What follows belongs to an exercise in optimizing a design on an open flow for small area and a short achievable clock period; a production flow would make more cautious choices. At most, simulation tests tie the RTL to the original design; equivalence was not proved. Not every run is shown, and edits may drop behaviour that the tests do not exercise. Function not checked in runs 1 to 3: the RTL went through the layout flow alone.

==> flow/design.v, too long to show whole: its modules and the start of the top module <==
// module cordic: 7452 lines
module cordic(clk, angle, sine, cosine);
  // ...
==> flow/run.sh <==
#!/bin/bash
# synth_recipe.tcl (not shown) runs the flow's synth.tcl, then flattens the netlist and writes it again
# the make line also repeats each setting of config.mk as NAME=value (left out here)
make -C /OpenROAD-flow-scripts/flow DESIGN_CONFIG=/design/flow/config.mk WORK_HOME=/design/flow/orfs CLKGATE_MAP_FILE= SYNTH_SCRIPT=/design/flow/synth_recipe.tcl finish
==> flow/config.mk <==
export PLATFORM = sky130hd
export DESIGN_NAME = cordic
export DESIGN_NICKNAME = cordic
export VERILOG_FILES = /design/flow/design.v
export SDC_FILE = /design/flow/constraint.sdc
export NUM_CORES = 4
export LEC_CHECK = 0
export CAP_MARGIN = 20
export CORE_MARGIN = 2
export CORE_UTILIZATION = 40
export CTS_CLUSTER_DIAMETER = 100
export CTS_CLUSTER_SIZE = 30
export SETUP_SLACK_MARGIN = 1.0
export SLEW_MARGIN = 20
==> flow/constraint.sdc <==
create_clock -name core_clock -period 3.5 [get_ports {clk}]
set_input_delay 0.7000 -clock core_clock [delete_from_list [all_inputs] [get_ports {clk}]]
set_output_delay 0.7000 -clock core_clock [all_outputs]
set_load 0.01 [all_outputs]
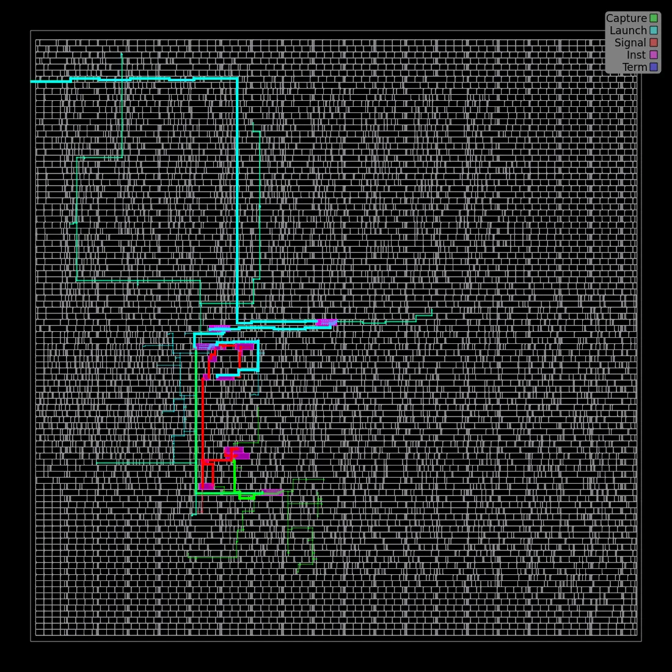
**Above:** run 1 (worst path highlighted).
crit path setup slack, layout: 1.02 ns
total negative slack for setup checks: 0 ns

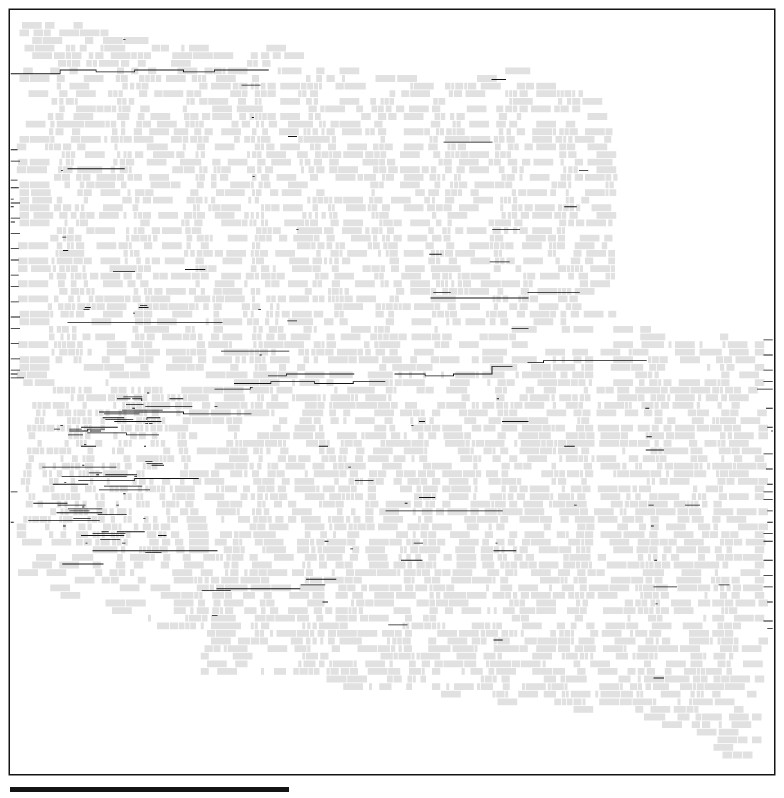
**Above:** run 1 (M3 wires).
Bar = 100 um. Cells faint in the background.
The layer holds 2.9% of the routed length. The wires run mostly horizontal. 126 nets have wire on it. The layer carries 1470 um of wire.
DRT Wirelength: 50700 um
met3 track demand over resource in global routing: 0.0157

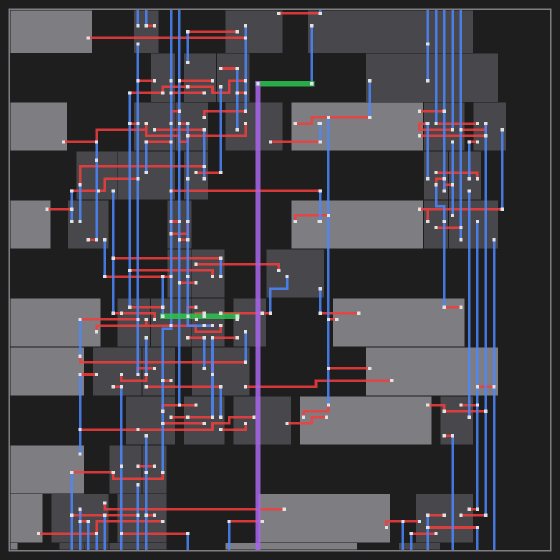
**Above:** run 1 (a small window of the routed layout).
Window x 190 to 220, y 190 to 220 um. Cells in gray, sequential cells in the stronger gray; small squares are vias.
met4: shown in purple. met1: shown in red. met2: shown in blue. met3: shown in green.
50 logic cells have their middle in the window. Sequential cells in the window: 10. Most frequent: dfxtp_1 (10), xnor2_1 (6).

==> results.toml, run 1 <==
[grt]
grt.total_usage = 0.132
grt_first_pass_wirelength_um = 86100
grt_max_degree = 57
overflow = 0
vias_in_the_first_global_route = 19000

[logic_synthesis]
yosys.area.top_type = "dfxtp_1"
main_combinational_cell_family_by_area_after_synthesis = "XOR/XNOR gates"
yosys_most_used_dff = "dfxtp_1"
fraction_of_synthesis_flops_using_an_asynchronous_set_or_reset_pin = 0
ys_seq_elements = 544
synth-adder-area-share = 0.128
synth_compound_gate_area_share = 0.150
synth_fp_nets = 3442
ys_seq_area_frac = 0.375
yosysWarnings = 1
number_of_enable_type_register_cells_in_the_synthesized_netlist = 0

[floorplan]
die_span_in_x_um = 273
core_um2 = 71700
die_area_um2 = 74700
initial_utilization = 0.405

[placement]
post-place-cells = 4077
detailedPlacementHpwl_um = 38400

[cts]
cts.path.max_buffers = 3
clock_tree_from_tritoncts = "yes"
hold_buffers = 0

[setup_path]
worstSetupPathDepth = 10
critPathMaxStageDelay_ns = 0.35
critPathLaunchType = "flop"
cpMaxStageDelayCell = "a311o_1"
timing.reg2reg.setup_slack_ns = 1.02
cp_num_buf_inv = 2

[min_path]
min_delay_path_depth = 0

[cells_and_area]
area_growth_syn_to_layout_pct = 12.5
fin_util = 0.455
num-nets-final = 3489
antenna_cells_inserted = 0

[run]
cap_violations = 0

[route]
drcViolationCount = 0
via_per_inst = 4.90
drt_first_pass_iters = 5

[sta]
final_max_slew_viol_count = 0
skew_ns = 0.0373
worst_relative_slew_slack = 0.260

[outcome]
status = "complete, no violations"
[run 1: final cells by class]
| class | instances | area [um2] |
|---|---|---|
| clock buffers | 28 | 689 |
| clock inverters | 15 | 208 |
| fillers | 6993 | 39100 |
| inverters | 213 | 811 |
| multi-input cells | 2274 | 17600 |
| flip-flops and latches | 544 | 10900 |
| well taps | 950 | 1190 |
| repair buffers | 134 | 1170 |
[run 1: metal layers]
layer / part of all wire / track usage / up-vias
met1: 0.45 / 0.165 / 9063
li1: - / - / 11000
met4: 0.028 / 0.0384 / 0
met5: 0 / 0 / -
met3: 0.029 / 0.0157 / 87
met2: 0.49 / 0.238 / 271
[run 1: what timing repair did]
item / CTS / global route
cloned: 0 / 0
gates resized for setup: 82 / 102
buffers inserted: 16 / 22
endpoints found under the setup margin: 65 / 76
pin swaps: 20 / 36
[run 1: stage by stage]
stage | worst slack, ns | area (um2)
2_1_floorplan | 1.01 | 29000
3_3_place_gp | 0.600 | 30700
3_5_place_dp | 0.535 | 30700
4_1_cts | 0.964 | 32100
5_1_grt | 0.922 | 32600
6_report | 1.02 | 32600
[run 1: worst register-to-register path, stage by stage, from the launching register on]
cell     delay [ns]
dfxtp_2        0.34
inv_2          0.05
fa_2           0.20
inv_2          0.03
a21o_1         0.15
a311o_1        0.35
a21o_1         0.24
a31o_4         0.24
a211o_1        0.29
fa_2           0.34
xor2_1         0.16
[run 1: synth_stat cells (10+ instances only)]
master and count:
mux2i_1 49, nor4_1 14, dfxtp_1 544, xor2_1 178, or3_1 39, a31o_2 10
o21ai_0 162, and3_1 28, o211ai_1 17, nand2_1 171, o21a_1 13, fa_1 56
and2_1 14, nor2_1 177, a21o_1 52, inv_1 210, clkbuf_1 91, a31oi_1 50
nand3_1 65, nand2b_1 49, o31ai_1 16, nor3_1 82, buf_1 17, a41oi_1 12
or2_2 10, a211oi_1 23, nand4_1 24, ha_1 207, o22ai_1 15, xnor2_1 358
nor2b_1 28, a21oi_1 204
**Run 1: floorplan with the power grid**

Bar = 100 um. Pins as bars on the die edge.
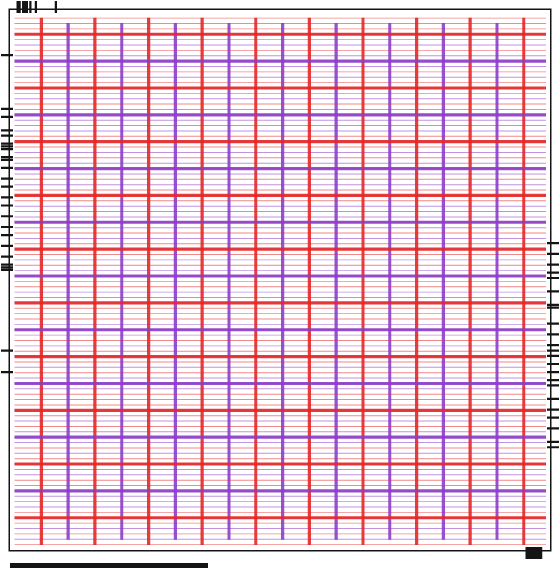

--- run 2 (diff from run 1) ---
--- a/flow/design.v
+++ b/flow/design.v
@@ -5797,72 +5797,73 @@
   reg s30_2; always @(posedge clk) s30_2 <= s30_1;
   reg s30_3; always @(posedge clk) s30_3 <= s30_2;
   reg s30_4; always @(posedge clk) s30_4 <= s30_3;
-  wire [5:0] tsel = {s31_4, s30_4, d1_4, d2_3, d3_2, d4_1};
+  wire [5:0] tselx = {s31_4, s30_4, d1_4, d2_3, d3_2, d4_1};
+  wire [5:0] tsely = tselx;
   wire [15:0] tx, ty;
   wire [63:0] tx0_tt = 64'h3F33FCFC3F3FFCFC;
   wire [63:0] ty0_tt = 64'hFCFC3F3FCCFC3F3F;
-  assign tx[0] = tx0_tt[tsel];
-  assign ty[0] = ty0_tt[tsel];
+  assign tx[0] = tx0_tt[tselx];
+  assign ty[0] = ty0_tt[tsely];
   wire [63:0] tx1_tt = 64'h7FE2AB02D94CCE67;
   wire [63:0] ty1_tt = 64'h329B40D547FEE673;
-  assign tx[1] = tx1_tt[tsel];
-  assign ty[1] = ty1_tt[tsel];
+  assign tx[1] = tx1_tt[tselx];
+  assign ty[1] = ty1_tt[tsely];
   wire [63:0] tx2_tt = 64'hEA8CDEA91D62B847;
   wire [63:0] ty2_tt = 64'h46B8957B3157E21D;
-  assign tx[2] = tx2_tt[tsel];
-  assign ty[2] = ty2_tt[tsel];
+  assign tx[2] = tx2_tt[tselx];
+  assign ty[2] = ty2_tt[tsely];
   wire [63:0] tx3_tt = 64'h2C1CC7CBDBF2B124;
   wire [63:0] ty3_tt = 64'h4FDBD3E33834248D;
-  assign tx[3] = tx3_tt[tsel];
-  assign ty[3] = ty3_tt[tsel];
+  assign tx[3] = tx3_tt[tselx];
+  assign ty[3] = ty3_tt[tsely];
   wire [63:0] tx4_tt = 64'h9668E99661969679;
   wire [63:0] ty4_tt = 64'h6986699716699E69;
-  assign tx[4] = tx4_tt[tsel];
-  assign ty[4] = ty4_tt[tsel];
+  assign tx[4] = tx4_tt[tselx];
+  assign ty[4] = ty4_tt[tsely];
   wire [63:0] tx5_tt = 64'hEA6F09A815917657;
   wire [63:0] ty5_tt = 64'h89A81590F657EA6E;
-  assign tx[5] = tx5_tt[tsel];
-  assign ty[5] = ty5_tt[tsel];
+  assign tx[5] = tx5_tt[tselx];
+  assign ty[5] = ty5_tt[tsely];
   wire [63:0] tx6_tt = 64'hDCFAA0C423055F3B;
   wire [63:0] ty6_tt = 64'hA0C423055F3BDCFA;
-  assign tx[6] = tx6_tt[tsel];
-  assign ty[6] = ty6_tt[tsel];
+  assign tx[6] = tx6_tt[tselx];
+  assign ty[6] = ty6_tt[tsely];
   wire [63:0] tx7_tt = 64'hE53693581AC96CA7;
   wire [63:0] ty7_tt = 64'h93581AC96CA7E536;
-  assign tx[7] = tx7_tt[tsel];
-  assign ty[7] = ty7_tt[tsel];
+  assign tx[7] = tx7_tt[tselx];
+  assign ty[7] = ty7_tt[tsely];
   wire [63:0] tx8_tt = 64'hFFEB28000014D7FF;
   wire [63:0] ty8_tt = 64'h28000014D7FFFFEB;
-  assign tx[8] = tx8_tt[tsel];
-  assign ty[8] = ty8_tt[tsel];
+  assign tx[8] = tx8_tt[tselx];
+  assign ty[8] = ty8_tt[tsely];
   wire [63:0] tx9_tt = 64'hB7F012FF480FED0;
   wire [63:0] ty9_tt = 64'h12FF480FED00B7F;
-  assign tx[9] = tx9_tt[tsel];
-  assign ty[9] = ty9_tt[tsel];
+  assign tx[9] = tx9_tt[tselx];
+  assign ty[9] = ty9_tt[tsely];
   wire [63:0] tx10_tt = 64'hDF7104FF208EFB0;
   wire [63:0] ty10_tt = 64'h104FF208EFB00DF7;
-  assign tx[10] = tx10_tt[tsel];
-  assign ty[10] = ty10_tt[tsel];
+  assign tx[10] = tx10_tt[tselx];
+  assign ty[10] = ty10_tt[tsely];
   wire [63:0] tx11_tt = 64'hEAF0A8FF150F570;
   wire [63:0] ty11_tt = 64'hA8FF150F5700EAF;
-  assign tx[11] = tx11_tt[tsel];
-  assign ty[11] = ty11_tt[tsel];
+  assign tx[11] = tx11_tt[tselx];
+  assign ty[11] = ty11_tt[tsely];
   wire [63:0] tx12_tt = 64'hA59F065A5A60F9A5;
   wire [63:0] ty12_tt = 64'h65A5A60F9A5A59F;
-  assign tx[12] = tx12_tt[tsel];
-  assign ty[12] = ty12_tt[tsel];
+  assign tx[12] = tx12_tt[tselx];
+  assign ty[12] = ty12_tt[tsely];
   wire [63:0] tx13_tt = 64'h9C7F01C66380FE39;
   wire [63:0] ty13_tt = 64'h1C66380FE399C7F;
-  assign tx[13] = tx13_tt[tsel];
-  assign ty[13] = ty13_tt[tsel];
+  assign tx[13] = tx13_tt[tselx];
+  assign ty[13] = ty13_tt[tsely];
   wire [63:0] tx14_tt = 64'h83FF003E7C00FFC1;
   wire [63:0] ty14_tt = 64'h3E7C00FFC183FF;
-  assign tx[14] = tx14_tt[tsel];
-  assign ty[14] = ty14_tt[tsel];
+  assign tx[14] = tx14_tt[tselx];
+  assign ty[14] = ty14_tt[tsely];
   wire [63:0] tx15_tt = 64'h8000FFFE7FFF0001;
   wire [63:0] ty15_tt = 64'hFFFE7FFF00018000;
-  assign tx[15] = tx15_tt[tsel];
-  assign ty[15] = ty15_tt[tsel];
+  assign tx[15] = tx15_tt[tselx];
+  assign ty[15] = ty15_tt[tsely];
   reg [15:0] x5, y5;   
   always @(posedge clk) begin x5 <= tx; y5 <= ty ^ {16{~z5[26]}}; end
   wire xa5_p0 = x5[0] ^ y5[5];
==> flow/flow/run.sh (new file) <==
#!/bin/bash
# Own layout flow: the standard flow (standard.sh) with these changes to how
# the layout is made:
#  1. synthesis is the standard synthesis script (synth_recipe.tcl), but ABC
#     maps the logic without the slow 4-high stacked cells (patch_abc.py) and
#     without first mapping adders to fa/ha cells (ADDER_MAP_FILE empty);
#     registers are mapped before ABC, so they are the standard synthesis's;
#  2. port buffers are buf_2 cells instead of the delay cell buffer_ports picks;
#  3. the resizer may swap a cell for any cell of the same function.
# Each step's full output goes to a log file in this folder.
set -uo pipefail
here=$(pwd)
rm -rf "$here/myscripts"
cp -r "$FLOW_HOME/scripts" "$here/myscripts"
python3 flow/patch_abc.py "$here/myscripts/synth_preamble.tcl" > patch.log 2>&1 || exit 1
bash standard.sh SCRIPTS_DIR="$here/myscripts" ADDER_MAP_FILE= synth > synth.log 2>&1 || exit 1
export BUFFER_PORTS_ARGS="-buffer_cell sky130_fd_sc_hd__buf_2"
bash standard.sh MATCH_CELL_FOOTPRINT=0 finish > layout.log 2>&1
==> flow/flow/patch_abc.py (new file) <==
# Adds -dont_use for the slow 4-high stacked cells to ABC's arguments only.
import sys
p = sys.argv[1]
s = open(p).read()
anchor = 'set abc_args [list -script $abc_script \\\n  {*}$lib_args {*}$lib_dont_use_args -constr $::env(OBJECTS_DIR)/abc.constr]\n'
assert anchor in s, "anchor not found"
cells = ("a2111o a2111oi o2111a o2111ai a311o a311oi o311a o311ai a41o a41oi o41a o41ai "
         "or4 or4b or4bb nor4 nor4b nor4bb and4 and4b and4bb a221o a221oi o221a o221ai "
         "a222oi a32o a32oi o32a o32ai").split()
extra = "foreach c {%s} {\n  lappend abc_args -dont_use sky130_fd_sc_hd__${c}_*\n}\n" % " ".join(cells)
open(p, "w").write(s.replace(anchor, anchor + extra))
print("patched", p)
==> flow/standard.sh (new file) <==
#!/bin/bash
# synth_recipe.tcl (not shown) runs the flow's synth.tcl, then flattens the netlist and writes it again
# the make line also repeats each setting of config.mk as NAME=value (left out here)
make -C /OpenROAD-flow-scripts/flow DESIGN_CONFIG=/design/flow/config.mk WORK_HOME=/design/flow/orfs CLKGATE_MAP_FILE= SYNTH_SCRIPT=/design/flow/synth_recipe.tcl "${@:-finish}"
--- a/flow/config.mk
+++ b/flow/config.mk
@@ -10,5 +10,5 @@
 export CORE_UTILIZATION = 40
 export CTS_CLUSTER_DIAMETER = 100
 export CTS_CLUSTER_SIZE = 30
-export SETUP_SLACK_MARGIN = 1.0
+export SETUP_SLACK_MARGIN = 1.3
 export SLEW_MARGIN = 20
removed: flow/run.sh
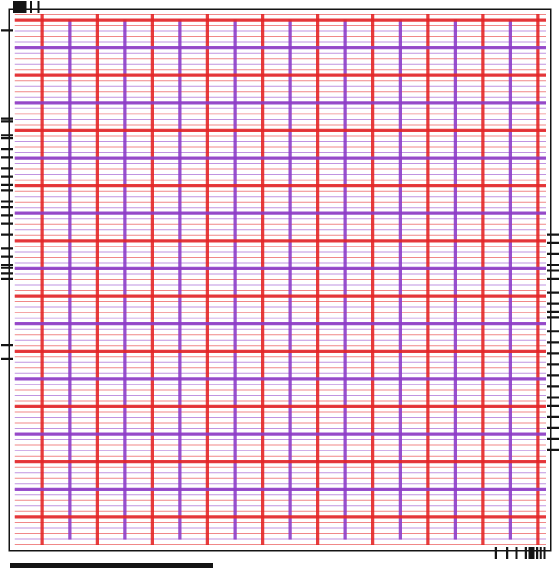
**Above:** run 2 (floorplan with the power grid).
Bar = 100 um. Pins as bars on the die edge.
VSS: shown in red. VDD: shown in purple.
The core has 96 rows. 19 straps on met4. 19 straps on met5. 65 signal pins sit on the boundary. 97 met1 rails follow the rows.
Die Span Y: 266 um
total core area: 68300 um2
die span in x: 266 um

==> run 2 against run 1 <==
  * Critical path depth stayed put
  * Largest cell class unchanged
  * Highest routed layer unchanged
  * Cell count up 3.5%
  * Die area fell by 5.3%
  * Register-to-register slack lost 0.30 ns
  * Critical path type unchanged
==> results.toml, run 2 <==
[logic_synthesis]
synth.most_common_cell = "dfxtp_1"
synth_fp_nets = 3207
fraction_of_synthesis_flops_using_an_asynchronous_set_or_reset_pin = 0
main_combinational_cell_family_by_area_after_synthesis = "XOR/XNOR gates"
yosys.area.top_type = "dfxtp_1"
synth_compound_gate_area_share = 0.144
ys_seq_elements = 544
yosys_most_used_dff = "dfxtp_1"
synth-adder-area-share = 0.0145
synth_common_cells = "dfxtp_1 (544), xnor2_1 (509), nor2_1 (243), nand2_1 (223), a21oi_1 (174)"
yosysWarnings = 1
number_of_enable_type_register_cells_in_the_synthesized_netlist = 0
ys_seq_area_frac = 0.396

[cts]
hold_buffers = 0
clock_tree_from_tritoncts = "yes"
cts.path.max_buffers = 3

[min_path]
min_delay_path_depth = 1

[route]
routed_wirelength_um = 53200
via_per_inst = 4.93
drt_first_pass_iters = 5

[placement]
finalWeightedCongestion = 0.836
detailedPlacementHpwl_um = 35900

[sta]
final_max_slew_viol_count = 0
fin_tns_setup_ns = 0
timing.fmax_ghz = 0.359
skew_ns = 0.0155
tightest_slew_ns = 0.708

[setup_path]
worstSetupPathDepth = 10
path_class = "reg2reg"
critPathMaxStageDelay_ns = 0.38
crit_path_max_fanout = 4
cp_num_buf_inv = 0
worstPathArrival_ns = 3.31
timing.critical_path.required_ns = 4.03
timing.reg2reg.setup_slack_ns = 0.72
crit_chain = "a21boi_4 -> o31ai_4 -> maj3_2 -> maj3_2 -> maj3_2 -> nand4bb_4 -> or3_4 -> or3_1 -> o21ai_2 -> xor2_1"
cpMaxStageDelayCell = "dfxtp_4"

[floorplan]
initial_utilization = 0.402
die_area_um2 = 70800

[grt]
vias_in_the_first_global_route = 19300
overflow = 0
grt_max_degree = 62
grt.total_usage = 0.141
grt_first_pass_wirelength_um = 87400

[cells_and_area]
num-nets-final = 3439

[run]
cap_violations = 0

[outcome]
status = "complete, no violations"
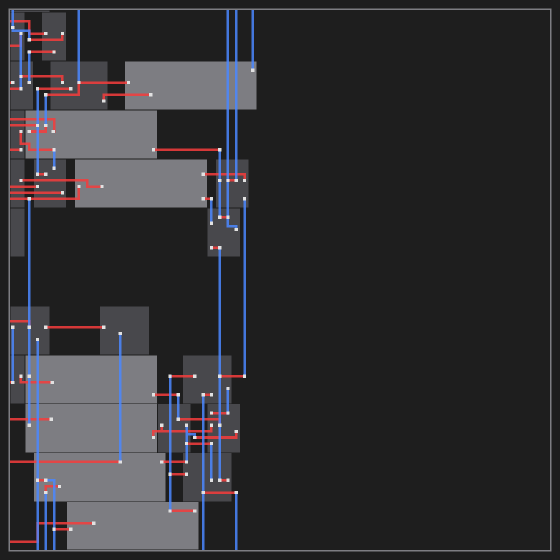
**Above:** run 2 (a small window of the routed layout).
Window x 185 to 215, y 185 to 215 um. Cells in gray, sequential cells in the stronger gray; small squares are vias.
met1: shown in red. met2: shown in blue.
Most frequent: dfxtp_1 (7), o21ai_0 (2), nor3_1 (2). 19 logic cells have their middle in the window. Sequential cells in the window: 7.

run 2: changes by cell type after synthesis, sizes merged, moves of 25 or more:
cell and delta:
inv -117, nand2 +52, o22ai +26, ha -207, nor2b +29, nand3 +25
nor3 +25, a21oi -30, maj3 +39, xnor2 +151, nor2 +65, fa -56
a21o -33
run 2: repair_timing:
| action | 4_1_cts | 5_1_grt |
|---|---|---|
| gates resized for setup | 278 | 246 |
| setup endpoints to repair | 175 | 187 |
| gates cloned | 0 | 0 |
| setup buffers | 187 | 74 |
| pin swaps | 190 | 191 |
run 2: cells by family (layout without fill, tap and decap cells):
kind of cell	after synthesis	after routing
muxes	52	52
DFF	544	544
xor gates and xnor gates	682	682
AOI/OAI and AO/OA	642	642
buffers and inverters	239	485
adders and majority gates	39	39
and+or+nand+nor	976	976
run 2: worst reg2reg max path, stage by stage (launching register included):
cell and delay [ns]:
dfxtp_4 0.38, a21boi_4 0.20, o31ai_4 0.07, maj3_2 0.31, maj3_2 0.32, maj3_2 0.33
nand4bb_4 0.23, or3_4 0.34, or3_1 0.33, o21ai_2 0.07, xor2_1 0.14
run 2: per-stage QoR:
stage / area, um2 / std cells / worst slack [ns]
3_3_place_gp: 29200 / 3999 / 0.531
2_1_floorplan: 28200 / 3174 / 0.694
5_1_grt: 33900 / 4302 / 0.632
4_1_cts: 32300 / 4228 / 0.673
3_5_place_dp: 29200 / 4000 / 0.521
6_report: 33900 / 4302 / 0.717
run 2: layout make-up:
class	count	area, um2
Clock inverter	14	154
Clock buffer	27	654
Inverter	98	382
Multi-Input combinational cell	2391	17800
Fill cell	6281	34400
Timing Repair Buffer	346	2640
Sequential cell	544	11200
Tap cell	882	1100
run 2: routing by layer:
layer,part of all wire,global-route usage,vias up
li1,-,-,11300
met1,0.43,0.165,9578
met2,0.53,0.273,277
met3,0.024,0.0136,72
met4,0.021,0.0381,0
met5,0,0,-
**Run 2: worst path highlighted**

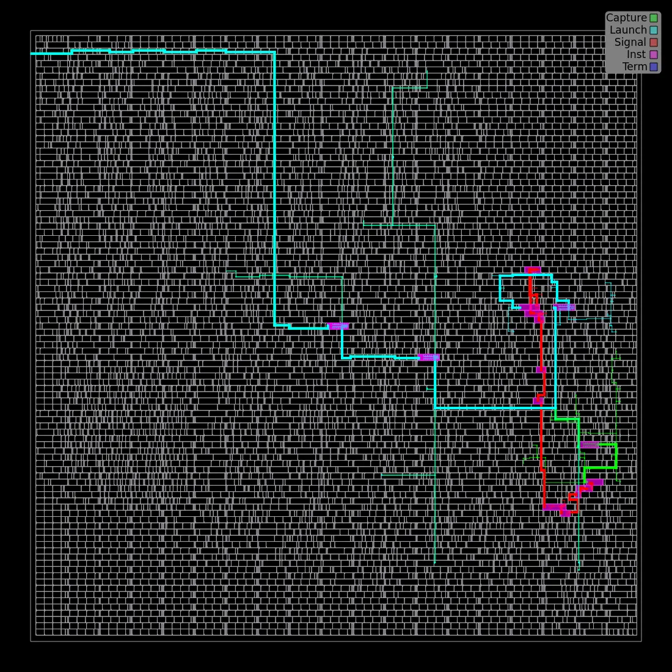

--- run 3 (diff from run 2) ---
--- a/flow/flow/run.sh
+++ b/flow/flow/run.sh
@@ -2,7 +2,7 @@
 # Own layout flow: the standard flow (standard.sh) with these changes to how
 # the layout is made:
 #  1. synthesis is the standard synthesis script (synth_recipe.tcl), but ABC
-#     maps the logic without the slow 4-high stacked cells (patch_abc.py) and
+#     maps the logic without the slow 4-high stacked cells and a few slow two-stage cells (patch_abc.py) and
 #     without first mapping adders to fa/ha cells (ADDER_MAP_FILE empty);
 #     registers are mapped before ABC, so they are the standard synthesis's;
 #  2. port buffers are buf_2 cells instead of the delay cell buffer_ports picks;
--- a/flow/flow/patch_abc.py
+++ b/flow/flow/patch_abc.py
@@ -6,7 +6,7 @@
 assert anchor in s, "anchor not found"
 cells = ("a2111o a2111oi o2111a o2111ai a311o a311oi o311a o311ai a41o a41oi o41a o41ai "
          "or4 or4b or4bb nor4 nor4b nor4bb and4 and4b and4bb a221o a221oi o221a o221ai "
-         "a222oi a32o a32oi o32a o32ai").split()
+         "a222oi a32o a32oi o32a o32ai maj3 or3 or3b and3b o31a a31o o2bb2a a2bb2o").split()
 extra = "foreach c {%s} {\n  lappend abc_args -dont_use sky130_fd_sc_hd__${c}_*\n}\n" % " ".join(cells)
 open(p, "w").write(s.replace(anchor, anchor + extra))
 print("patched", p)
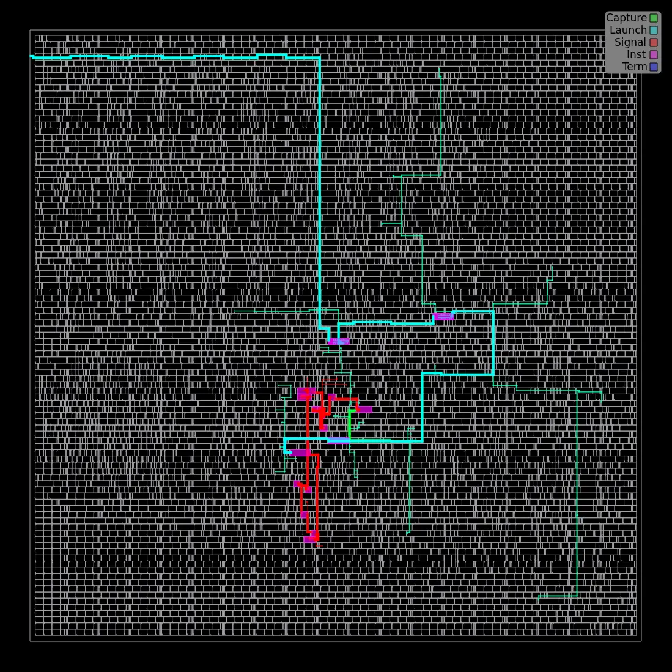
**Above:** run 3 (worst path highlighted).
non-filler instance count after layout: 4439
crit path setup slack, layout: 1.15 ns
Final Core Density: 0.488

==> run 3 against run 2 <==
  * Still clean
  * Synthesized area grew 2.2%
  * Synthesized cell count up 4.0%
  * Non-clock buffer count is 39 lower
  * Clock-buffer cell count increased by 2
  * Critical path type unchanged
  * Register-to-register slack improved by 0.43 ns
  * Sequential share of layout area barely moved
  * Global-route usage rose by 0.16 points
  * Critical endpoint is now y7[13]
  * Clock skew grew 0.016 ns
  * Largest cell class unchanged
  * First-iteration DRC count down 8.0%
==> results.toml, run 3 <==
[placement]
finalWeightedCongestion = 0.846
dpl_worst_slack_ns = 0.836

[sta]
timing.fmax_ghz = 0.425
skew_ns = 0.0313
worst_relative_slew_slack = 0.283
tightest_slew_ns = 1.07

[logic_synthesis]
ys_seq_area_frac = 0.388
yosys_most_used_dff = "dfxtp_1"
yosys.area.top_type = "dfxtp_1"
ys_seq_elements = 544
yosysWarnings = 1

[min_path]
min_delay_path_depth = 1

[grt]
grt_max_degree = 65
grt.total_usage = 0.143

[cts]
cts.path.max_buffers = 3
clock_tree_from_tritoncts = "yes"

[floorplan]
die_span_in_x_um = 269
die_area_um2 = 72300

[setup_path]
cpMaxStageDelayCell = "dfxtp_4"
crit_path_max_fanout = 4
critPathMaxStageDelay_ns = 0.37
timing.reg2reg.setup_slack_ns = 1.15

[route]
drcViolationCount = 0

[outcome]
status = "complete, no violations"

[cells_and_area]
area_growth_syn_to_layout_pct = 21.2
antenna_cells_inserted = 0
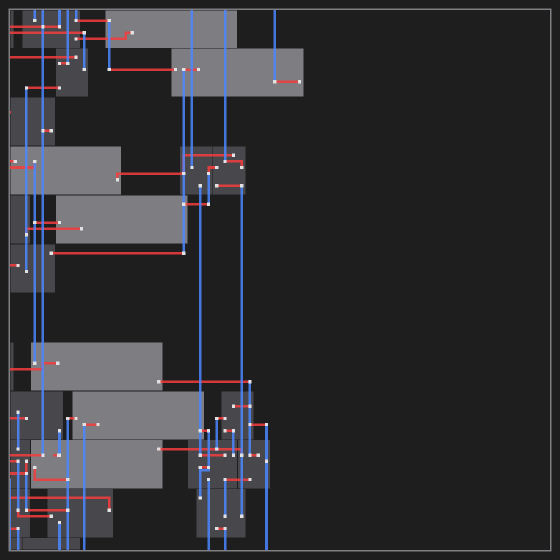
**Above:** run 3 (a small window of the routed layout).
Window x 187 to 217, y 187 to 217 um. Cells in gray, sequential cells in the stronger gray; small squares are vias.
met1: shown in red. met2: shown in blue.
Sequential cells in the window: 7. 20 logic cells have their middle in the window. Most frequent: dfxtp_1 (7), xnor2_1 (3).

-- run 3: per-stage QoR --
| stage | utilization | area (um2) |
|---|---|---|
| 2_1_floorplan | - | 28400 |
| 3_3_place_gp | 0.421 | 29400 |
| 3_5_place_dp | 0.422 | 29400 |
| 4_1_cts | 0.463 | 32300 |
| 5_1_grt | 0.488 | 34000 |
| 6_report | 0.488 | 34000 |
-- run 3: cell families (layout without fill, tap and decap cells) --
kind of cell           Yosys count  in the layout  share of synthesized area
AO/OA/AOI/OAI                  713            713                      0.162
flip-flops                     544            544                      0.388
buffers and inverters          252            449                     0.0359
multiplexers                    57             57                     0.0203
AND/OR/NAND/NOR               1048           1049                      0.179
XOR/XNOR                       687            687                      0.215
-- run 3: area by class of cell --
type	instances	area, um2	share of cell area
Multi-Input combinational cell	2506	18100	0.533
Sequential cell	544	11200	0.329
Timing Repair Buffer	307	2260	0.0664
Tap cell	940	1180	0.0346
Clock buffer	29	683	0.0201
Inverter	97	383	0.0113
Clock inverter	15	194	0.00570
Timing Repair inverter	1	5.00	0.000147
-- run 3: worst register-to-register path, stage by stage (launching register included) --
cell and delay (ns):
dfxtp_4 0.37, nor2b_4 0.13, a21o_1 0.17, a211o_1 0.24, o211ai_1 0.09, buf_4 0.18
a21oi_4 0.07, o31ai_4 0.35, buf_4 0.17, nand4_1 0.09, a21oi_1 0.16, o21ai_1 0.10
xnor2_1 0.14
-- run 3: routing by layer --
metal,track usage,wire [um],up-vias
li1,-,-,11600
met1,0.170,23400,9854
met2,0.269,28200,342
met3,0.0160,1740,106
met4,0.0422,1530,0
met5,0,0,-
-- run 3: what timing repair did --
| action | CTS | global route |
|---|---|---|
| endpoints found under the setup margin | 172 | 164 |
| pin swaps | 151 | 203 |
| gates resized for setup | 297 | 280 |
| cloned | 1 | 1 |
| buffers inserted | 134 | 85 |
**Run 3: I/O nets highlighted**

Bar = 100 um.
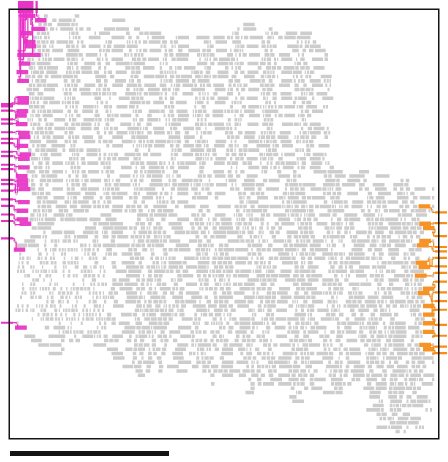

--- run 4 (diff from run 3) ---
--- a/flow/design.v
+++ b/flow/design.v
@@ -5776,12 +5776,16 @@
   reg d1_2; always @(posedge clk) d1_2 <= d1_1;
   reg d1_3; always @(posedge clk) d1_3 <= d1_2;
   reg d1_4; always @(posedge clk) d1_4 <= d1_3;
+  reg d1_5; always @(posedge clk) d1_5 <= d1_4;
   reg d2_1; always @(posedge clk) d2_1 <= z2[29];
   reg d2_2; always @(posedge clk) d2_2 <= d2_1;
   reg d2_3; always @(posedge clk) d2_3 <= d2_2;
+  reg d2_4; always @(posedge clk) d2_4 <= d2_3;
   reg d3_1; always @(posedge clk) d3_1 <= z3[28];
   reg d3_2; always @(posedge clk) d3_2 <= d3_1;
+  reg d3_3; always @(posedge clk) d3_3 <= d3_2;
   reg d4_1; always @(posedge clk) d4_1 <= z4[27];
+  reg d4_2; always @(posedge clk) d4_2 <= d4_1;
   reg d5_1; always @(posedge clk) d5_1 <= z5[26];
   reg d6_1; always @(posedge clk) d6_1 <= z6[25];
   reg d7_1; always @(posedge clk) d7_1 <= z7[24];
@@ -5793,305 +5797,80 @@
   reg s31_2; always @(posedge clk) s31_2 <= s31_1;
   reg s31_3; always @(posedge clk) s31_3 <= s31_2;
   reg s31_4; always @(posedge clk) s31_4 <= s31_3;
+  reg s31_5; always @(posedge clk) s31_5 <= s31_4;
   reg s30_1; always @(posedge clk) s30_1 <= a0[30];
   reg s30_2; always @(posedge clk) s30_2 <= s30_1;
   reg s30_3; always @(posedge clk) s30_3 <= s30_2;
   reg s30_4; always @(posedge clk) s30_4 <= s30_3;
-  wire [5:0] tselx = {s31_4, s30_4, d1_4, d2_3, d3_2, d4_1};
-  wire [5:0] tsely = tselx;
+  reg s30_5; always @(posedge clk) s30_5 <= s30_4;
+  wire [6:0] tsel = {s31_5, s30_5, d1_5, d2_4, d3_3, d4_2, d5_1};
   wire [15:0] tx, ty;
-  wire [63:0] tx0_tt = 64'h3F33FCFC3F3FFCFC;
-  wire [63:0] ty0_tt = 64'hFCFC3F3FCCFC3F3F;
-  assign tx[0] = tx0_tt[tselx];
-  assign ty[0] = ty0_tt[tsely];
-  wire [63:0] tx1_tt = 64'h7FE2AB02D94CCE67;
-  wire [63:0] ty1_tt = 64'h329B40D547FEE673;
-  assign tx[1] = tx1_tt[tselx];
-  assign ty[1] = ty1_tt[tsely];
-  wire [63:0] tx2_tt = 64'hEA8CDEA91D62B847;
-  wire [63:0] ty2_tt = 64'h46B8957B3157E21D;
-  assign tx[2] = tx2_tt[tselx];
-  assign ty[2] = ty2_tt[tsely];
-  wire [63:0] tx3_tt = 64'h2C1CC7CBDBF2B124;
-  wire [63:0] ty3_tt = 64'h4FDBD3E33834248D;
-  assign tx[3] = tx3_tt[tselx];
-  assign ty[3] = ty3_tt[tsely];
-  wire [63:0] tx4_tt = 64'h9668E99661969679;
-  wire [63:0] ty4_tt = 64'h6986699716699E69;
-  assign tx[4] = tx4_tt[tselx];
-  assign ty[4] = ty4_tt[tsely];
-  wire [63:0] tx5_tt = 64'hEA6F09A815917657;
-  wire [63:0] ty5_tt = 64'h89A81590F657EA6E;
-  assign tx[5] = tx5_tt[tselx];
-  assign ty[5] = ty5_tt[tsely];
-  wire [63:0] tx6_tt = 64'hDCFAA0C423055F3B;
-  wire [63:0] ty6_tt = 64'hA0C423055F3BDCFA;
-  assign tx[6] = tx6_tt[tselx];
-  assign ty[6] = ty6_tt[tsely];
-  wire [63:0] tx7_tt = 64'hE53693581AC96CA7;
-  wire [63:0] ty7_tt = 64'h93581AC96CA7E536;
-  assign tx[7] = tx7_tt[tselx];
-  assign ty[7] = ty7_tt[tsely];
-  wire [63:0] tx8_tt = 64'hFFEB28000014D7FF;
-  wire [63:0] ty8_tt = 64'h28000014D7FFFFEB;
-  assign tx[8] = tx8_tt[tselx];
-  assign ty[8] = ty8_tt[tsely];
-  wire [63:0] tx9_tt = 64'hB7F012FF480FED0;
-  wire [63:0] ty9_tt = 64'h12FF480FED00B7F;
-  assign tx[9] = tx9_tt[tselx];
-  assign ty[9] = ty9_tt[tsely];
-  wire [63:0] tx10_tt = 64'hDF7104FF208EFB0;
-  wire [63:0] ty10_tt = 64'h104FF208EFB00DF7;
-  assign tx[10] = tx10_tt[tselx];
-  assign ty[10] = ty10_tt[tsely];
-  wire [63:0] tx11_tt = 64'hEAF0A8FF150F570;
-  wire [63:0] ty11_tt = 64'hA8FF150F5700EAF;
-  assign tx[11] = tx11_tt[tselx];
-  assign ty[11] = ty11_tt[tsely];
-  wire [63:0] tx12_tt = 64'hA59F065A5A60F9A5;
-  wire [63:0] ty12_tt = 64'h65A5A60F9A5A59F;
-  assign tx[12] = tx12_tt[tselx];
-  assign ty[12] = ty12_tt[tsely];
-  wire [63:0] tx13_tt = 64'h9C7F01C66380FE39;
-  wire [63:0] ty13_tt = 64'h1C66380FE399C7F;
-  assign tx[13] = tx13_tt[tselx];
-  assign ty[13] = ty13_tt[tsely];
-  wire [63:0] tx14_tt = 64'h83FF003E7C00FFC1;
-  wire [63:0] ty14_tt = 64'h3E7C00FFC183FF;
-  assign tx[14] = tx14_tt[tselx];
-  assign ty[14] = ty14_tt[tsely];
-  wire [63:0] tx15_tt = 64'h8000FFFE7FFF0001;
-  wire [63:0] ty15_tt = 64'hFFFE7FFF00018000;
-  assign tx[15] = tx15_tt[tselx];
-  assign ty[15] = ty15_tt[tsely];
-  reg [15:0] x5, y5;   
-  always @(posedge clk) begin x5 <= tx; y5 <= ty ^ {16{~z5[26]}}; end
-  wire xa5_p0 = x5[0] ^ y5[5];
-  wire xa5_g0 = x5[0] & y5[5];
-  wire xa5_p1 = x5[1] ^ y5[6];
-  wire xa5_g1 = x5[1] & y5[6];
-  wire xa5_p2 = x5[2] ^ y5[7];
-  wire xa5_g2 = x5[2] & y5[7];
-  wire xa5_p3 = x5[3] ^ y5[8];
-  wire xa5_g3 = x5[3] & y5[8];
-  wire xa5_p4 = x5[4] ^ y5[9];
-  wire xa5_g4 = x5[4] & y5[9];
-  wire xa5_p5 = x5[5] ^ y5[10];
-  wire xa5_g5 = x5[5] & y5[10];
-  wire xa5_p6 = x5[6] ^ y5[11];
-  wire xa5_g6 = x5[6] & y5[11];
-  wire xa5_p7 = x5[7] ^ y5[12];
-  wire xa5_g7 = x5[7] & y5[12];
-  wire xa5_p8 = x5[8] ^ y5[13];
-  wire xa5_g8 = x5[8] & y5[13];
-  wire xa5_p9 = x5[9] ^ y5[14];
-  wire xa5_g9 = x5[9] & y5[14];
-  wire xa5_p10 = x5[10] ^ y5[15];
-  wire xa5_g10 = x5[10] & y5[15];
-  wire xa5_p11 = x5[11] ^ y5[15];
-  wire xa5_g11 = x5[11] & y5[15];
-  wire xa5_p12 = x5[12] ^ y5[15];
-  wire xa5_g12 = x5[12] & y5[15];
-  wire xa5_p13 = x5[13] ^ y5[15];
-  wire xa5_g13 = x5[13] & y5[15];
-  wire xa5_p14 = x5[14] ^ y5[15];
-  wire xa5_g14 = x5[14] & y5[15];
-  wire xa5_p15 = x5[15] ^ y5[15];
-  wire xa5_g15 = x5[15] & y5[15];
-  wire xa5_G0_1 = xa5_g0 | (xa5_p0 & ~d5_1);
-  wire xa5_P0_1 = xa5_p0 & 1'b0;
-  wire xa5_G0_3 = xa5_g2 | (xa5_p2 & xa5_g1);
-  wire xa5_P0_3 = xa5_p2 & xa5_p1;
-  wire xa5_G0_5 = xa5_g4 | (xa5_p4 & xa5_g3);
-  wire xa5_P0_5 = xa5_p4 & xa5_p3;
-  wire xa5_G0_7 = xa5_g6 | (xa5_p6 & xa5_g5);
-  wire xa5_P0_7 = xa5_p6 & xa5_p5;
-  wire xa5_G0_9 = xa5_g8 | (xa5_p8 & xa5_g7);
-  wire xa5_P0_9 = xa5_p8 & xa5_p7;
-  wire xa5_G0_11 = xa5_g10 | (xa5_p10 & xa5_g9);
-  wire xa5_P0_11 = xa5_p10 & xa5_p9;
-  wire xa5_G0_13 = xa5_g12 | (xa5_p12 & xa5_g11);
-  wire xa5_P0_13 = xa5_p12 & xa5_p11;
-  wire xa5_G0_15 = xa5_g14 | (xa5_p14 & xa5_g13);
-  wire xa5_P0_15 = xa5_p14 & xa5_p13;
-  wire xa5_G1_3 = xa5_G0_3 | (xa5_P0_3 & xa5_G0_1);
-  wire xa5_P1_3 = xa5_P0_3 & xa5_P0_1;
-  wire xa5_G1_7 = xa5_G0_7 | (xa5_P0_7 & xa5_G0_5);
-  wire xa5_P1_7 = xa5_P0_7 & xa5_P0_5;
-  wire xa5_G1_11 = xa5_G0_11 | (xa5_P0_11 & xa5_G0_9);
-  wire xa5_P1_11 = xa5_P0_11 & xa5_P0_9;
-  wire xa5_G1_15 = xa5_G0_15 | (xa5_P0_15 & xa5_G0_13);
-  wire xa5_P1_15 = xa5_P0_15 & xa5_P0_13;
-  wire xa5_G2_7 = xa5_G1_7 | (xa5_P1_7 & xa5_G1_3);
-  wire xa5_P2_7 = xa5_P1_7 & xa5_P1_3;
-  wire xa5_G2_15 = xa5_G1_15 | (xa5_P1_15 & xa5_G1_11);
-  wire xa5_P2_15 = xa5_P1_15 & xa5_P1_11;
-  wire xa5_G3_15 = xa5_G2_15 | (xa5_P2_15 & xa5_G2_7);
-  wire xa5_P3_15 = xa5_P2_15 & xa5_P2_7;
-  wire xa5_G7_11 = xa5_G1_11 | (xa5_P1_11 & xa5_G2_7);
-  wire xa5_P7_11 = xa5_P1_11 & xa5_P2_7;
-  wire xa5_G8_5 = xa5_G0_5 | (xa5_P0_5 & xa5_G1_3);
-  wire xa5_P8_5 = xa5_P0_5 & xa5_P1_3;
-  wire xa5_G8_9 = xa5_G0_9 | (xa5_P0_9 & xa5_G2_7);
-  wire xa5_P8_9 = xa5_P0_9 & xa5_P2_7;
-  wire xa5_G8_13 = xa5_G0_13 | (xa5_P0_13 & xa5_G7_11);
-  wire xa5_P8_13 = xa5_P0_13 & xa5_P7_11;
-  wire xa5_G9_2 = xa5_g1 | (xa5_p1 & xa5_G0_1);
-  wire xa5_P9_2 = xa5_p1 & xa5_P0_1;
-  wire xa5_G9_4 = xa5_g3 | (xa5_p3 & xa5_G1_3);
-  wire xa5_P9_4 = xa5_p3 & xa5_P1_3;
-  wire xa5_G9_6 = xa5_g5 | (xa5_p5 & xa5_G8_5);
-  wire xa5_P9_6 = xa5_p5 & xa5_P8_5;
-  wire xa5_G9_8 = xa5_g7 | (xa5_p7 & xa5_G2_7);
-  wire xa5_P9_8 = xa5_p7 & xa5_P2_7;
-  wire xa5_G9_10 = xa5_g9 | (xa5_p9 & xa5_G8_9);
-  wire xa5_P9_10 = xa5_p9 & xa5_P8_9;
-  wire xa5_G9_12 = xa5_g11 | (xa5_p11 & xa5_G7_11);
-  wire xa5_P9_12 = xa5_p11 & xa5_P7_11;
-  wire xa5_G9_14 = xa5_g13 | (xa5_p13 & xa5_G8_13);
-  wire xa5_P9_14 = xa5_p13 & xa5_P8_13;
-  wire xa5_G9_16 = xa5_g15 | (xa5_p15 & xa5_G3_15);
-  wire xa5_P9_16 = xa5_p15 & xa5_P3_15;
-  wire xa5_s0 = xa5_p0 ^ ~d5_1;
-  wire xa5_s1 = xa5_p1 ^ xa5_G0_1;
-  wire xa5_s2 = xa5_p2 ^ xa5_G9_2;
-  wire xa5_s3 = xa5_p3 ^ xa5_G1_3;
-  wire xa5_s4 = xa5_p4 ^ xa5_G9_4;
-  wire xa5_s5 = xa5_p5 ^ xa5_G8_5;
-  wire xa5_s6 = xa5_p6 ^ xa5_G9_6;
-  wire xa5_s7 = xa5_p7 ^ xa5_G2_7;
-  wire xa5_s8 = xa5_p8 ^ xa5_G9_8;
-  wire xa5_s9 = xa5_p9 ^ xa5_G8_9;
-  wire xa5_s10 = xa5_p10 ^ xa5_G9_10;
-  wire xa5_s11 = xa5_p11 ^ xa5_G7_11;
-  wire xa5_s12 = xa5_p12 ^ xa5_G9_12;
-  wire xa5_s13 = xa5_p13 ^ xa5_G8_13;
-  wire xa5_s14 = xa5_p14 ^ xa5_G9_14;
-  wire xa5_s15 = xa5_p15 ^ xa5_G3_15;
-  wire m5 = d5_1 ^ z6[25];
-  wire ya5_p0 = y5[0] ^ ~x5[5];
-  wire ya5_g0 = y5[0] & ~x5[5];
-  wire ya5_p1 = y5[1] ^ ~x5[6];
-  wire ya5_g1 = y5[1] & ~x5[6];
-  wire ya5_p2 = y5[2] ^ ~x5[7];
-  wire ya5_g2 = y5[2] & ~x5[7];
-  wire ya5_p3 = y5[3] ^ ~x5[8];
-  wire ya5_g3 = y5[3] & ~x5[8];
-  wire ya5_p4 = y5[4] ^ ~x5[9];
-  wire ya5_g4 = y5[4] & ~x5[9];
-  wire ya5_p5 = y5[5] ^ ~x5[10];
-  wire ya5_g5 = y5[5] & ~x5[10];
-  wire ya5_p6 = y5[6] ^ ~x5[11];
-  wire ya5_g6 = y5[6] & ~x5[11];
-  wire ya5_p7 = y5[7] ^ ~x5[12];
-  wire ya5_g7 = y5[7] & ~x5[12];
-  wire ya5_p8 = y5[8] ^ ~x5[13];
-  wire ya5_g8 = y5[8] & ~x5[13];
-  wire ya5_p9 = y5[9] ^ ~x5[14];
-  wire ya5_g9 = y5[9] & ~x5[14];
-  wire ya5_p10 = y5[10] ^ ~x5[15];
-  wire ya5_g10 = y5[10] & ~x5[15];
-  wire ya5_p11 = y5[11] ^ ~x5[15];
-  wire ya5_g11 = y5[11] & ~x5[15];
-  wire ya5_p12 = y5[12] ^ ~x5[15];
-  wire ya5_g12 = y5[12] & ~x5[15];
-  wire ya5_p13 = y5[13] ^ ~x5[15];
-  wire ya5_g13 = y5[13] & ~x5[15];
-  wire ya5_p14 = y5[14] ^ ~x5[15];
-  wire ya5_g14 = y5[14] & ~x5[15];
-  wire ya5_p15 = y5[15] ^ ~x5[15];
-  wire ya5_g15 = y5[15] & ~x5[15];
-  wire ya5_G0_1 = ya5_g0 | (ya5_p0 & 1'b1);
-  wire ya5_P0_1 = ya5_p0 & 1'b0;
-  wire ya5_G0_3 = ya5_g2 | (ya5_p2 & ya5_g1);
-  wire ya5_P0_3 = ya5_p2 & ya5_p1;
-  wire ya5_G0_5 = ya5_g4 | (ya5_p4 & ya5_g3);
-  wire ya5_P0_5 = ya5_p4 & ya5_p3;
-  wire ya5_G0_7 = ya5_g6 | (ya5_p6 & ya5_g5);
-  wire ya5_P0_7 = ya5_p6 & ya5_p5;
-  wire ya5_G0_9 = ya5_g8 | (ya5_p8 & ya5_g7);
-  wire ya5_P0_9 = ya5_p8 & ya5_p7;
-  wire ya5_G0_11 = ya5_g10 | (ya5_p10 & ya5_g9);
-  wire ya5_P0_11 = ya5_p10 & ya5_p9;
-  wire ya5_G0_13 = ya5_g12 | (ya5_p12 & ya5_g11);
-  wire ya5_P0_13 = ya5_p12 & ya5_p11;
-  wire ya5_G0_15 = ya5_g14 | (ya5_p14 & ya5_g13);
-  wire ya5_P0_15 = ya5_p14 & ya5_p13;
-  wire ya5_G1_3 = ya5_G0_3 | (ya5_P0_3 & ya5_G0_1);
-  wire ya5_P1_3 = ya5_P0_3 & ya5_P0_1;
-  wire ya5_G1_7 = ya5_G0_7 | (ya5_P0_7 & ya5_G0_5);
-  wire ya5_P1_7 = ya5_P0_7 & ya5_P0_5;
-  wire ya5_G1_11 = ya5_G0_11 | (ya5_P0_11 & ya5_G0_9);
-  wire ya5_P1_11 = ya5_P0_11 & ya5_P0_9;
-  wire ya5_G1_15 = ya5_G0_15 | (ya5_P0_15 & ya5_G0_13);
-  wire ya5_P1_15 = ya5_P0_15 & ya5_P0_13;
-  wire ya5_G2_7 = ya5_G1_7 | (ya5_P1_7 & ya5_G1_3);
-  wire ya5_P2_7 = ya5_P1_7 & ya5_P1_3;
-  wire ya5_G2_15 = ya5_G1_15 | (ya5_P1_15 & ya5_G1_11);
-  wire ya5_P2_15 = ya5_P1_15 & ya5_P1_11;
-  wire ya5_G3_15 = ya5_G2_15 | (ya5_P2_15 & ya5_G2_7);
-  wire ya5_P3_15 = ya5_P2_15 & ya5_P2_7;
-  wire ya5_G7_11 = ya5_G1_11 | (ya5_P1_11 & ya5_G2_7);
-  wire ya5_P7_11 = ya5_P1_11 & ya5_P2_7;
-  wire ya5_G8_5 = ya5_G0_5 | (ya5_P0_5 & ya5_G1_3);
-  wire ya5_P8_5 = ya5_P0_5 & ya5_P1_3;
-  wire ya5_G8_9 = ya5_G0_9 | (ya5_P0_9 & ya5_G2_7);
-  wire ya5_P8_9 = ya5_P0_9 & ya5_P2_7;
-  wire ya5_G8_13 = ya5_G0_13 | (ya5_P0_13 & ya5_G7_11);
-  wire ya5_P8_13 = ya5_P0_13 & ya5_P7_11;
-  wire ya5_G9_2 = ya5_g1 | (ya5_p1 & ya5_G0_1);
-  wire ya5_P9_2 = ya5_p1 & ya5_P0_1;
-  wire ya5_G9_4 = ya5_g3 | (ya5_p3 & ya5_G1_3);
-  wire ya5_P9_4 = ya5_p3 & ya5_P1_3;
-  wire ya5_G9_6 = ya5_g5 | (ya5_p5 & ya5_G8_5);
-  wire ya5_P9_6 = ya5_p5 & ya5_P8_5;
-  wire ya5_G9_8 = ya5_g7 | (ya5_p7 & ya5_G2_7);
-  wire ya5_P9_8 = ya5_p7 & ya5_P2_7;
-  wire ya5_G9_10 = ya5_g9 | (ya5_p9 & ya5_G8_9);
-  wire ya5_P9_10 = ya5_p9 & ya5_P8_9;
-  wire ya5_G9_12 = ya5_g11 | (ya5_p11 & ya5_G7_11);
-  wire ya5_P9_12 = ya5_p11 & ya5_P7_11;
-  wire ya5_G9_14 = ya5_g13 | (ya5_p13 & ya5_G8_13);
-  wire ya5_P9_14 = ya5_p13 & ya5_P8_13;
-  wire ya5_G9_16 = ya5_g15 | (ya5_p15 & ya5_G3_15);
-  wire ya5_P9_16 = ya5_p15 & ya5_P3_15;
-  wire ya5_q0 = ya5_p0 ^ m5;
-  wire ya5_s0 = ya5_q0 ^ 1'b1;
-  wire ya5_q1 = ya5_p1 ^ m5;
-  wire ya5_s1 = ya5_q1 ^ ya5_G0_1;
-  wire ya5_q2 = ya5_p2 ^ m5;
-  wire ya5_s2 = ya5_q2 ^ ya5_G9_2;
-  wire ya5_q3 = ya5_p3 ^ m5;
-  wire ya5_s3 = ya5_q3 ^ ya5_G1_3;
-  wire ya5_q4 = ya5_p4 ^ m5;
-  wire ya5_s4 = ya5_q4 ^ ya5_G9_4;
-  wire ya5_q5 = ya5_p5 ^ m5;
-  wire ya5_s5 = ya5_q5 ^ ya5_G8_5;
-  wire ya5_q6 = ya5_p6 ^ m5;
-  wire ya5_s6 = ya5_q6 ^ ya5_G9_6;
-  wire ya5_q7 = ya5_p7 ^ m5;
-  wire ya5_s7 = ya5_q7 ^ ya5_G2_7;
-  wire ya5_q8 = ya5_p8 ^ m5;
-  wire ya5_s8 = ya5_q8 ^ ya5_G9_8;
-  wire ya5_q9 = ya5_p9 ^ m5;
-  wire ya5_s9 = ya5_q9 ^ ya5_G8_9;
-  wire ya5_q10 = ya5_p10 ^ m5;
-  wire ya5_s10 = ya5_q10 ^ ya5_G9_10;
-  wire ya5_q11 = ya5_p11 ^ m5;
-  wire ya5_s11 = ya5_q11 ^ ya5_G7_11;
-  wire ya5_q12 = ya5_p12 ^ m5;
-  wire ya5_s12 = ya5_q12 ^ ya5_G9_12;
-  wire ya5_q13 = ya5_p13 ^ m5;
-  wire ya5_s13 = ya5_q13 ^ ya5_G8_13;
-  wire ya5_q14 = ya5_p14 ^ m5;
-  wire ya5_s14 = ya5_q14 ^ ya5_G9_14;
-  wire ya5_q15 = ya5_p15 ^ m5;
-  wire ya5_s15 = ya5_q15 ^ ya5_G3_15;
-  reg [15:0] x6, y6;
-  always @(posedge clk) begin
-    x6 <= {xa5_s15,xa5_s14,xa5_s13,xa5_s12,xa5_s11,xa5_s10,xa5_s9,xa5_s8,xa5_s7,xa5_s6,xa5_s5,xa5_s4,xa5_s3,xa5_s2,xa5_s1,xa5_s0};
-    y6 <= {ya5_s15,ya5_s14,ya5_s13,ya5_s12,ya5_s11,ya5_s10,ya5_s9,ya5_s8,ya5_s7,ya5_s6,ya5_s5,ya5_s4,ya5_s3,ya5_s2,ya5_s1,ya5_s0};
-  end
+  wire [127:0] tx0_tt = 128'hCF3CC3CFFCC33CF0F0C33CC0033CC30C;
+  wire [127:0] ty0_tt = 128'h33CC30F0F3CC33FF3C33CF330C33CC0;
+  assign tx[0] = tx0_tt[tsel];
+  assign ty[0] = ty0_tt[tsel];
+  wire [127:0] tx1_tt = 128'hB37D447CC2E1823F9A142D15AB88EB57;
+  wire [127:0] ty1_tt = 128'hA8B42859FC4187433E22BECDEAD711D5;
+  assign tx[1] = tx1_tt[tsel];
+  assign ty[1] = ty1_tt[tsel];
+  wire [127:0] tx2_tt = 128'h77411B60F83B3C110DBDF79C925356EF;
+  wire [127:0] ty2_tt = 128'h39EFBDB0883CDC1F06D882EEF76ACA49;
+  assign tx[2] = tx2_tt[tsel];
+  assign ty[2] = ty2_tt[tsel];
+  wire [127:0] tx3_tt = 128'hC9BBB230F2B6636C36464DCC884D9D93;
+  wire [127:0] ty3_tt = 128'h33B2626C36C66D4F0C4DDD93C9B9B211;
+  assign tx[3] = tx3_tt[tsel];
+  assign ty[3] = ty3_tt[tsel];
+  wire [127:0] tx4_tt = 128'h8ABE20BF03FB82AE7541DF4379047D51;
+  wire [127:0] ty4_tt = 128'hC2FB82AE7541DFC0FD047D518ABE209E;
+  assign tx[4] = tx4_tt[tsel];
+  assign ty[4] = ty4_tt[tsel];
+  wire [127:0] tx5_tt = 128'hFFCD049556DF4C000032FB6AAD20B3FF;
+  wire [127:0] ty5_tt = 128'h56DF4C000032FB6AA920B3FFFFCD04B5;
+  assign tx[5] = tx5_tt[tsel];
+  assign ty[5] = ty5_tt[tsel];
+  wire [127:0] tx6_tt = 128'hF23D178CCE1743B00DC2E87331E8BC4F;
+  wire [127:0] ty6_tt = 128'hCE1743B00DC2E87331E8BC4FF23D178C;
+  assign tx[6] = tx6_tt[tsel];
+  assign ty[6] = ty6_tt[tsel];
+  wire [127:0] tx7_tt = 128'hFC8A944F0DD6AEC003756BB0F229513F;
+  wire [127:0] ty7_tt = 128'hDD6AEC003756BB0F229513FFC8A944F;
+  assign tx[7] = tx7_tt[tsel];
+  assign ty[7] = ty7_tt[tsel];
+  wire [127:0] tx8_tt = 128'hFFD8361E8793E4000027C9E1786C1BFF;
+  wire [127:0] ty8_tt = 128'h8793E4000027C9E1786C1BFFFFD8361E;
+  assign tx[8] = tx8_tt[tsel];
+  assign ty[8] = ty8_tt[tsel];
+  wire [127:0] tx9_tt = 128'hED88BF02EE48FFFF127740FD11B700;
+  wire [127:0] ty9_tt = 128'h2EE48FFFF127740FD11B70000ED88BF;
+  assign tx[9] = tx9_tt[tsel];
+  assign ty[9] = ty9_tt[tsel];
+  wire [127:0] tx10_tt = 128'hFF0E2A7F01AB8F0000F1D580FE5470FF;
+  wire [127:0] ty10_tt = 128'h1AB8F0000F1D580FE5470FFFF0E2A7F;
+  assign tx[10] = tx10_tt[tsel];
+  assign ty[10] = ty10_tt[tsel];
+  wire [127:0] tx11_tt = 128'hAAA599FF00665AAA555A6600FF99A555;
+  wire [127:0] ty11_tt = 128'h665AAA555A6600FF99A555AAA599FF;
+  assign tx[11] = tx11_tt[tsel];
+  assign ty[11] = ty11_tt[tsel];
+  wire [127:0] tx12_tt = 128'h666387FF001E3999999C7800FFE1C666;
+  wire [127:0] ty12_tt = 128'h1E3999999C7800FFE1C666666387FF;
+  assign tx[12] = tx12_tt[tsel];
+  assign ty[12] = ty12_tt[tsel];
+  wire [127:0] tx13_tt = 128'hE1E07FFF0001F8781E1F8000FFFE0787;
+  wire [127:0] ty13_tt = 128'h1F8781E1F8000FFFE0787E1E07FFF;
+  assign tx[13] = tx13_tt[tsel];
+  assign ty[13] = ty13_tt[tsel];
+  wire [127:0] tx14_tt = 128'hE01FFFFF000007F81FE00000FFFFF807;
+  wire [127:0] ty14_tt = 128'h7F81FE00000FFFFF807E01FFFFF;
+  assign tx[14] = tx14_tt[tsel];
+  assign ty[14] = ty14_tt[tsel];
+  wire [127:0] tx15_tt = 128'hE0000000FFFFFFF81FFFFFFF00000007;
+  wire [127:0] ty15_tt = 128'hFFFFFFF81FFFFFFF00000007E0000000;
+  assign tx[15] = tx15_tt[tsel];
+  assign ty[15] = ty15_tt[tsel];
+  reg [15:0] x6, y6;   
+  always @(posedge clk) begin x6 <= tx; y6 <= ty ^ {16{~z6[25]}}; end
   wire xa6_p0 = x6[0] ^ y6[6];
   wire xa6_g0 = x6[0] & y6[6];
   wire xa6_p1 = x6[1] ^ y6[7];
==> flow/run.sh (new file) <==
#!/bin/bash
# synth_recipe.tcl (not shown) runs the flow's synth.tcl, then flattens the netlist and writes it again
# the make line also repeats each setting of config.mk as NAME=value (left out here)
make -C /OpenROAD-flow-scripts/flow DESIGN_CONFIG=/design/flow/config.mk WORK_HOME=/design/flow/orfs CLKGATE_MAP_FILE= SYNTH_SCRIPT=/design/flow/synth_recipe.tcl finish
--- a/flow/config.mk
+++ b/flow/config.mk
@@ -8,7 +8,5 @@
 export CAP_MARGIN = 20
 export CORE_MARGIN = 2
 export CORE_UTILIZATION = 40
-export CTS_CLUSTER_DIAMETER = 100
-export CTS_CLUSTER_SIZE = 30
-export SETUP_SLACK_MARGIN = 1.3
+export SETUP_SLACK_MARGIN = 1.0
 export SLEW_MARGIN = 20
removed: flow/flow/run.sh
removed: flow/flow/patch_abc.py
removed: flow/standard.sh
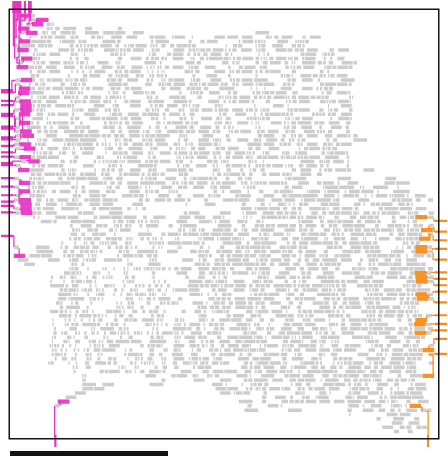
**Above:** run 4 (I/O nets highlighted).
Bar = 100 um.
sine: shown in orange, bits 16, direction output, edge 15 right, 1 bottom, end cells 16, buffers 16, wire 128 um. angle: shown in magenta, bits 32, direction input, edge 22 left, 9 top, 1 bottom, end cells 32, buffers 32, wire 403 um.
number of placed I/O pins: 65
Buffers on Ports: 64

==> run 4 against run 3 <==
  * Die area is 1.9% higher
  * Register-to-register slack worse by 0.12 ns
  * Sequential cell count decreased by 26
  * Sequential share of layout area is 1.7 points lower
  * Via count shrank 3.1%
  * Cell count down 5.3%
  * Design area down 1.5%
  * Synthesized area grew 2.0%
  * Critical path depth fell by 4
  * Largest cell class unchanged
==> results.toml, run 4 <==
[setup_path]
timing.reg2reg.setup_slack_ns = 1.02
timing.critical_path.required_ns = 3.97
critPathLaunchType = "flop"
critPathMaxStageDelay_ns = 0.41
crit_path_max_fanout = 4
path_class = "reg2reg"
crit_chain = "o21a_1 -> o2111a_1 -> o41a_1 -> o41a_1 -> o41a_1 -> nor3b_2 -> a31oi_1 -> xor2_1"

[placement]
dpl_worst_slack_ns = 0.732
finalWeightedCongestion = 0.906
detailedPlacementHpwl_um = 42400

[logic_synthesis]
yosysWarnings = 1
synth_fp_nets = 3413
synth_common_cells = "dfxtp_1 (518), xnor2_1 (355), ha_1 (203), a21oi_1 (202), inv_1 (179)"
ys_seq_elements = 518

[route]
drt_first_pass_iters = 6
routed_wirelength_um = 58000
drcViolationCount = 0

[floorplan]
die_y_um = 272
core_um2 = 71100

[sta]
worst_relative_slew_slack = 0.352

[run]
cap_violations = 0

[cells_and_area]
num-nets-final = 3487
final.fill_count = 6816
multi_input_comb_area_um2 = 17900

[grt]
grt.total_usage = 0.153
vias_in_the_first_global_route = 20000

[cts]
cts.path.max_buffers = 3
hold_buffers = 0

[min_path]
min_delay_path_depth = 0

[outcome]
status = "complete, no violations"
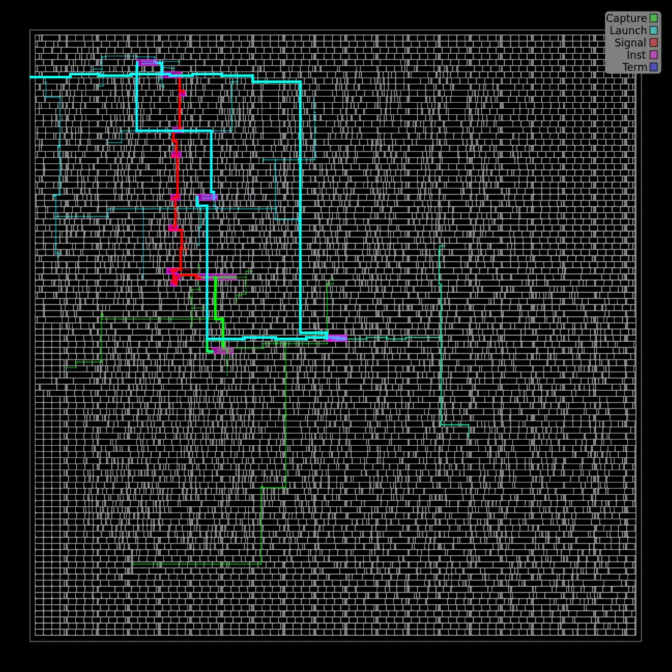
**Above:** run 4 (worst path highlighted).
Final Core Density: 0.471
final critical-path required period: 2.48 ns
crit path setup slack, layout: 1.02 ns
non-filler instance count after layout: 4203

-- run 4: cell types whose count changed after synthesis, moves of 42 or more --
cell / before / now
fa_1: 0 / 48
ha_1: 0 / 203
inv_1: 89 / 179
nand2_1: 259 / 177
nor2_1: 285 / 177
nor3_1: 114 / 72
xnor2_1: 515 / 355
-- run 4: critical path: cells and delay by family (launching register included) --
| family | cells | cell delay [ns] |
|---|---|---|
| AO/OA/AOI/OAI | 6 | 1.60 |
| XOR/XNOR | 1 | 0.18 |
| flip-flops | 1 | 0.34 |
| AND/OR/NAND/NOR | 1 | 0.21 |
-- run 4: layout make-up --
type / instances / share of cell area
Clock buffer: 80 / 0.0494
Clock inverter: 30 / 0.00911
Inverter: 183 / 0.0211
Multi-Input combinational cell: 2291 / 0.534
Sequential cell: 518 / 0.312
Tap cell: 950 / 0.0355
Timing Repair Buffer: 151 / 0.0392
-- run 4: cells by family after synthesis --
| kind of cell | count (synthesis) | synth area share |
|---|---|---|
| fa+ha+maj | 251 | 0.122 |
| compound gates | 752 | 0.173 |
| buf+inv | 320 | 0.0422 |
| mux | 42 | 0.0182 |
| simple gates | 756 | 0.133 |
| xor+xnor | 490 | 0.150 |
| flops | 518 | 0.362 |
-- run 4: stage by stage --
step / hold WS (ns) / cell area, um2 / cells
2_1_floorplan: 0.310 / 28600 / 3129
3_3_place_gp: 0.311 / 30200 / 4034
3_5_place_dp: 0.312 / 30200 / 4034
4_1_cts: 0.312 / 32600 / 4162
5_1_grt: 0.320 / 33500 / 4203
6_report: 0.313 / 33500 / 4203
-- run 4: layer usage --
layer | part of all wire | up-vias | GRT usage
li1 | - | 11100 | -
met1 | 0.44 | 9554 | 0.186
met2 | 0.49 | 402 | 0.273
met3 | 0.043 | 123 | 0.0235
met4 | 0.030 | 0 | 0.0528
met5 | 0 | - | 0.00193
-- run 4: what timing repair did --
action | CTS | global route
pin swaps | 29 | 70
endpoints found under the setup margin | 66 | 86
setup buffers | 18 | 41
resized for setup | 77 | 128
**Run 4: a small window of the routed layout**

Window x 189 to 219, y 189 to 219 um. Cells in gray, sequential cells in the stronger gray; small squares are vias.
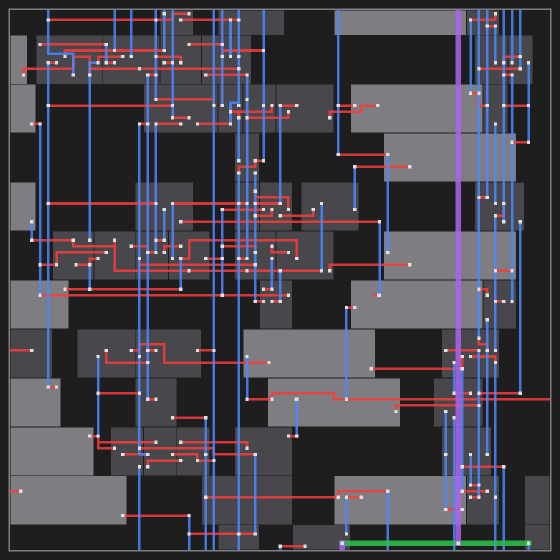

--- run 5 (diff from run 4) ---
--- a/flow/config.mk
+++ b/flow/config.mk
@@ -8,5 +8,7 @@
 export CAP_MARGIN = 20
 export CORE_MARGIN = 2
 export CORE_UTILIZATION = 40
-export SETUP_SLACK_MARGIN = 1.0
+export CTS_CLUSTER_DIAMETER = 100
+export CTS_CLUSTER_SIZE = 30
+export SETUP_SLACK_MARGIN = 1.2
 export SLEW_MARGIN = 20
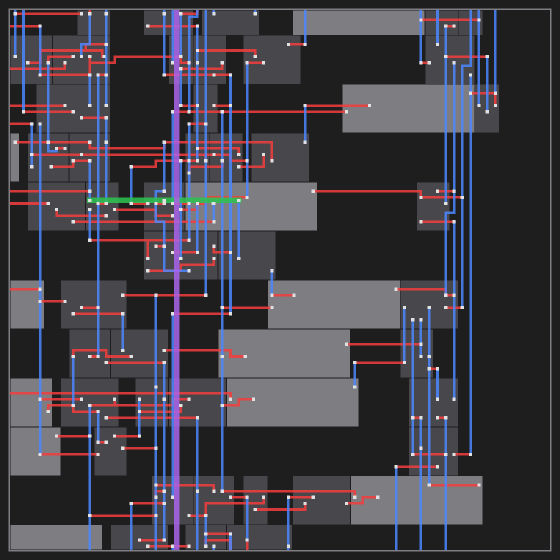
**Above:** run 5 (a small window of the routed layout).
Window x 189 to 219, y 189 to 219 um. Cells in gray, sequential cells in the stronger gray; small squares are vias.
met4: shown in purple. met1: shown in red. met3: shown in green. met2: shown in blue.
52 logic cells have their middle in the window. Sequential cells in the window: 8. Most frequent: dfxtp_1 (8), xor2_1 (5), nand2_1 (4).

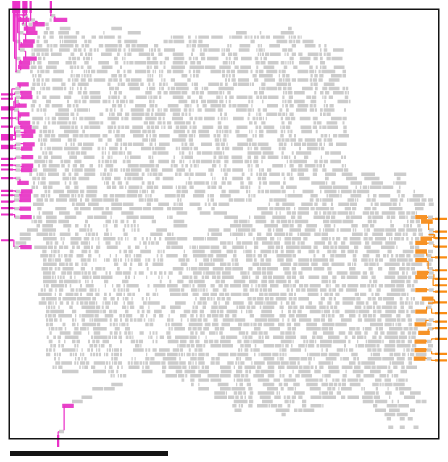
**Above:** run 5 (I/O nets highlighted).
Bar = 100 um.
angle: shown in magenta, bits 32, direction input, edge 21 left, 10 top, 1 bottom, end cells 32, buffers 32, wire 392 um. sine: shown in orange, bits 16, direction output, edge right, end cells 16, buffers 16, wire 109 um.

==> run 5 against run 4 <==
  * Synthesized area did not move
  * Critical endpoint unchanged
  * Synthesized cell count did not move
  * Hold slack improved by 0.0011 ns
  * Clock-buffer cell count fell by 51
  * Sequential cell count did not move
  * Register-to-register slack barely moved
  * Via count rose by 2.1%
  * Core utilization rose by 1.2 points
  * Critical path depth did not move
  * Critical path type unchanged
  * Cell count rose by 0.86%
==> results.toml, run 5 <==
[placement]
dpl_worst_slack_ns = 0.718

[setup_path]
timing.reg2reg.setup_slack_ns = 1.02
crit_chain = "o21a_1 -> o2111a_1 -> o41a_1 -> o41a_1 -> o41a_1 -> nor3b_2 -> a31oi_1 -> xor2_1"
critPathLaunchType = "flop"
cpMaxStageDelayCell = "o41a_1"

[sta]
final_max_slew_viol_count = 0
skew_ns = 0.0200
timing.final.crit_period_ns = 2.48

[cells_and_area]
register_cell_area_after_layout_um2 = 10500
area_growth_syn_to_layout_pct = 20.1
multi_input_comb_area_um2 = 18800

[grt]
vias_in_the_first_global_route = 20300
grt_first_pass_wirelength_um = 97700
overflow = 0

[cts]
clock_tree_from_tritoncts = "yes"
cts.path.max_buffers = 3

[route]
drt_first_pass_iters = 5
via_per_inst = 5.10
drcViolationCount = 0

[floorplan]
core_um2 = 71100
initial_utilization = 0.403
die_y_um = 272
die_span_in_x_um = 272

[logic_synthesis]
yosysWarnings = 1
ys_seq_elements = 518
yosys_most_used_dff = "dfxtp_1"

[outcome]
status = "complete, no violations"
-- run 5: cell counts after synthesis --
Identical to the previous run, type by type.
-- run 5: stage by stage --
| stage | cells | hold WS (ns) | instance area [um2] |
|---|---|---|---|
| detailed placement | 4041 | 0.312 | 30400 |
| finish | 4239 | 0.314 | 34400 |
| global route | 4239 | 0.318 | 34400 |
| floorplan | 3129 | 0.309 | 28800 |
| global placement | 4041 | 0.310 | 30400 |
| CTS | 4179 | 0.321 | 32900 |
-- run 5: cells by family after synthesis --
logic type | count (synthesis) | synth area share
buf+inv | 320 | 0.0422
flops | 518 | 0.362
fa+ha+maj | 251 | 0.122
simple gates | 756 | 0.133
compound gates | 752 | 0.173
mux | 42 | 0.0182
xor+xnor | 490 | 0.150
-- run 5: timing repair --
action | in CTS | in global routing
setup buffers | 97 | 59
cloned | 0 | 1
gates resized for setup | 230 | 234
setup endpoints to repair | 135 | 141
pin swaps | 135 | 124
-- run 5: area by class of cell --
type                    count  share of cell area
multi-input cells        2291               0.548
clock buffers              29              0.0192
repair buffers            256              0.0656
inverters                 183              0.0207
flip-flops and latches    518               0.307
clock inverters            12             0.00550
well taps                 950              0.0346
-- run 5: worst reg2reg max path, delay by kind of cell (launching register included) --
| kind | cells | cell delay, ns |
|---|---|---|
| AOI/OAI and AO/OA | 6 | 1.62 |
| DFF | 1 | 0.36 |
| xor gates and xnor gates | 1 | 0.17 |
| and+or+nand+nor | 1 | 0.23 |
-- run 5: metal layers --
layer  global-route usage  vias up  routed length (um)
met1                0.187     9895               25700
li1                     -    11200                   -
met2                0.289      426               30200
met3               0.0189      104                2410
met5                    0        -                   0
met4               0.0395        0                1590
**Run 5: worst path highlighted**

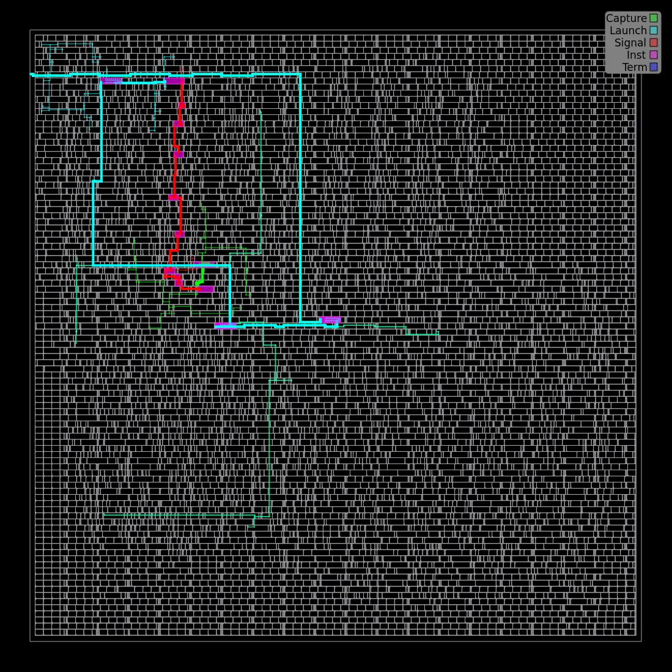

--- run 6 (diff from run 5) ---
--- a/flow/config.mk
+++ b/flow/config.mk
@@ -10,5 +10,5 @@
 export CORE_UTILIZATION = 40
 export CTS_CLUSTER_DIAMETER = 100
 export CTS_CLUSTER_SIZE = 30
-export SETUP_SLACK_MARGIN = 1.2
+export SETUP_SLACK_MARGIN = 1.0
 export SLEW_MARGIN = 20
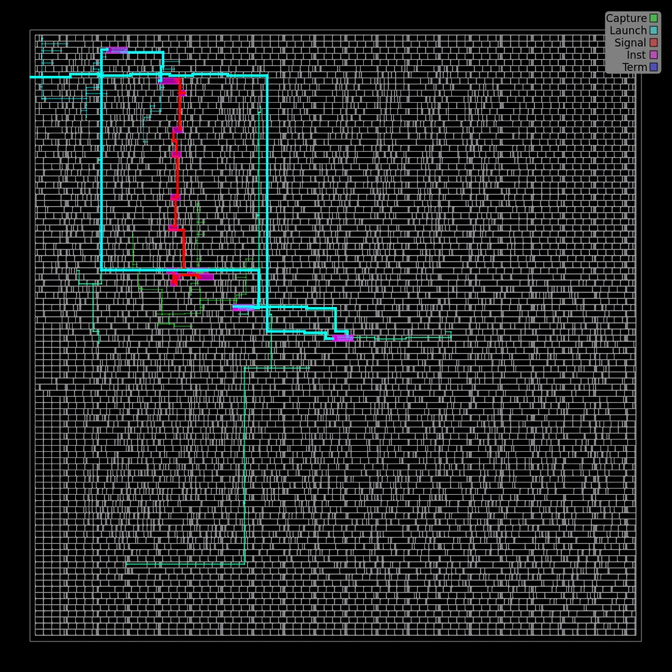
**Above:** run 6 (worst path highlighted).
final critical-path required period: 2.49 ns
Final Core Density: 0.455
crit path setup slack, layout: 1.01 ns
non-filler instance count after layout: 4132

==> run 6 against run 5 <==
  * Critical path type unchanged
  * Wire length shrank 5.9%
  * Clock skew is 0.00094 ns higher
  * Still clean on timing, DRC and antenna
==> results.toml, run 6 <==
[outcome]
status = "complete, no violations"

[setup_path]
crit_path_max_fanout = 4
path_class = "reg2reg"
critPathLaunchType = "flop"
worstPathArrival_ns = 2.97
timing.critical_path.required_ns = 3.98
cpMaxStageDelayCell = "o41a_1"

[sta]
hold_slack_ns = 0.330
skew_ns = 0.0210
final_max_slew_viol_count = 0
fin_tns_setup_ns = 0
worst_relative_slew_slack = 0.351
tightest_slew_ns = 0.973

[logic_synthesis]
ys_seq_elements = 518
number_of_enable_type_register_cells_in_the_synthesized_netlist = 0
yosys_most_used_dff = "dfxtp_1"
yosys.area.top_type = "dfxtp_1"
ys_seq_area_frac = 0.362
fraction_of_synthesis_flops_using_an_asynchronous_set_or_reset_pin = 0
synth.most_common_cell = "dfxtp_1"

[route]
drcViolationCount = 0
via_per_inst = 5.03
routed_wirelength_um = 56400

[grt]
vias_in_the_first_global_route = 19500
overflow = 0
grt_first_pass_wirelength_um = 94000
grt.total_usage = 0.149
grt_max_degree = 68

[run]
cap_violations = 0

[placement]
dpl_worst_slack_ns = 0.732
detailedPlacementHpwl_um = 42400
dpl-instance-area_um2 = 30200
portBuffers = 64
post-place-cells = 4034
finalWeightedCongestion = 0.906

[cells_and_area]
final_design_area_excluding_fillers_um2 = 32400
final.fill_count = 6912
area_growth_syn_to_layout_pct = 13.0
num-nets-final = 3448

[floorplan]
ios = 65
core_um2 = 71100
die_y_um = 272
die_span_in_x_um = 272
initial_utilization = 0.403

[cts]
cts.path.max_buffers = 3
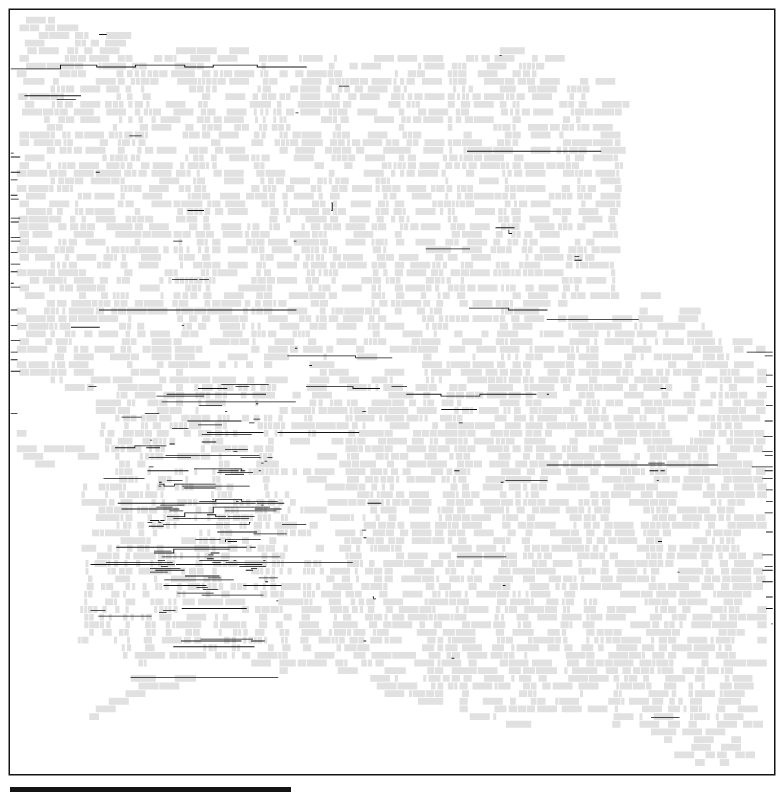
**Above:** run 6 (M3 wires).
Bar = 100 um. Cells faint in the background.
The longest straight run is 69.9 um. The layer carries 2210 um of wire. The wires run mostly horizontal.
met3 track demand over resource in global routing: 0.0192
total number of vias: 20.8k

run 6: changes by cell type in the layout (fill, tap and decap cells not counted), sizes merged:
| cell | before | now |
|---|---|---|
| buf | 191 | 79 |
| inv | 187 | 191 |
| clkinv | 3 | 5 |
| bufinv | 1 | 0 |
| clkbuf | 30 | 29 |
| clkinvlp | 4 | 5 |
run 6: cells by family (layout without fill, tap and decap cells):
kind of cell / count (synthesis) / in the layout / synth area share
buffers and inverters: 320 / 373 / 0.0422
XOR/XNOR: 490 / 490 / 0.150
flip-flops: 518 / 518 / 0.362
adder cells (fa/ha/maj): 251 / 251 / 0.122
multiplexers: 42 / 42 / 0.0182
AND/OR/NAND/NOR: 756 / 756 / 0.133
AO/OA/AOI/OAI: 752 / 752 / 0.173
run 6: layout make-up:
| cell class | count | area (um2) | area share |
|---|---|---|---|
| Clock buffer | 29 | 693 | 0.0214 |
| Inverter | 183 | 711 | 0.0220 |
| Multi-Input combinational cell | 2291 | 17800 | 0.551 |
| Clock inverter | 18 | 248 | 0.00766 |
| Sequential cell | 518 | 10400 | 0.322 |
| Tap cell | 950 | 1190 | 0.0367 |
| Timing Repair Buffer | 143 | 1250 | 0.0387 |
run 6: critical path: cells and delay by family, from the launching register on:
family | cells | cell delay (ns)
XOR/XNOR | 1 | 0.18
AO/OA/AOI/OAI | 6 | 1.61
AND/OR/NAND/NOR | 1 | 0.21
flip-flops | 1 | 0.36
run 6: layer usage:
layer | part of all wire | global-route usage | vias up
li1 | - | - | 11000
met3 | 0.039 | 0.0192 | 88
met1 | 0.44 | 0.182 | 9393
met2 | 0.50 | 0.270 | 339
met5 | 0 | 0 | -
met4 | 0.027 | 0.0435 | 0
run 6: repair_timing:
action | in CTS | in global routing
pin swaps | 29 | 58
resized for setup | 74 | 119
hold buffers | 0 | 0
buffers inserted | 18 | 33
setup endpoints to repair | 70 | 94
**Run 6: I/O nets highlighted**

Bar = 100 um.
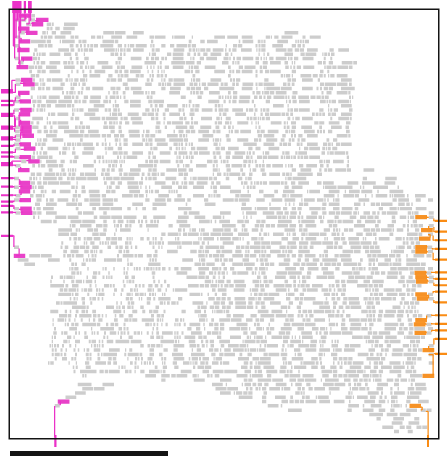

--- run 7 (diff from run 6) ---
--- a/flow/config.mk
+++ b/flow/config.mk
@@ -7,8 +7,9 @@
 export LEC_CHECK = 0
 export CAP_MARGIN = 20
 export CORE_MARGIN = 2
-export CORE_UTILIZATION = 40
+export CORE_UTILIZATION = 60
 export CTS_CLUSTER_DIAMETER = 100
 export CTS_CLUSTER_SIZE = 30
+export PLACE_DENSITY = 0.75
 export SETUP_SLACK_MARGIN = 1.0
 export SLEW_MARGIN = 20
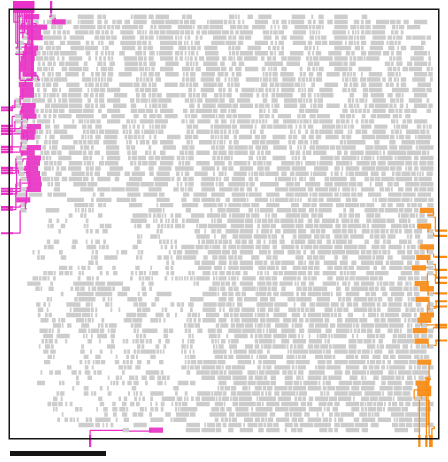
**Above:** run 7 (I/O nets highlighted).
Bar = 50 um.
sine: shown in orange, bits 16, direction output, edge 12 right, 4 bottom, end cells 16, buffers 16, wire 254 um. angle: shown in magenta, bits 32, direction input, edge 18 left, 13 top, 1 bottom, end cells 32, buffers 32, wire 603 um.

==> run 7 against run 6 <==
  * Still clean on timing, DRC and antenna
  * First-iteration DRC count grew 16%
  * Global-route usage grew 9.7 points
  * Sequential share of layout area grew 0.45 points
  * Die area shrank 33%
  * Critical path depth is the same
  * Non-clock buffer count grew 40
  * Largest cell class unchanged
==> results.toml, run 7 <==
[floorplan]
ios = 65
die_y_um = 222
initial_utilization = 0.603
core_um2 = 47400

[setup_path]
crit_path_max_fanout = 4
crit_chain = "o21a_1 -> o2111a_1 -> o41a_1 -> o41a_1 -> o41a_1 -> nor3b_2 -> a31oi_1 -> xor2_1"
worstPathArrival_ns = 2.95
cp_num_buf_inv = 0
critPathMaxStageDelay_ns = 0.41
worstSetupPathDepth = 8

[route]
via_count = 22000
drt_first_pass_iters = 5
via_per_inst = 5.76

[placement]
detailedPlacementHpwl_um = 47600
post-place-cells = 3713
finalWeightedCongestion = 0.971

[logic_synthesis]
synth_common_cells = "dfxtp_1 (518), xnor2_1 (355), ha_1 (203), a21oi_1 (202), inv_1 (179)"
synth_fp_nets = 3413
yosys.area.top_type = "dfxtp_1"

[sta]
hold_slack_ns = 0.335
timing.fmax_ghz = 0.401
tightest_slew_ns = 1.01

[cells_and_area]
final_cells = 3817
register_cell_area_after_layout_um2 = 10500
final.fill_count = 3640

[outcome]
status = "complete, no violations"

[grt]
overflow = 0

[cts]
clock_tree_from_tritoncts = "yes"
hold_buffers = 0
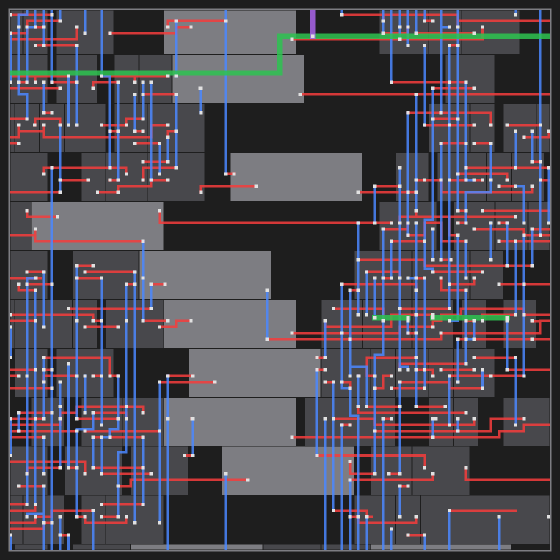
**Above:** run 7 (a small window of the routed layout).
Window x 152 to 182, y 152 to 182 um. Cells in gray, sequential cells in the stronger gray; small squares are vias.
met2: shown in blue. met4: shown in purple. met1: shown in red. met3: shown in green.
Most frequent: nand2_1 (9), dfxtp_1 (9), xnor2_1 (6). 78 logic cells have their middle in the window. Sequential cells in the window: 9.

-- run 7: layout make-up --
type	count	area share
inverter	183	0.0218
clock inverter	5	0.00251
clock buffer	22	0.0172
sequential	518	0.327
tap	615	0.0241
multi-input combinational	2291	0.558
timing repair buffer	183	0.0496
-- run 7: cell families (layout without fill, tap and decap cells) --
logic type | count (synthesis) | after routing | share of synthesized area
simple gates | 756 | 756 | 0.133
fa+ha+maj | 251 | 251 | 0.122
buf+inv | 320 | 393 | 0.0422
flops | 518 | 518 | 0.362
compound gates | 752 | 752 | 0.173
xor+xnor | 490 | 490 | 0.150
mux | 42 | 42 | 0.0182
-- run 7: worst reg2reg max path, stage by stage (launching register included) --
cell and delay (ns):
dfxtp_4 0.35, o21a_1 0.19, o2111a_1 0.28, o41a_1 0.34, o41a_1 0.36, o41a_1 0.41
nor3b_2 0.22, a31oi_1 0.07, xor2_1 0.16
-- run 7: metrics by stage --
step	cell area (um2)	setup WS, ns
after CTS	31100	0.963
after floorplan	28600	1.04
after detailed placement	29900	0.696
final	32000	1.01
after global placement	29900	0.687
after global routing	32000	0.922
-- run 7: per-layer routing --
| metal | GRT usage | share of wire |
|---|---|---|
| met5 | 0 | 0.00028 |
| met4 | 0.101 | 0.041 |
| met3 | 0.0214 | 0.034 |
| met2 | 0.473 | 0.52 |
| met1 | 0.278 | 0.40 |
-- run 7: what timing repair did --
| item | 4_1_cts | 5_1_grt |
|---|---|---|
| setup endpoints to repair | 61 | 91 |
| buffers inserted | 38 | 39 |
| pin swaps | 34 | 69 |
| cloned | 0 | 0 |
| gates resized for setup | 79 | 127 |
**Run 7: floorplan with the power grid**

Bar = 50 um. Pins as bars on the die edge.
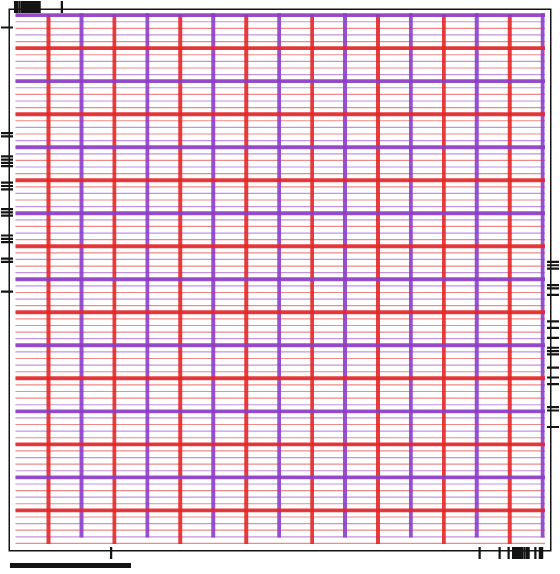

--- run 8 (diff from run 7) ---
==> flow/flow/run.sh (new file) <==
#!/bin/bash
# The standard layout (standard.sh, standard synthesis unchanged), with two
# changes to how the layout is made:
#  - port buffers are buf_2 cells instead of the delay cell buffer_ports picks by default;
#  - the resizer may swap a cell for any cell of the same function, not only one
#    of the same footprint.
set -uo pipefail
export BUFFER_PORTS_ARGS="-buffer_cell sky130_fd_sc_hd__buf_2"
bash standard.sh MATCH_CELL_FOOTPRINT=0 finish > standard.log 2>&1
status=$?
exit $status
==> flow/standard.sh (new file) <==
#!/bin/bash
# synth_recipe.tcl (not shown) runs the flow's synth.tcl, then flattens the netlist and writes it again
# the make line also repeats each setting of config.mk as NAME=value (left out here)
make -C /OpenROAD-flow-scripts/flow DESIGN_CONFIG=/design/flow/config.mk WORK_HOME=/design/flow/orfs CLKGATE_MAP_FILE= SYNTH_SCRIPT=/design/flow/synth_recipe.tcl "${@:-finish}"
--- a/flow/config.mk
+++ b/flow/config.mk
@@ -7,9 +7,8 @@
 export LEC_CHECK = 0
 export CAP_MARGIN = 20
 export CORE_MARGIN = 2
-export CORE_UTILIZATION = 60
+export CORE_UTILIZATION = 40
 export CTS_CLUSTER_DIAMETER = 100
 export CTS_CLUSTER_SIZE = 30
-export PLACE_DENSITY = 0.75
-export SETUP_SLACK_MARGIN = 1.0
+export SETUP_SLACK_MARGIN = 1.4
 export SLEW_MARGIN = 20
removed: flow/run.sh
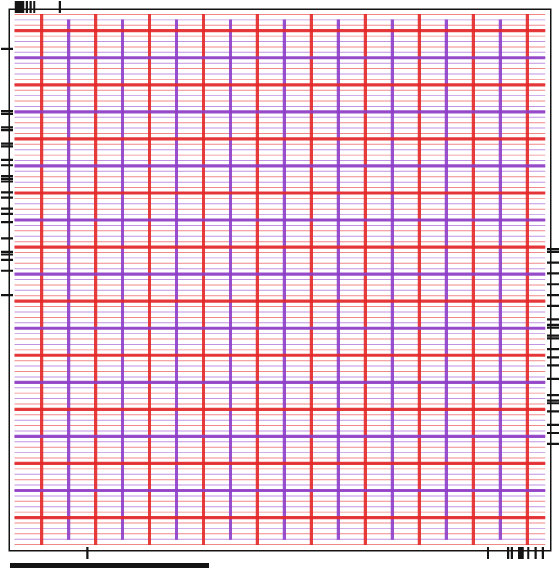
**Above:** run 8 (floorplan with the power grid).
Bar = 100 um. Pins as bars on the die edge.
VDD: shown in purple. VSS: shown in red.
19 straps on met5. The core has 98 rows. 65 signal pins sit on the boundary. 99 met1 rails follow the rows.
Die Span Y: 272 um
die span in x: 272 um
total core area: 71100 um2

==> run 8 against run 7 <==
  * Design area up 12%
  * Critical endpoint is now z4[22]
  * Via count grew 1.1%
  * Non-clock buffer count up 165
  * Still clean on timing, DRC and antenna
  * Sequential share of layout area decreased by 3.2 points
  * Register-to-register slack hardly changed
  * Clock-buffer cell count rose by 6
  * Sequential cell count unchanged
==> results.toml, run 8 <==
[outcome]
status = "complete, no violations"

[grt]
antenna_found_initial = 0
vias_in_the_first_global_route = 20700
grt_first_pass_wirelength_um = 99700
overflow = 0
use_met3 = 0.0192
grt-busiest-layer = "met2"
gr-usage-met2 = 0.291
grt_max_degree = 63

[setup_path]
crit_chain = "o21a_1 -> o2111a_1 -> o41a_1 -> o41a_1 -> o41a_1 -> buf_4 -> nor3_2 -> a31oi_1 -> xnor2_1"
cpMaxStageDelayCell = "o41a_1"
timing.reg2reg.setup_slack_ns = 1.00
worstPathArrival_ns = 2.99
crit_path_max_fanout = 4
critPathMaxStageDelay_ns = 0.41
timing.critical_path.required_ns = 3.99
critPathLaunchType = "flop"
path_class = "reg2reg"

[cts]
clk_root_buffer_cell = "clkbuf_16"
clock_tree_from_tritoncts = "yes"
cts.path.max_buffers = 3
hold_buffers = 0

[logic_synthesis]
synth_common_cells = "dfxtp_1 (518), xnor2_1 (355), ha_1 (203), a21oi_1 (202), inv_1 (179)"
number_of_enable_type_register_cells_in_the_synthesized_netlist = 0
fraction_of_synthesis_flops_using_an_asynchronous_set_or_reset_pin = 0
ys_seq_elements = 518
yosys.area.top_type = "dfxtp_1"
synth_fp_nets = 3413
yosys_most_used_dff = "dfxtp_1"
synth.most_common_cell = "dfxtp_1"
ys_seq_area_frac = 0.362

[sta]
tightest_slew_ns = 1.03
worst_relative_slew_slack = 0.315
timing.final.crit_period_ns = 2.50
timing.fmax_ghz = 0.400
fin_tns_setup_ns = 0
final_max_slew_viol_count = 0
skew_ns = 0.0251

[placement]
finalWeightedCongestion = 0.911
portBuffers = 64
detailedPlacementHpwl_um = 42500

[cells_and_area]
register_cell_area_after_layout_um2 = 10600
area_growth_syn_to_layout_pct = 25.5
antenna_cells_inserted = 0
final.fill_count = 6520
fin_util = 0.505
multi_input_comb_area_um2 = 19700

[route]
drcViolationCount = 0
via_per_inst = 5.13

[floorplan]
die_area_um2 = 73700
ios = 65

[run]
cap_violations = 0

[min_path]
min_delay_path_depth = 1
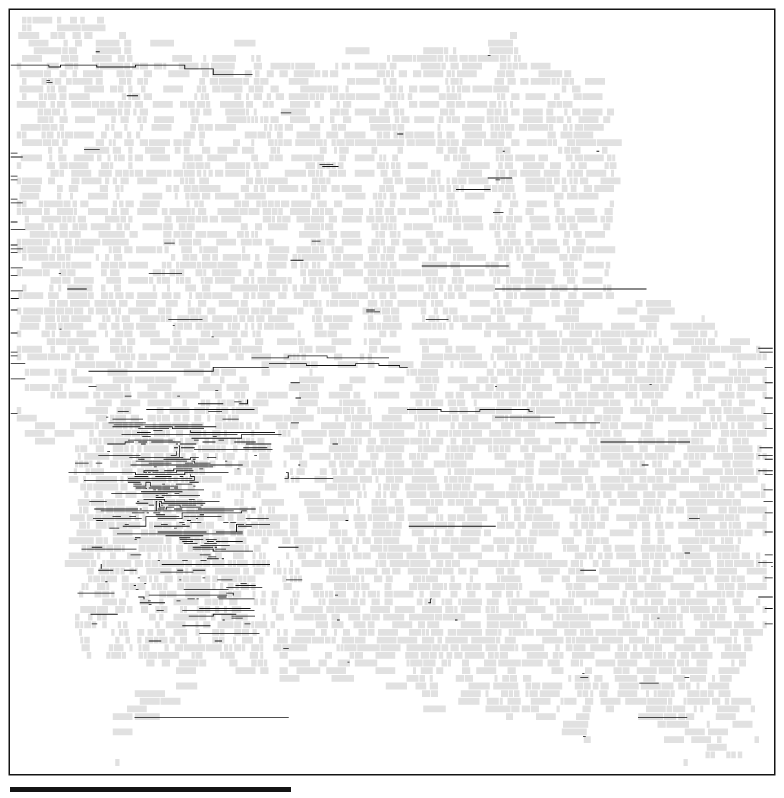
**Above:** run 8 (M3 wires).
Bar = 100 um. Cells faint in the background.
The layer holds 4.2% of the routed length. 202 nets have wire on it. The layer carries 2580 um of wire. The wires run mostly horizontal. The longest straight run is 54.5 um.
DRT Wirelength: 62000 um
total number of vias: 22.2k

run 8: cell count changes in the layout (fill, tap and decap cells not counted), sizes merged:
cell,before,now
clkdlybuf4s50,64,0
buf,119,346
clkbuf,22,29
clkinv,3,7
clkinvlp,3,7
inv,182,189
dlymetal6s2s,0,1
run 8: worst max-delay path: cells and delay by family, from the launching register on:
| kind | cells | cell delay, ns |
|---|---|---|
| xor gates and xnor gates | 1 | 0.14 |
| DFF | 1 | 0.36 |
| and+or+nand+nor | 1 | 0.10 |
| buffers and inverters | 1 | 0.17 |
| AOI/OAI and AO/OA | 6 | 1.64 |
run 8: area by class of cell:
type | instances | area share
Timing Repair Buffer | 348 | 0.0749
Timing Repair inverter | 1 | 0.000244
Multi-Input combinational cell | 2291 | 0.550
Tap cell | 950 | 0.0331
Clock inverter | 19 | 0.00724
Inverter | 183 | 0.0208
Sequential cell | 518 | 0.295
Clock buffer | 28 | 0.0192
run 8: stage by stage:
step           area (um2)  hold slack, ns  setup slack (ns)  std cells
6_report            35900           0.189              1.00       4338
5_1_grt             35900           0.143             0.883       4338
4_1_cts             33900           0.148              1.01       4239
3_5_place_dp        30400           0.312             0.908       4036
3_3_place_gp        30400           0.310             0.913       4036
2_1_floorplan       29100           0.309              1.14       3129
run 8: metal layers:
layer / share of wire / wire length [um]
met2: 0.50 / 31100
met4: 0.037 / 2320
met5: 0 / 0
met3: 0.042 / 2580
met1: 0.42 / 25900
run 8: timing repair:
item,4_1_cts,5_1_grt
gates resized for setup,357,282
cloned,2,0
endpoints found under the setup margin,177,195
pin swaps,188,193
buffers inserted,154,99
run 8: kinds of logic after synthesis:
group	Yosys count	share of synthesized area
compound gates	752	0.173
xor+xnor	490	0.150
fa+ha+maj	251	0.122
buf+inv	320	0.0422
mux	42	0.0182
flops	518	0.362
simple gates	756	0.133
**Run 8: worst path highlighted**

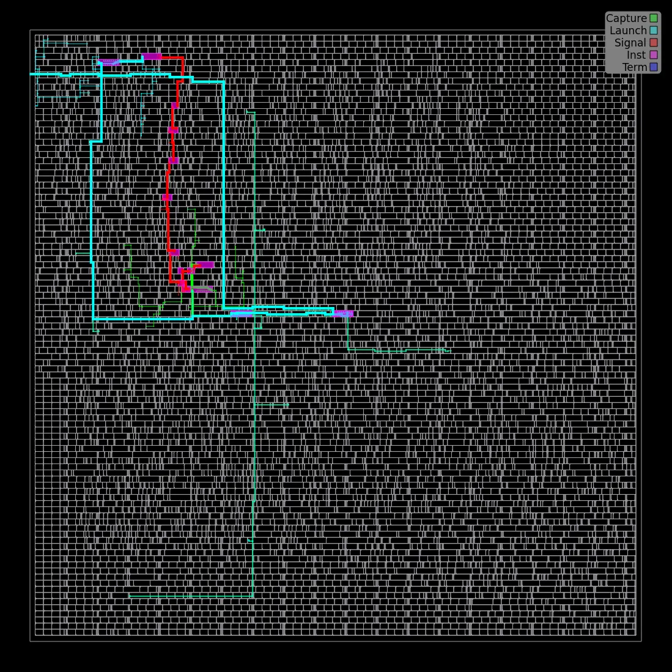

--- run 9 (diff from run 8) ---
==> flow/flow/run.sh (replaced) <==
#!/bin/bash
# Own layout flow: the standard flow (standard.sh) with these changes to how
# the layout is made:
#  1. synthesis is the standard synthesis script (synth_recipe.tcl), but ABC
#     maps the logic without the slow 4-high stacked cells (patch_abc.py);
#     registers are mapped before ABC, so they are the standard synthesis's;
#  2. port buffers are buf_2 cells instead of the delay cell buffer_ports picks;
#  3. the resizer may swap a cell for any cell of the same function.
# Each step's full output goes to a log file in this folder.
set -uo pipefail
here=$(pwd)
rm -rf "$here/myscripts"
cp -r "$FLOW_HOME/scripts" "$here/myscripts"
python3 flow/patch_abc.py "$here/myscripts/synth_preamble.tcl" > patch.log 2>&1 || exit 1
bash standard.sh SCRIPTS_DIR="$here/myscripts" synth > synth.log 2>&1 || exit 1
export BUFFER_PORTS_ARGS="-buffer_cell sky130_fd_sc_hd__buf_2"
bash standard.sh MATCH_CELL_FOOTPRINT=0 finish > layout.log 2>&1
==> flow/flow/patch_abc.py (new file) <==
# Adds -dont_use for the slow 4-high stacked cells to ABC's arguments only.
import sys
p = sys.argv[1]
s = open(p).read()
anchor = 'set abc_args [list -script $abc_script \\\n  {*}$lib_args {*}$lib_dont_use_args -constr $::env(OBJECTS_DIR)/abc.constr]\n'
assert anchor in s, "anchor not found"
cells = ("a2111o a2111oi o2111a o2111ai a311o a311oi o311a o311ai a41o a41oi o41a o41ai "
         "or4 or4b or4bb nor4 nor4b nor4bb and4 and4b and4bb a221o a221oi o221a o221ai "
         "a222oi a32o a32oi o32a o32ai").split()
extra = "foreach c {%s} {\n  lappend abc_args -dont_use sky130_fd_sc_hd__${c}_*\n}\n" % " ".join(cells)
open(p, "w").write(s.replace(anchor, anchor + extra))
print("patched", p)
--- a/flow/config.mk
+++ b/flow/config.mk
@@ -10,5 +10,5 @@
 export CORE_UTILIZATION = 40
 export CTS_CLUSTER_DIAMETER = 100
 export CTS_CLUSTER_SIZE = 30
-export SETUP_SLACK_MARGIN = 1.4
+export SETUP_SLACK_MARGIN = 1.3
 export SLEW_MARGIN = 20
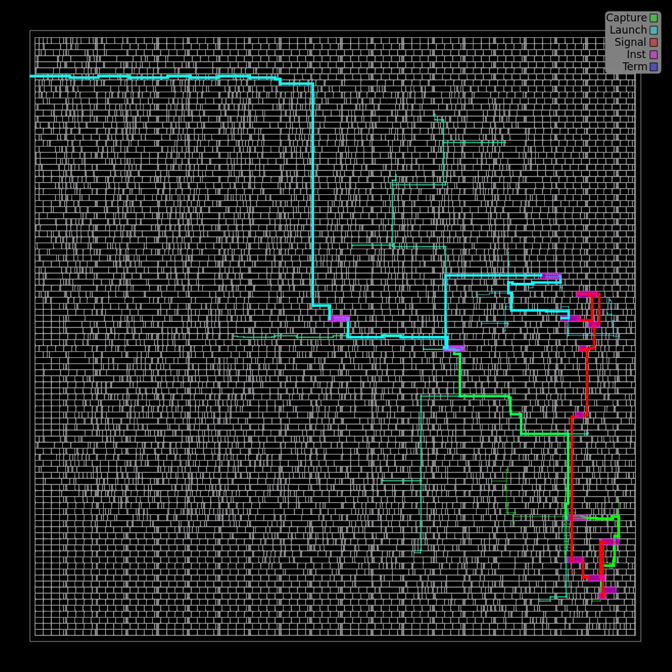
**Above:** run 9 (worst path highlighted).
non-filler instance count after layout: 4380
final critical-path required period: 2.33 ns

==> run 9 against run 8 <==
  * Still clean
  * Highest routed layer unchanged
  * Largest cell class unchanged
  * Wire length fell by 0.47%
  * Critical path type unchanged
  * Global-route usage fell by 0.083 points
  * Design area fell by 4.9%
==> results.toml, run 9 <==
[logic_synthesis]
fraction_of_synthesis_flops_using_an_asynchronous_set_or_reset_pin = 0
number_of_enable_type_register_cells_in_the_synthesized_netlist = 0
ys_seq_area_frac = 0.353
synth_common_cells = "dfxtp_1 (518), xnor2_1 (328), ha_1 (203), a21oi_1 (199), nor2_1 (195)"
yosysWarnings = 1
synth_fp_nets = 3573
ys_seq_elements = 518
synth.most_common_cell = "dfxtp_1"

[floorplan]
die_area_um2 = 75700
ios = 65
initial_utilization = 0.404

[setup_path]
crit_chain = "ha_4 -> nor2b_4 -> o31a_1 -> o22a_2 -> a211oi_4 -> o31ai_4 -> fa_2 -> xor2_1"
timing.critical_path.required_ns = 4.00
path_class = "reg2reg"
crit_path_max_fanout = 3
worstPathArrival_ns = 2.83
critPathMaxStageDelay_ns = 0.38
cpMaxStageDelayCell = "fa_2"

[sta]
skew_ns = 0.0216
fin_tns_setup_ns = 0
worst_relative_slew_slack = 0.425
final_max_slew_viol_count = 0
timing.fmax_ghz = 0.430

[outcome]
status = "complete, no violations"

[run]
cap_violations = 0

[cts]
clock_tree_from_tritoncts = "yes"
clk_root_buffer_cell = "clkbuf_16"
hold_buffers = 0

[placement]
dpl_worst_slack_ns = 0.817
detailedPlacementHpwl_um = 44900
post-place-cells = 4222
portBuffers = 64

[cells_and_area]
antenna_cells_inserted = 0
num-nets-final = 3687
final.fill_count = 6944
register_cell_area_after_layout_um2 = 10500

[grt]
grt.total_usage = 0.157
grt_first_pass_wirelength_um = 101000
grt_max_degree = 62
overflow = 0

[route]
routed_wirelength_um = 61700
via_count = 22300
drt_first_pass_iters = 5
drcViolationCount = 0

[min_path]
min_delay_path_depth = 1
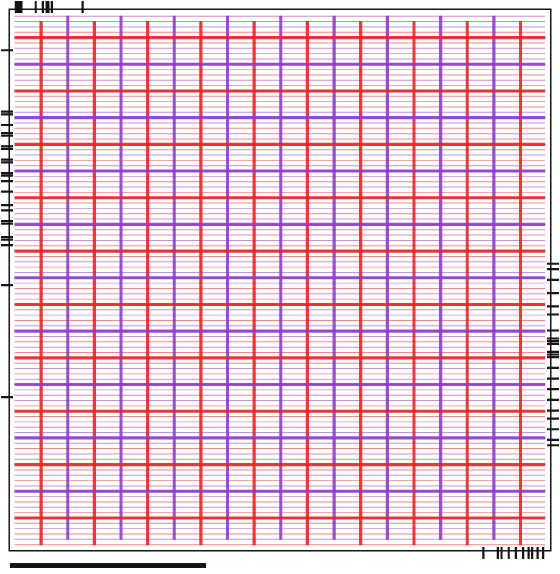
**Above:** run 9 (floorplan with the power grid).
Bar = 100 um. Pins as bars on the die edge.
VDD: shown in purple. VSS: shown in red.
19 straps on met5. The core has 99 rows.
total core area: 72800 um2
die span in x: 275 um
Die Span Y: 275 um

## run 9: cell types whose count changed after synthesis, moves of 15 or more
cell / before / now
nand4_1: 14 / 34
xnor2_1: 355 / 328
or3_1: 38 / 73
nand3_1: 67 / 82
nor3_1: 72 / 102
and2_1: 14 / 31
xor2_1: 135 / 158
nor2_1: 177 / 195
nand2_1: 177 / 194
o31ai_1: 17 / 33
## run 9: per-stage QoR
| step | hold slack [ns] | utilization | instance area [um2] |
|---|---|---|---|
| floorplan | 0.309 | - | 29600 |
| global placement | 0.311 | 0.424 | 30900 |
| detailed placement | 0.312 | 0.424 | 30900 |
| CTS | 0.153 | 0.451 | 32800 |
| global route | 0.159 | 0.469 | 34200 |
| finish | 0.193 | 0.469 | 34200 |
## run 9: final cells by class
cell class,count,share of cell area
multi-input cells,2462,0.565
repair buffers,211,0.0441
inverters,183,0.0211
flip-flops and latches,518,0.308
clock inverters,20,0.00729
well taps,959,0.0351
clock buffers,27,0.0198
## run 9: worst register-to-register path, cell delays in order (launching register included)
cell	delay, ns
dfxtp_4	0.37
ha_4	0.21
nor2b_4	0.12
o31a_1	0.30
o22a_2	0.29
a211oi_4	0.27
o31ai_4	0.12
fa_2	0.38
xor2_1	0.14
## run 9: kinds of logic (layout without fill, tap and decap cells)
logic type	count (synthesis)	after routing	synth area share
flops	518	518	0.353
simple gates	919	919	0.158
xor+xnor	486	486	0.145
compound gates	753	753	0.163
buf+inv	309	441	0.0404
fa+ha+maj	251	251	0.119
mux	53	53	0.0229
## run 9: layer usage
layer,global-route usage,share of wire
met1,0.192,0.44
met2,0.283,0.49
met3,0.0187,0.042
met4,0.0560,0.036
met5,0,0
## run 9: what timing repair did
item                                    CTS  global route
resized for setup                       166           204
pin swaps                                43            88
buffers inserted                         46            65
endpoints found under the setup margin  123           125
**Run 9: I/O nets highlighted**

Bar = 100 um.
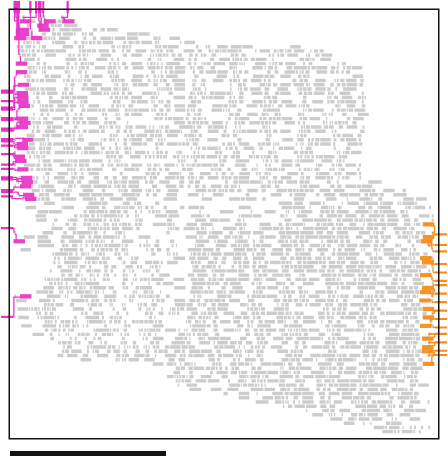

--- run 10 (diff from run 9) ---
--- a/flow/config.mk
+++ b/flow/config.mk
@@ -10,5 +10,5 @@
 export CORE_UTILIZATION = 40
 export CTS_CLUSTER_DIAMETER = 100
 export CTS_CLUSTER_SIZE = 30
-export SETUP_SLACK_MARGIN = 1.3
+export SETUP_SLACK_MARGIN = 1.0
 export SLEW_MARGIN = 20
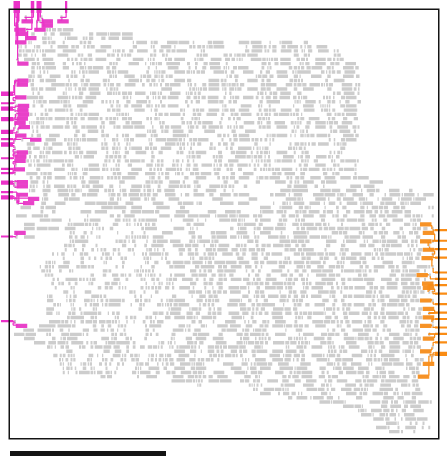
**Above:** run 10 (I/O nets highlighted).
Bar = 100 um.
sine: shown in orange, bits 16, direction output, edge right, end cells 16, buffers 16, wire 147 um. angle: shown in magenta, bits 32, direction input, edge 22 left, 10 top, end cells 32, buffers 32, wire 364 um.

==> run 10 against run 9 <==
  * Still clean on timing, DRC and antenna
  * Wire length is 3.8% lower
  * Cell count is 2.1% lower
  * Non-clock buffer count is 88 lower
  * Critical path depth is 4 lower
  * Critical endpoint is now y6[3]
==> results.toml, run 10 <==
[cells_and_area]
antenna_cells_inserted = 0
area_growth_syn_to_layout_pct = 9.33
final.fill_count = 7207
final_design_area_excluding_fillers_um2 = 32200
num-nets-final = 3598

[sta]
timing.fmax_ghz = 0.409
worst_relative_slew_slack = 0.326

[grt]
antenna_found_initial = 0
overflow = 0
vias_in_the_first_global_route = 20400
grt_max_degree = 86

[logic_synthesis]
ys_seq_area_frac = 0.353
fraction_of_synthesis_flops_using_an_asynchronous_set_or_reset_pin = 0
ys_seq_elements = 518
yosysWarnings = 1

[floorplan]
ios = 65
core_um2 = 72800
die_area_um2 = 75700
initial_utilization = 0.404

[placement]
dpl_worst_slack_ns = 0.759
detailedPlacementHpwl_um = 45400
finalWeightedCongestion = 0.911

[cts]
clk_root_buffer_cell = "clkbuf_16"
clock_tree_from_tritoncts = "yes"
hold_buffers = 0

[min_path]
min_delay_path_depth = 1

[outcome]
status = "complete, no violations"

[route]
drt_first_pass_iters = 6
via_count = 21700
routed_wirelength_um = 59300
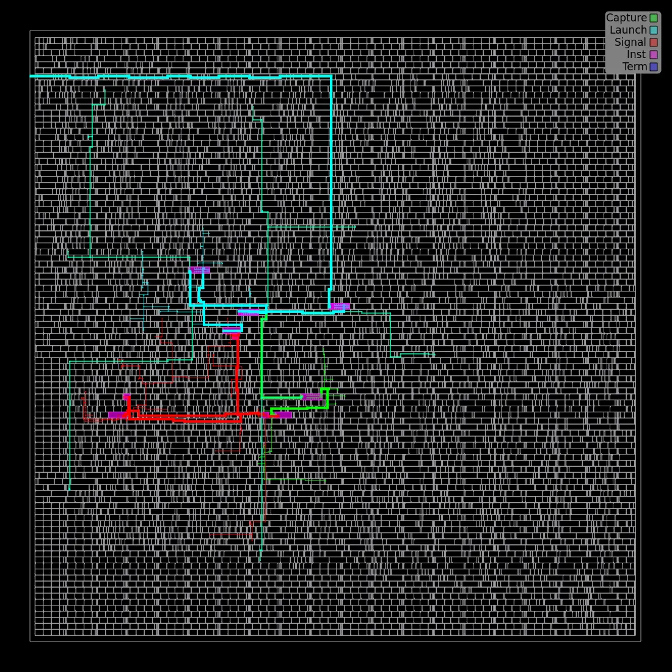
**Above:** run 10 (worst path highlighted).
non-filler instance count after layout: 4289
crit path setup slack, layout: 1.06 ns
final critical-path required period: 2.44 ns

## run 10: cell types whose count changed in the layout (fill, tap and decap cells not counted), moves of 13 or more
cell,before,now
dfxtp_1,441,506
ha_1,160,190
fa_2,20,1
a21oi_2,18,5
dfxtp_2,57,11
buf_4,132,55
o21ai_0,145,167
dfxtp_4,20,1
o21ai_1,23,10
ha_4,39,4
inv_1,155,173
inv_2,16,2
a21oi_1,177,194
fa_1,28,47
## run 10: routing by layer
| layer | up-vias | routed length, um | global-route usage |
|---|---|---|---|
| met5 | - | 0 | 0 |
| met4 | 0 | 1770 | 0.0469 |
| met3 | 100 | 1810 | 0.0159 |
| met2 | 342 | 29300 | 0.284 |
| met1 | 9788 | 26400 | 0.189 |
| li1 | 11500 | - | - |
## run 10: cell families after synthesis
logic type | synth area share
AO/OA/AOI/OAI | 0.163
AND/OR/NAND/NOR | 0.158
flip-flops | 0.353
adder cells (fa/ha/maj) | 0.119
XOR/XNOR | 0.145
multiplexers | 0.0229
buffers and inverters | 0.0404
## run 10: stage by stage
| stage | utilization | instances |
|---|---|---|
| global placement | 0.423 | 4222 |
| global route | 0.442 | 4289 |
| detailed placement | 0.423 | 4222 |
| floorplan | - | 3289 |
| finish | 0.442 | 4289 |
| CTS | 0.437 | 4274 |
## run 10: repair_timing
| action | 4_1_cts | 5_1_grt |
|---|---|---|
| setup endpoints to repair | 35 | 51 |
| resized for setup | 24 | 55 |
| pin swaps | 7 | 15 |
| buffers inserted | 8 | 15 |
## run 10: cell type report
class / count / area, um2 / share of cell area
Clock buffer: 28 / 679 / 0.0211
Clock inverter: 16 / 235 / 0.00731
Inverter: 183 / 706 / 0.0219
Multi-Input combinational cell: 2462 / 18200 / 0.564
Sequential cell: 518 / 10400 / 0.323
Tap cell: 959 / 1200 / 0.0373
Timing Repair Buffer: 123 / 800 / 0.0249
## run 10: worst max-delay path, cell delays in order, from the launching register on
cell,delay (ns)
dfxtp_2,0.71
clkinvlp_4,0.59
o21a_1,0.33
mux4_2,0.52
xnor2_1,0.15
**Run 10: a small window of the routed layout**

Window x 191 to 221, y 191 to 221 um. Cells in gray, sequential cells in the stronger gray; small squares are vias.
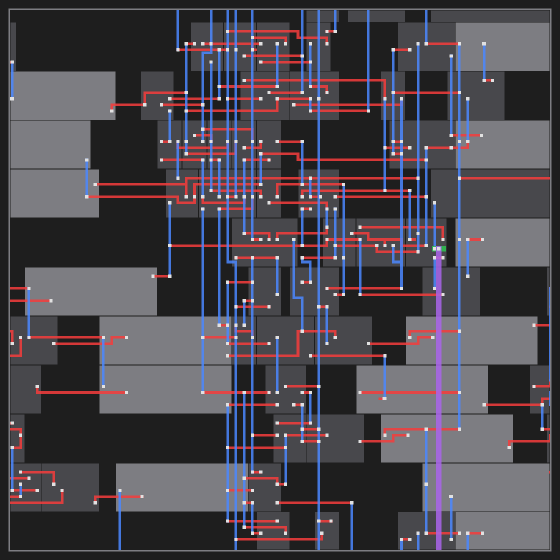

--- run 11 (diff from run 10) ---
--- a/flow/design.v
+++ b/flow/design.v
@@ -5803,72 +5803,73 @@
   reg s30_3; always @(posedge clk) s30_3 <= s30_2;
   reg s30_4; always @(posedge clk) s30_4 <= s30_3;
   reg s30_5; always @(posedge clk) s30_5 <= s30_4;
-  wire [6:0] tsel = {s31_5, s30_5, d1_5, d2_4, d3_3, d4_2, d5_1};
+  wire [6:0] tselx = {s31_5, s30_5, d1_5, d2_4, d3_3, d4_2, d5_1};
+  wire [6:0] tsely = tselx;
   wire [15:0] tx, ty;
   wire [127:0] tx0_tt = 128'hCF3CC3CFFCC33CF0F0C33CC0033CC30C;
   wire [127:0] ty0_tt = 128'h33CC30F0F3CC33FF3C33CF330C33CC0;
-  assign tx[0] = tx0_tt[tsel];
-  assign ty[0] = ty0_tt[tsel];
+  assign tx[0] = tx0_tt[tselx];
+  assign ty[0] = ty0_tt[tsely];
   wire [127:0] tx1_tt = 128'hB37D447CC2E1823F9A142D15AB88EB57;
   wire [127:0] ty1_tt = 128'hA8B42859FC4187433E22BECDEAD711D5;
-  assign tx[1] = tx1_tt[tsel];
-  assign ty[1] = ty1_tt[tsel];
+  assign tx[1] = tx1_tt[tselx];
+  assign ty[1] = ty1_tt[tsely];
   wire [127:0] tx2_tt = 128'h77411B60F83B3C110DBDF79C925356EF;
   wire [127:0] ty2_tt = 128'h39EFBDB0883CDC1F06D882EEF76ACA49;
-  assign tx[2] = tx2_tt[tsel];
-  assign ty[2] = ty2_tt[tsel];
+  assign tx[2] = tx2_tt[tselx];
+  assign ty[2] = ty2_tt[tsely];
   wire [127:0] tx3_tt = 128'hC9BBB230F2B6636C36464DCC884D9D93;
   wire [127:0] ty3_tt = 128'h33B2626C36C66D4F0C4DDD93C9B9B211;
-  assign tx[3] = tx3_tt[tsel];
-  assign ty[3] = ty3_tt[tsel];
+  assign tx[3] = tx3_tt[tselx];
+  assign ty[3] = ty3_tt[tsely];
   wire [127:0] tx4_tt = 128'h8ABE20BF03FB82AE7541DF4379047D51;
   wire [127:0] ty4_tt = 128'hC2FB82AE7541DFC0FD047D518ABE209E;
-  assign tx[4] = tx4_tt[tsel];
-  assign ty[4] = ty4_tt[tsel];
+  assign tx[4] = tx4_tt[tselx];
+  assign ty[4] = ty4_tt[tsely];
   wire [127:0] tx5_tt = 128'hFFCD049556DF4C000032FB6AAD20B3FF;
   wire [127:0] ty5_tt = 128'h56DF4C000032FB6AA920B3FFFFCD04B5;
-  assign tx[5] = tx5_tt[tsel];
-  assign ty[5] = ty5_tt[tsel];
+  assign tx[5] = tx5_tt[tselx];
+  assign ty[5] = ty5_tt[tsely];
   wire [127:0] tx6_tt = 128'hF23D178CCE1743B00DC2E87331E8BC4F;
   wire [127:0] ty6_tt = 128'hCE1743B00DC2E87331E8BC4FF23D178C;
-  assign tx[6] = tx6_tt[tsel];
-  assign ty[6] = ty6_tt[tsel];
+  assign tx[6] = tx6_tt[tselx];
+  assign ty[6] = ty6_tt[tsely];
   wire [127:0] tx7_tt = 128'hFC8A944F0DD6AEC003756BB0F229513F;
   wire [127:0] ty7_tt = 128'hDD6AEC003756BB0F229513FFC8A944F;
-  assign tx[7] = tx7_tt[tsel];
-  assign ty[7] = ty7_tt[tsel];
+  assign tx[7] = tx7_tt[tselx];
+  assign ty[7] = ty7_tt[tsely];
   wire [127:0] tx8_tt = 128'hFFD8361E8793E4000027C9E1786C1BFF;
   wire [127:0] ty8_tt = 128'h8793E4000027C9E1786C1BFFFFD8361E;
-  assign tx[8] = tx8_tt[tsel];
-  assign ty[8] = ty8_tt[tsel];
+  assign tx[8] = tx8_tt[tselx];
+  assign ty[8] = ty8_tt[tsely];
   wire [127:0] tx9_tt = 128'hED88BF02EE48FFFF127740FD11B700;
   wire [127:0] ty9_tt = 128'h2EE48FFFF127740FD11B70000ED88BF;
-  assign tx[9] = tx9_tt[tsel];
-  assign ty[9] = ty9_tt[tsel];
+  assign tx[9] = tx9_tt[tselx];
+  assign ty[9] = ty9_tt[tsely];
   wire [127:0] tx10_tt = 128'hFF0E2A7F01AB8F0000F1D580FE5470FF;
   wire [127:0] ty10_tt = 128'h1AB8F0000F1D580FE5470FFFF0E2A7F;
-  assign tx[10] = tx10_tt[tsel];
-  assign ty[10] = ty10_tt[tsel];
+  assign tx[10] = tx10_tt[tselx];
+  assign ty[10] = ty10_tt[tsely];
   wire [127:0] tx11_tt = 128'hAAA599FF00665AAA555A6600FF99A555;
   wire [127:0] ty11_tt = 128'h665AAA555A6600FF99A555AAA599FF;
-  assign tx[11] = tx11_tt[tsel];
-  assign ty[11] = ty11_tt[tsel];
+  assign tx[11] = tx11_tt[tselx];
+  assign ty[11] = ty11_tt[tsely];
   wire [127:0] tx12_tt = 128'h666387FF001E3999999C7800FFE1C666;
   wire [127:0] ty12_tt = 128'h1E3999999C7800FFE1C666666387FF;
-  assign tx[12] = tx12_tt[tsel];
-  assign ty[12] = ty12_tt[tsel];
+  assign tx[12] = tx12_tt[tselx];
+  assign ty[12] = ty12_tt[tsely];
   wire [127:0] tx13_tt = 128'hE1E07FFF0001F8781E1F8000FFFE0787;
   wire [127:0] ty13_tt = 128'h1F8781E1F8000FFFE0787E1E07FFF;
-  assign tx[13] = tx13_tt[tsel];
-  assign ty[13] = ty13_tt[tsel];
+  assign tx[13] = tx13_tt[tselx];
+  assign ty[13] = ty13_tt[tsely];
   wire [127:0] tx14_tt = 128'hE01FFFFF000007F81FE00000FFFFF807;
   wire [127:0] ty14_tt = 128'h7F81FE00000FFFFF807E01FFFFF;
-  assign tx[14] = tx14_tt[tsel];
-  assign ty[14] = ty14_tt[tsel];
+  assign tx[14] = tx14_tt[tselx];
+  assign ty[14] = ty14_tt[tsely];
   wire [127:0] tx15_tt = 128'hE0000000FFFFFFF81FFFFFFF00000007;
   wire [127:0] ty15_tt = 128'hFFFFFFF81FFFFFFF00000007E0000000;
-  assign tx[15] = tx15_tt[tsel];
-  assign ty[15] = ty15_tt[tsel];
+  assign tx[15] = tx15_tt[tselx];
+  assign ty[15] = ty15_tt[tsely];
   reg [15:0] x6, y6;   
   always @(posedge clk) begin x6 <= tx; y6 <= ty ^ {16{~z6[25]}}; end
   wire xa6_p0 = x6[0] ^ y6[6];
==> flow/flow/run.sh (replaced) <==
#!/bin/bash
# Own layout flow: the standard flow (standard.sh) with these changes to how
# the layout is made:
#  1. synthesis is the standard synthesis script (synth_recipe.tcl), but ABC
#     maps the logic without the slow 4-high stacked cells (patch_abc.py) and
#     without first mapping adders to fa/ha cells (ADDER_MAP_FILE empty);
#     registers are mapped before ABC, so they are the standard synthesis's;
#  2. port buffers are buf_2 cells instead of the delay cell buffer_ports picks;
#  3. the resizer may swap a cell for any cell of the same function.
# Each step's full output goes to a log file in this folder.
set -uo pipefail
here=$(pwd)
rm -rf "$here/myscripts"
cp -r "$FLOW_HOME/scripts" "$here/myscripts"
python3 flow/patch_abc.py "$here/myscripts/synth_preamble.tcl" > patch.log 2>&1 || exit 1
bash standard.sh SCRIPTS_DIR="$here/myscripts" ADDER_MAP_FILE= synth > synth.log 2>&1 || exit 1
export BUFFER_PORTS_ARGS="-buffer_cell sky130_fd_sc_hd__buf_2"
bash standard.sh MATCH_CELL_FOOTPRINT=0 finish > layout.log 2>&1
--- a/flow/config.mk
+++ b/flow/config.mk
@@ -10,5 +10,5 @@
 export CORE_UTILIZATION = 40
 export CTS_CLUSTER_DIAMETER = 100
 export CTS_CLUSTER_SIZE = 30
-export SETUP_SLACK_MARGIN = 1.0
+export SETUP_SLACK_MARGIN = 1.6
 export SLEW_MARGIN = 20
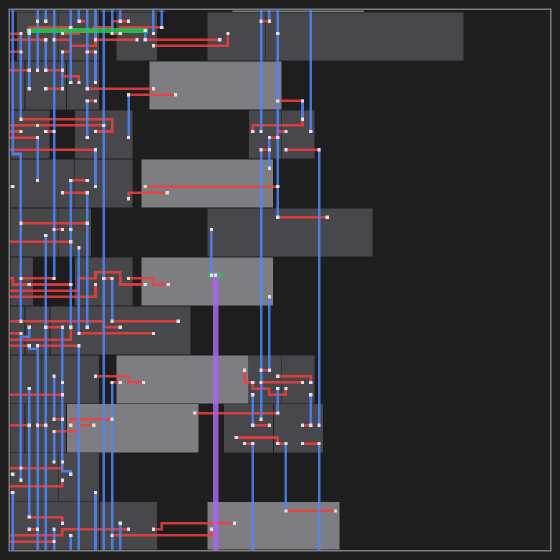
**Above:** run 11 (a small window of the routed layout).
Window x 185 to 215, y 185 to 215 um. Cells in gray, sequential cells in the stronger gray; small squares are vias.
met1: shown in red. met3: shown in green. met2: shown in blue. met4: shown in purple.
Sequential cells in the window: 6. Most frequent: dfxtp_1 (6), xor2_1 (5). 35 logic cells have their middle in the window.

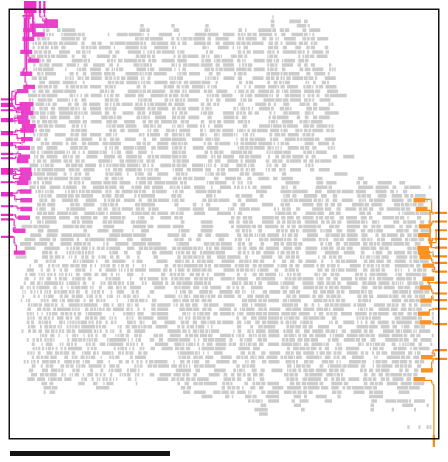
**Above:** run 11 (I/O nets highlighted).
Bar = 100 um.
sine: shown in orange, bits 16, direction output, edge 15 right, 1 bottom, end cells 16, buffers 16, wire 183 um. angle: shown in magenta, bits 32, direction input, edge 22 left, 10 top, end cells 32, buffers 32, wire 441 um.

==> run 11 against run 10 <==
  * Still clean
  * Cell count is 6.1% higher
  * Clock skew is 0.0099 ns higher
  * Synthesized area fell by 6.0%
  * Largest cell class unchanged
==> results.toml, run 11 <==
[sta]
timing.fmax_ghz = 0.426
timing.final.crit_period_ns = 2.35
tightest_slew_ns = 0.788
fin_tns_setup_ns = 0
final_max_slew_viol_count = 0
worst_relative_slew_slack = 0.474

[route]
via_count = 23800
routed_wirelength_um = 66300

[setup_path]
cp_num_buf_inv = 0
timing.critical_path.required_ns = 4.03
critPathLaunchType = "flop"
critPathMaxStageDelay_ns = 0.40
cpLargestDelayFamily = "simple AND/OR/NAND/NOR gates"
timing.reg2reg.setup_slack_ns = 1.15
crit_chain = "or3_4 -> o211ai_4 -> nor3_4 -> o31a_1 -> or3_4 -> or3b_4 -> a21oi_4 -> a211oi_2 -> xnor2_1"

[logic_synthesis]
number_of_enable_type_register_cells_in_the_synthesized_netlist = 0
synth_common_cells = "dfxtp_1 (518), xnor2_1 (472), nor2_1 (293), nand2_1 (242), a21oi_1 (220)"
yosysWarnings = 1

[grt]
vias_in_the_first_global_route = 21400
global_route.usage.met1 = 0.199
grt-busiest-layer = "met2"
grt_max_degree = 52
antenna_found_initial = 0
grt_first_pass_wirelength_um = 103000

[placement]
detailedPlacementHpwl_um = 41200
dpl-instance-area_um2 = 29400
finalWeightedCongestion = 0.949
post-place-cells = 4138

[outcome]
status = "complete, no violations"

[cts]
hold_buffers = 0

[floorplan]
die_area_um2 = 71200

[cells_and_area]
area_growth_syn_to_layout_pct = 32.2
[run 11: cell families (layout without fill, tap and decap cells)]
family                     count (synthesis)  after routing  share of synthesized area
AOI/OAI and AO/OA                        753            753                      0.168
xor gates and xnor gates                 624            624                      0.198
adders and majority gates                 30             30                     0.0113
buffers and inverters                    288            616                     0.0401
DFF                                      518            518                      0.375
muxes                                     48             48                     0.0175
and+or+nand+nor                         1078           1078                      0.190
[run 11: cell type report]
class	count	area, um2
clock buffer	29	683
tap	882	1100
inverter	96	374
multi-input combinational	2533	19400
fill	6111	31900
timing repair buffer	475	4060
clock inverter	16	199
sequential	518	10700
[run 11: metal layers]
metal  share of wire  wire length (um)  vias up
met5               0                 0        -
met4           0.041              2730        0
met3           0.063              4150      234
met2            0.50             33000      709
met1            0.40             26500    10800
li1                -                 -    12100
[run 11: worst register-to-register path: stages (launching register included)]
cell	delay, ns
dfxtp_2	0.34
or3_4	0.40
o211ai_4	0.21
nor3_4	0.07
o31a_1	0.28
or3_4	0.36
or3b_4	0.27
a21oi_4	0.06
a211oi_2	0.17
xnor2_1	0.13
[run 11: stage by stage]
stage	utilization	hold WS (ns)
after floorplan	-	0.310
after global placement	0.429	0.310
after detailed placement	0.429	0.312
after CTS	0.493	0.159
after global routing	0.534	0.158
final	0.534	0.186
[run 11: repair_timing]
item,4_1_cts,5_1_grt
buffers inserted,237,121
endpoints found under the setup margin,259,257
pin swaps,263,307
gates resized for setup,463,422
cloned,2,6

afterwards: timing with drivers on the ports:
Ports are ideal in the flow. The routed layouts listed here were re-timed in OpenROAD.
Step 1: set_driving_cell puts a clkbuf_16 on clk and a buf_2 on each other input, an assumption about the parent block.
Step 2, shift: input delay + t, output delay - t, t = (earliest + latest rising clock arrival at the registers) / 2. This alone moves slack from input paths to output paths.
Three values: ideal ports, drivers, drivers and shift; two values: the first two.
| run | t (ns) | setup WS [ns] | worst slew at a driven data input, ns |
|---|---|---|---|
| run 1 | 0.642 | 1.021 / 1.021 / 1.021 | 0.04 |
| run 2 | 0.640 | 0.717 / 0.717 / 0.717 | 0.04 |
| run 3 | 0.648 | 1.147 / 1.147 / 1.147 | 0.05 |
| run 4 | 0.670 | 1.024 / 1.024 / 1.024 | 0.04 |
| run 5 | 0.636 | 1.020 / 1.020 / 1.020 | 0.04 |
| run 6 | 0.651 | 1.012 / 1.012 / 1.012 | 0.05 |
| run 7 | 0.624 | 1.008 / 1.008 / 1.008 | 0.05 |
| run 8 | 0.659 | 1.002 / 1.002 / 1.002 | 0.04 |
| run 9 | 0.652 | 1.174 / 1.174 / 1.174 | 0.04 |
| run 10 | 0.646 | 1.055 / 1.055 / 1.055 | 0.04 |
| run 11 | 0.649 | 1.150 / 1.150 / 1.150 | 0.05 |
After both steps every run listed still meets setup and hold.
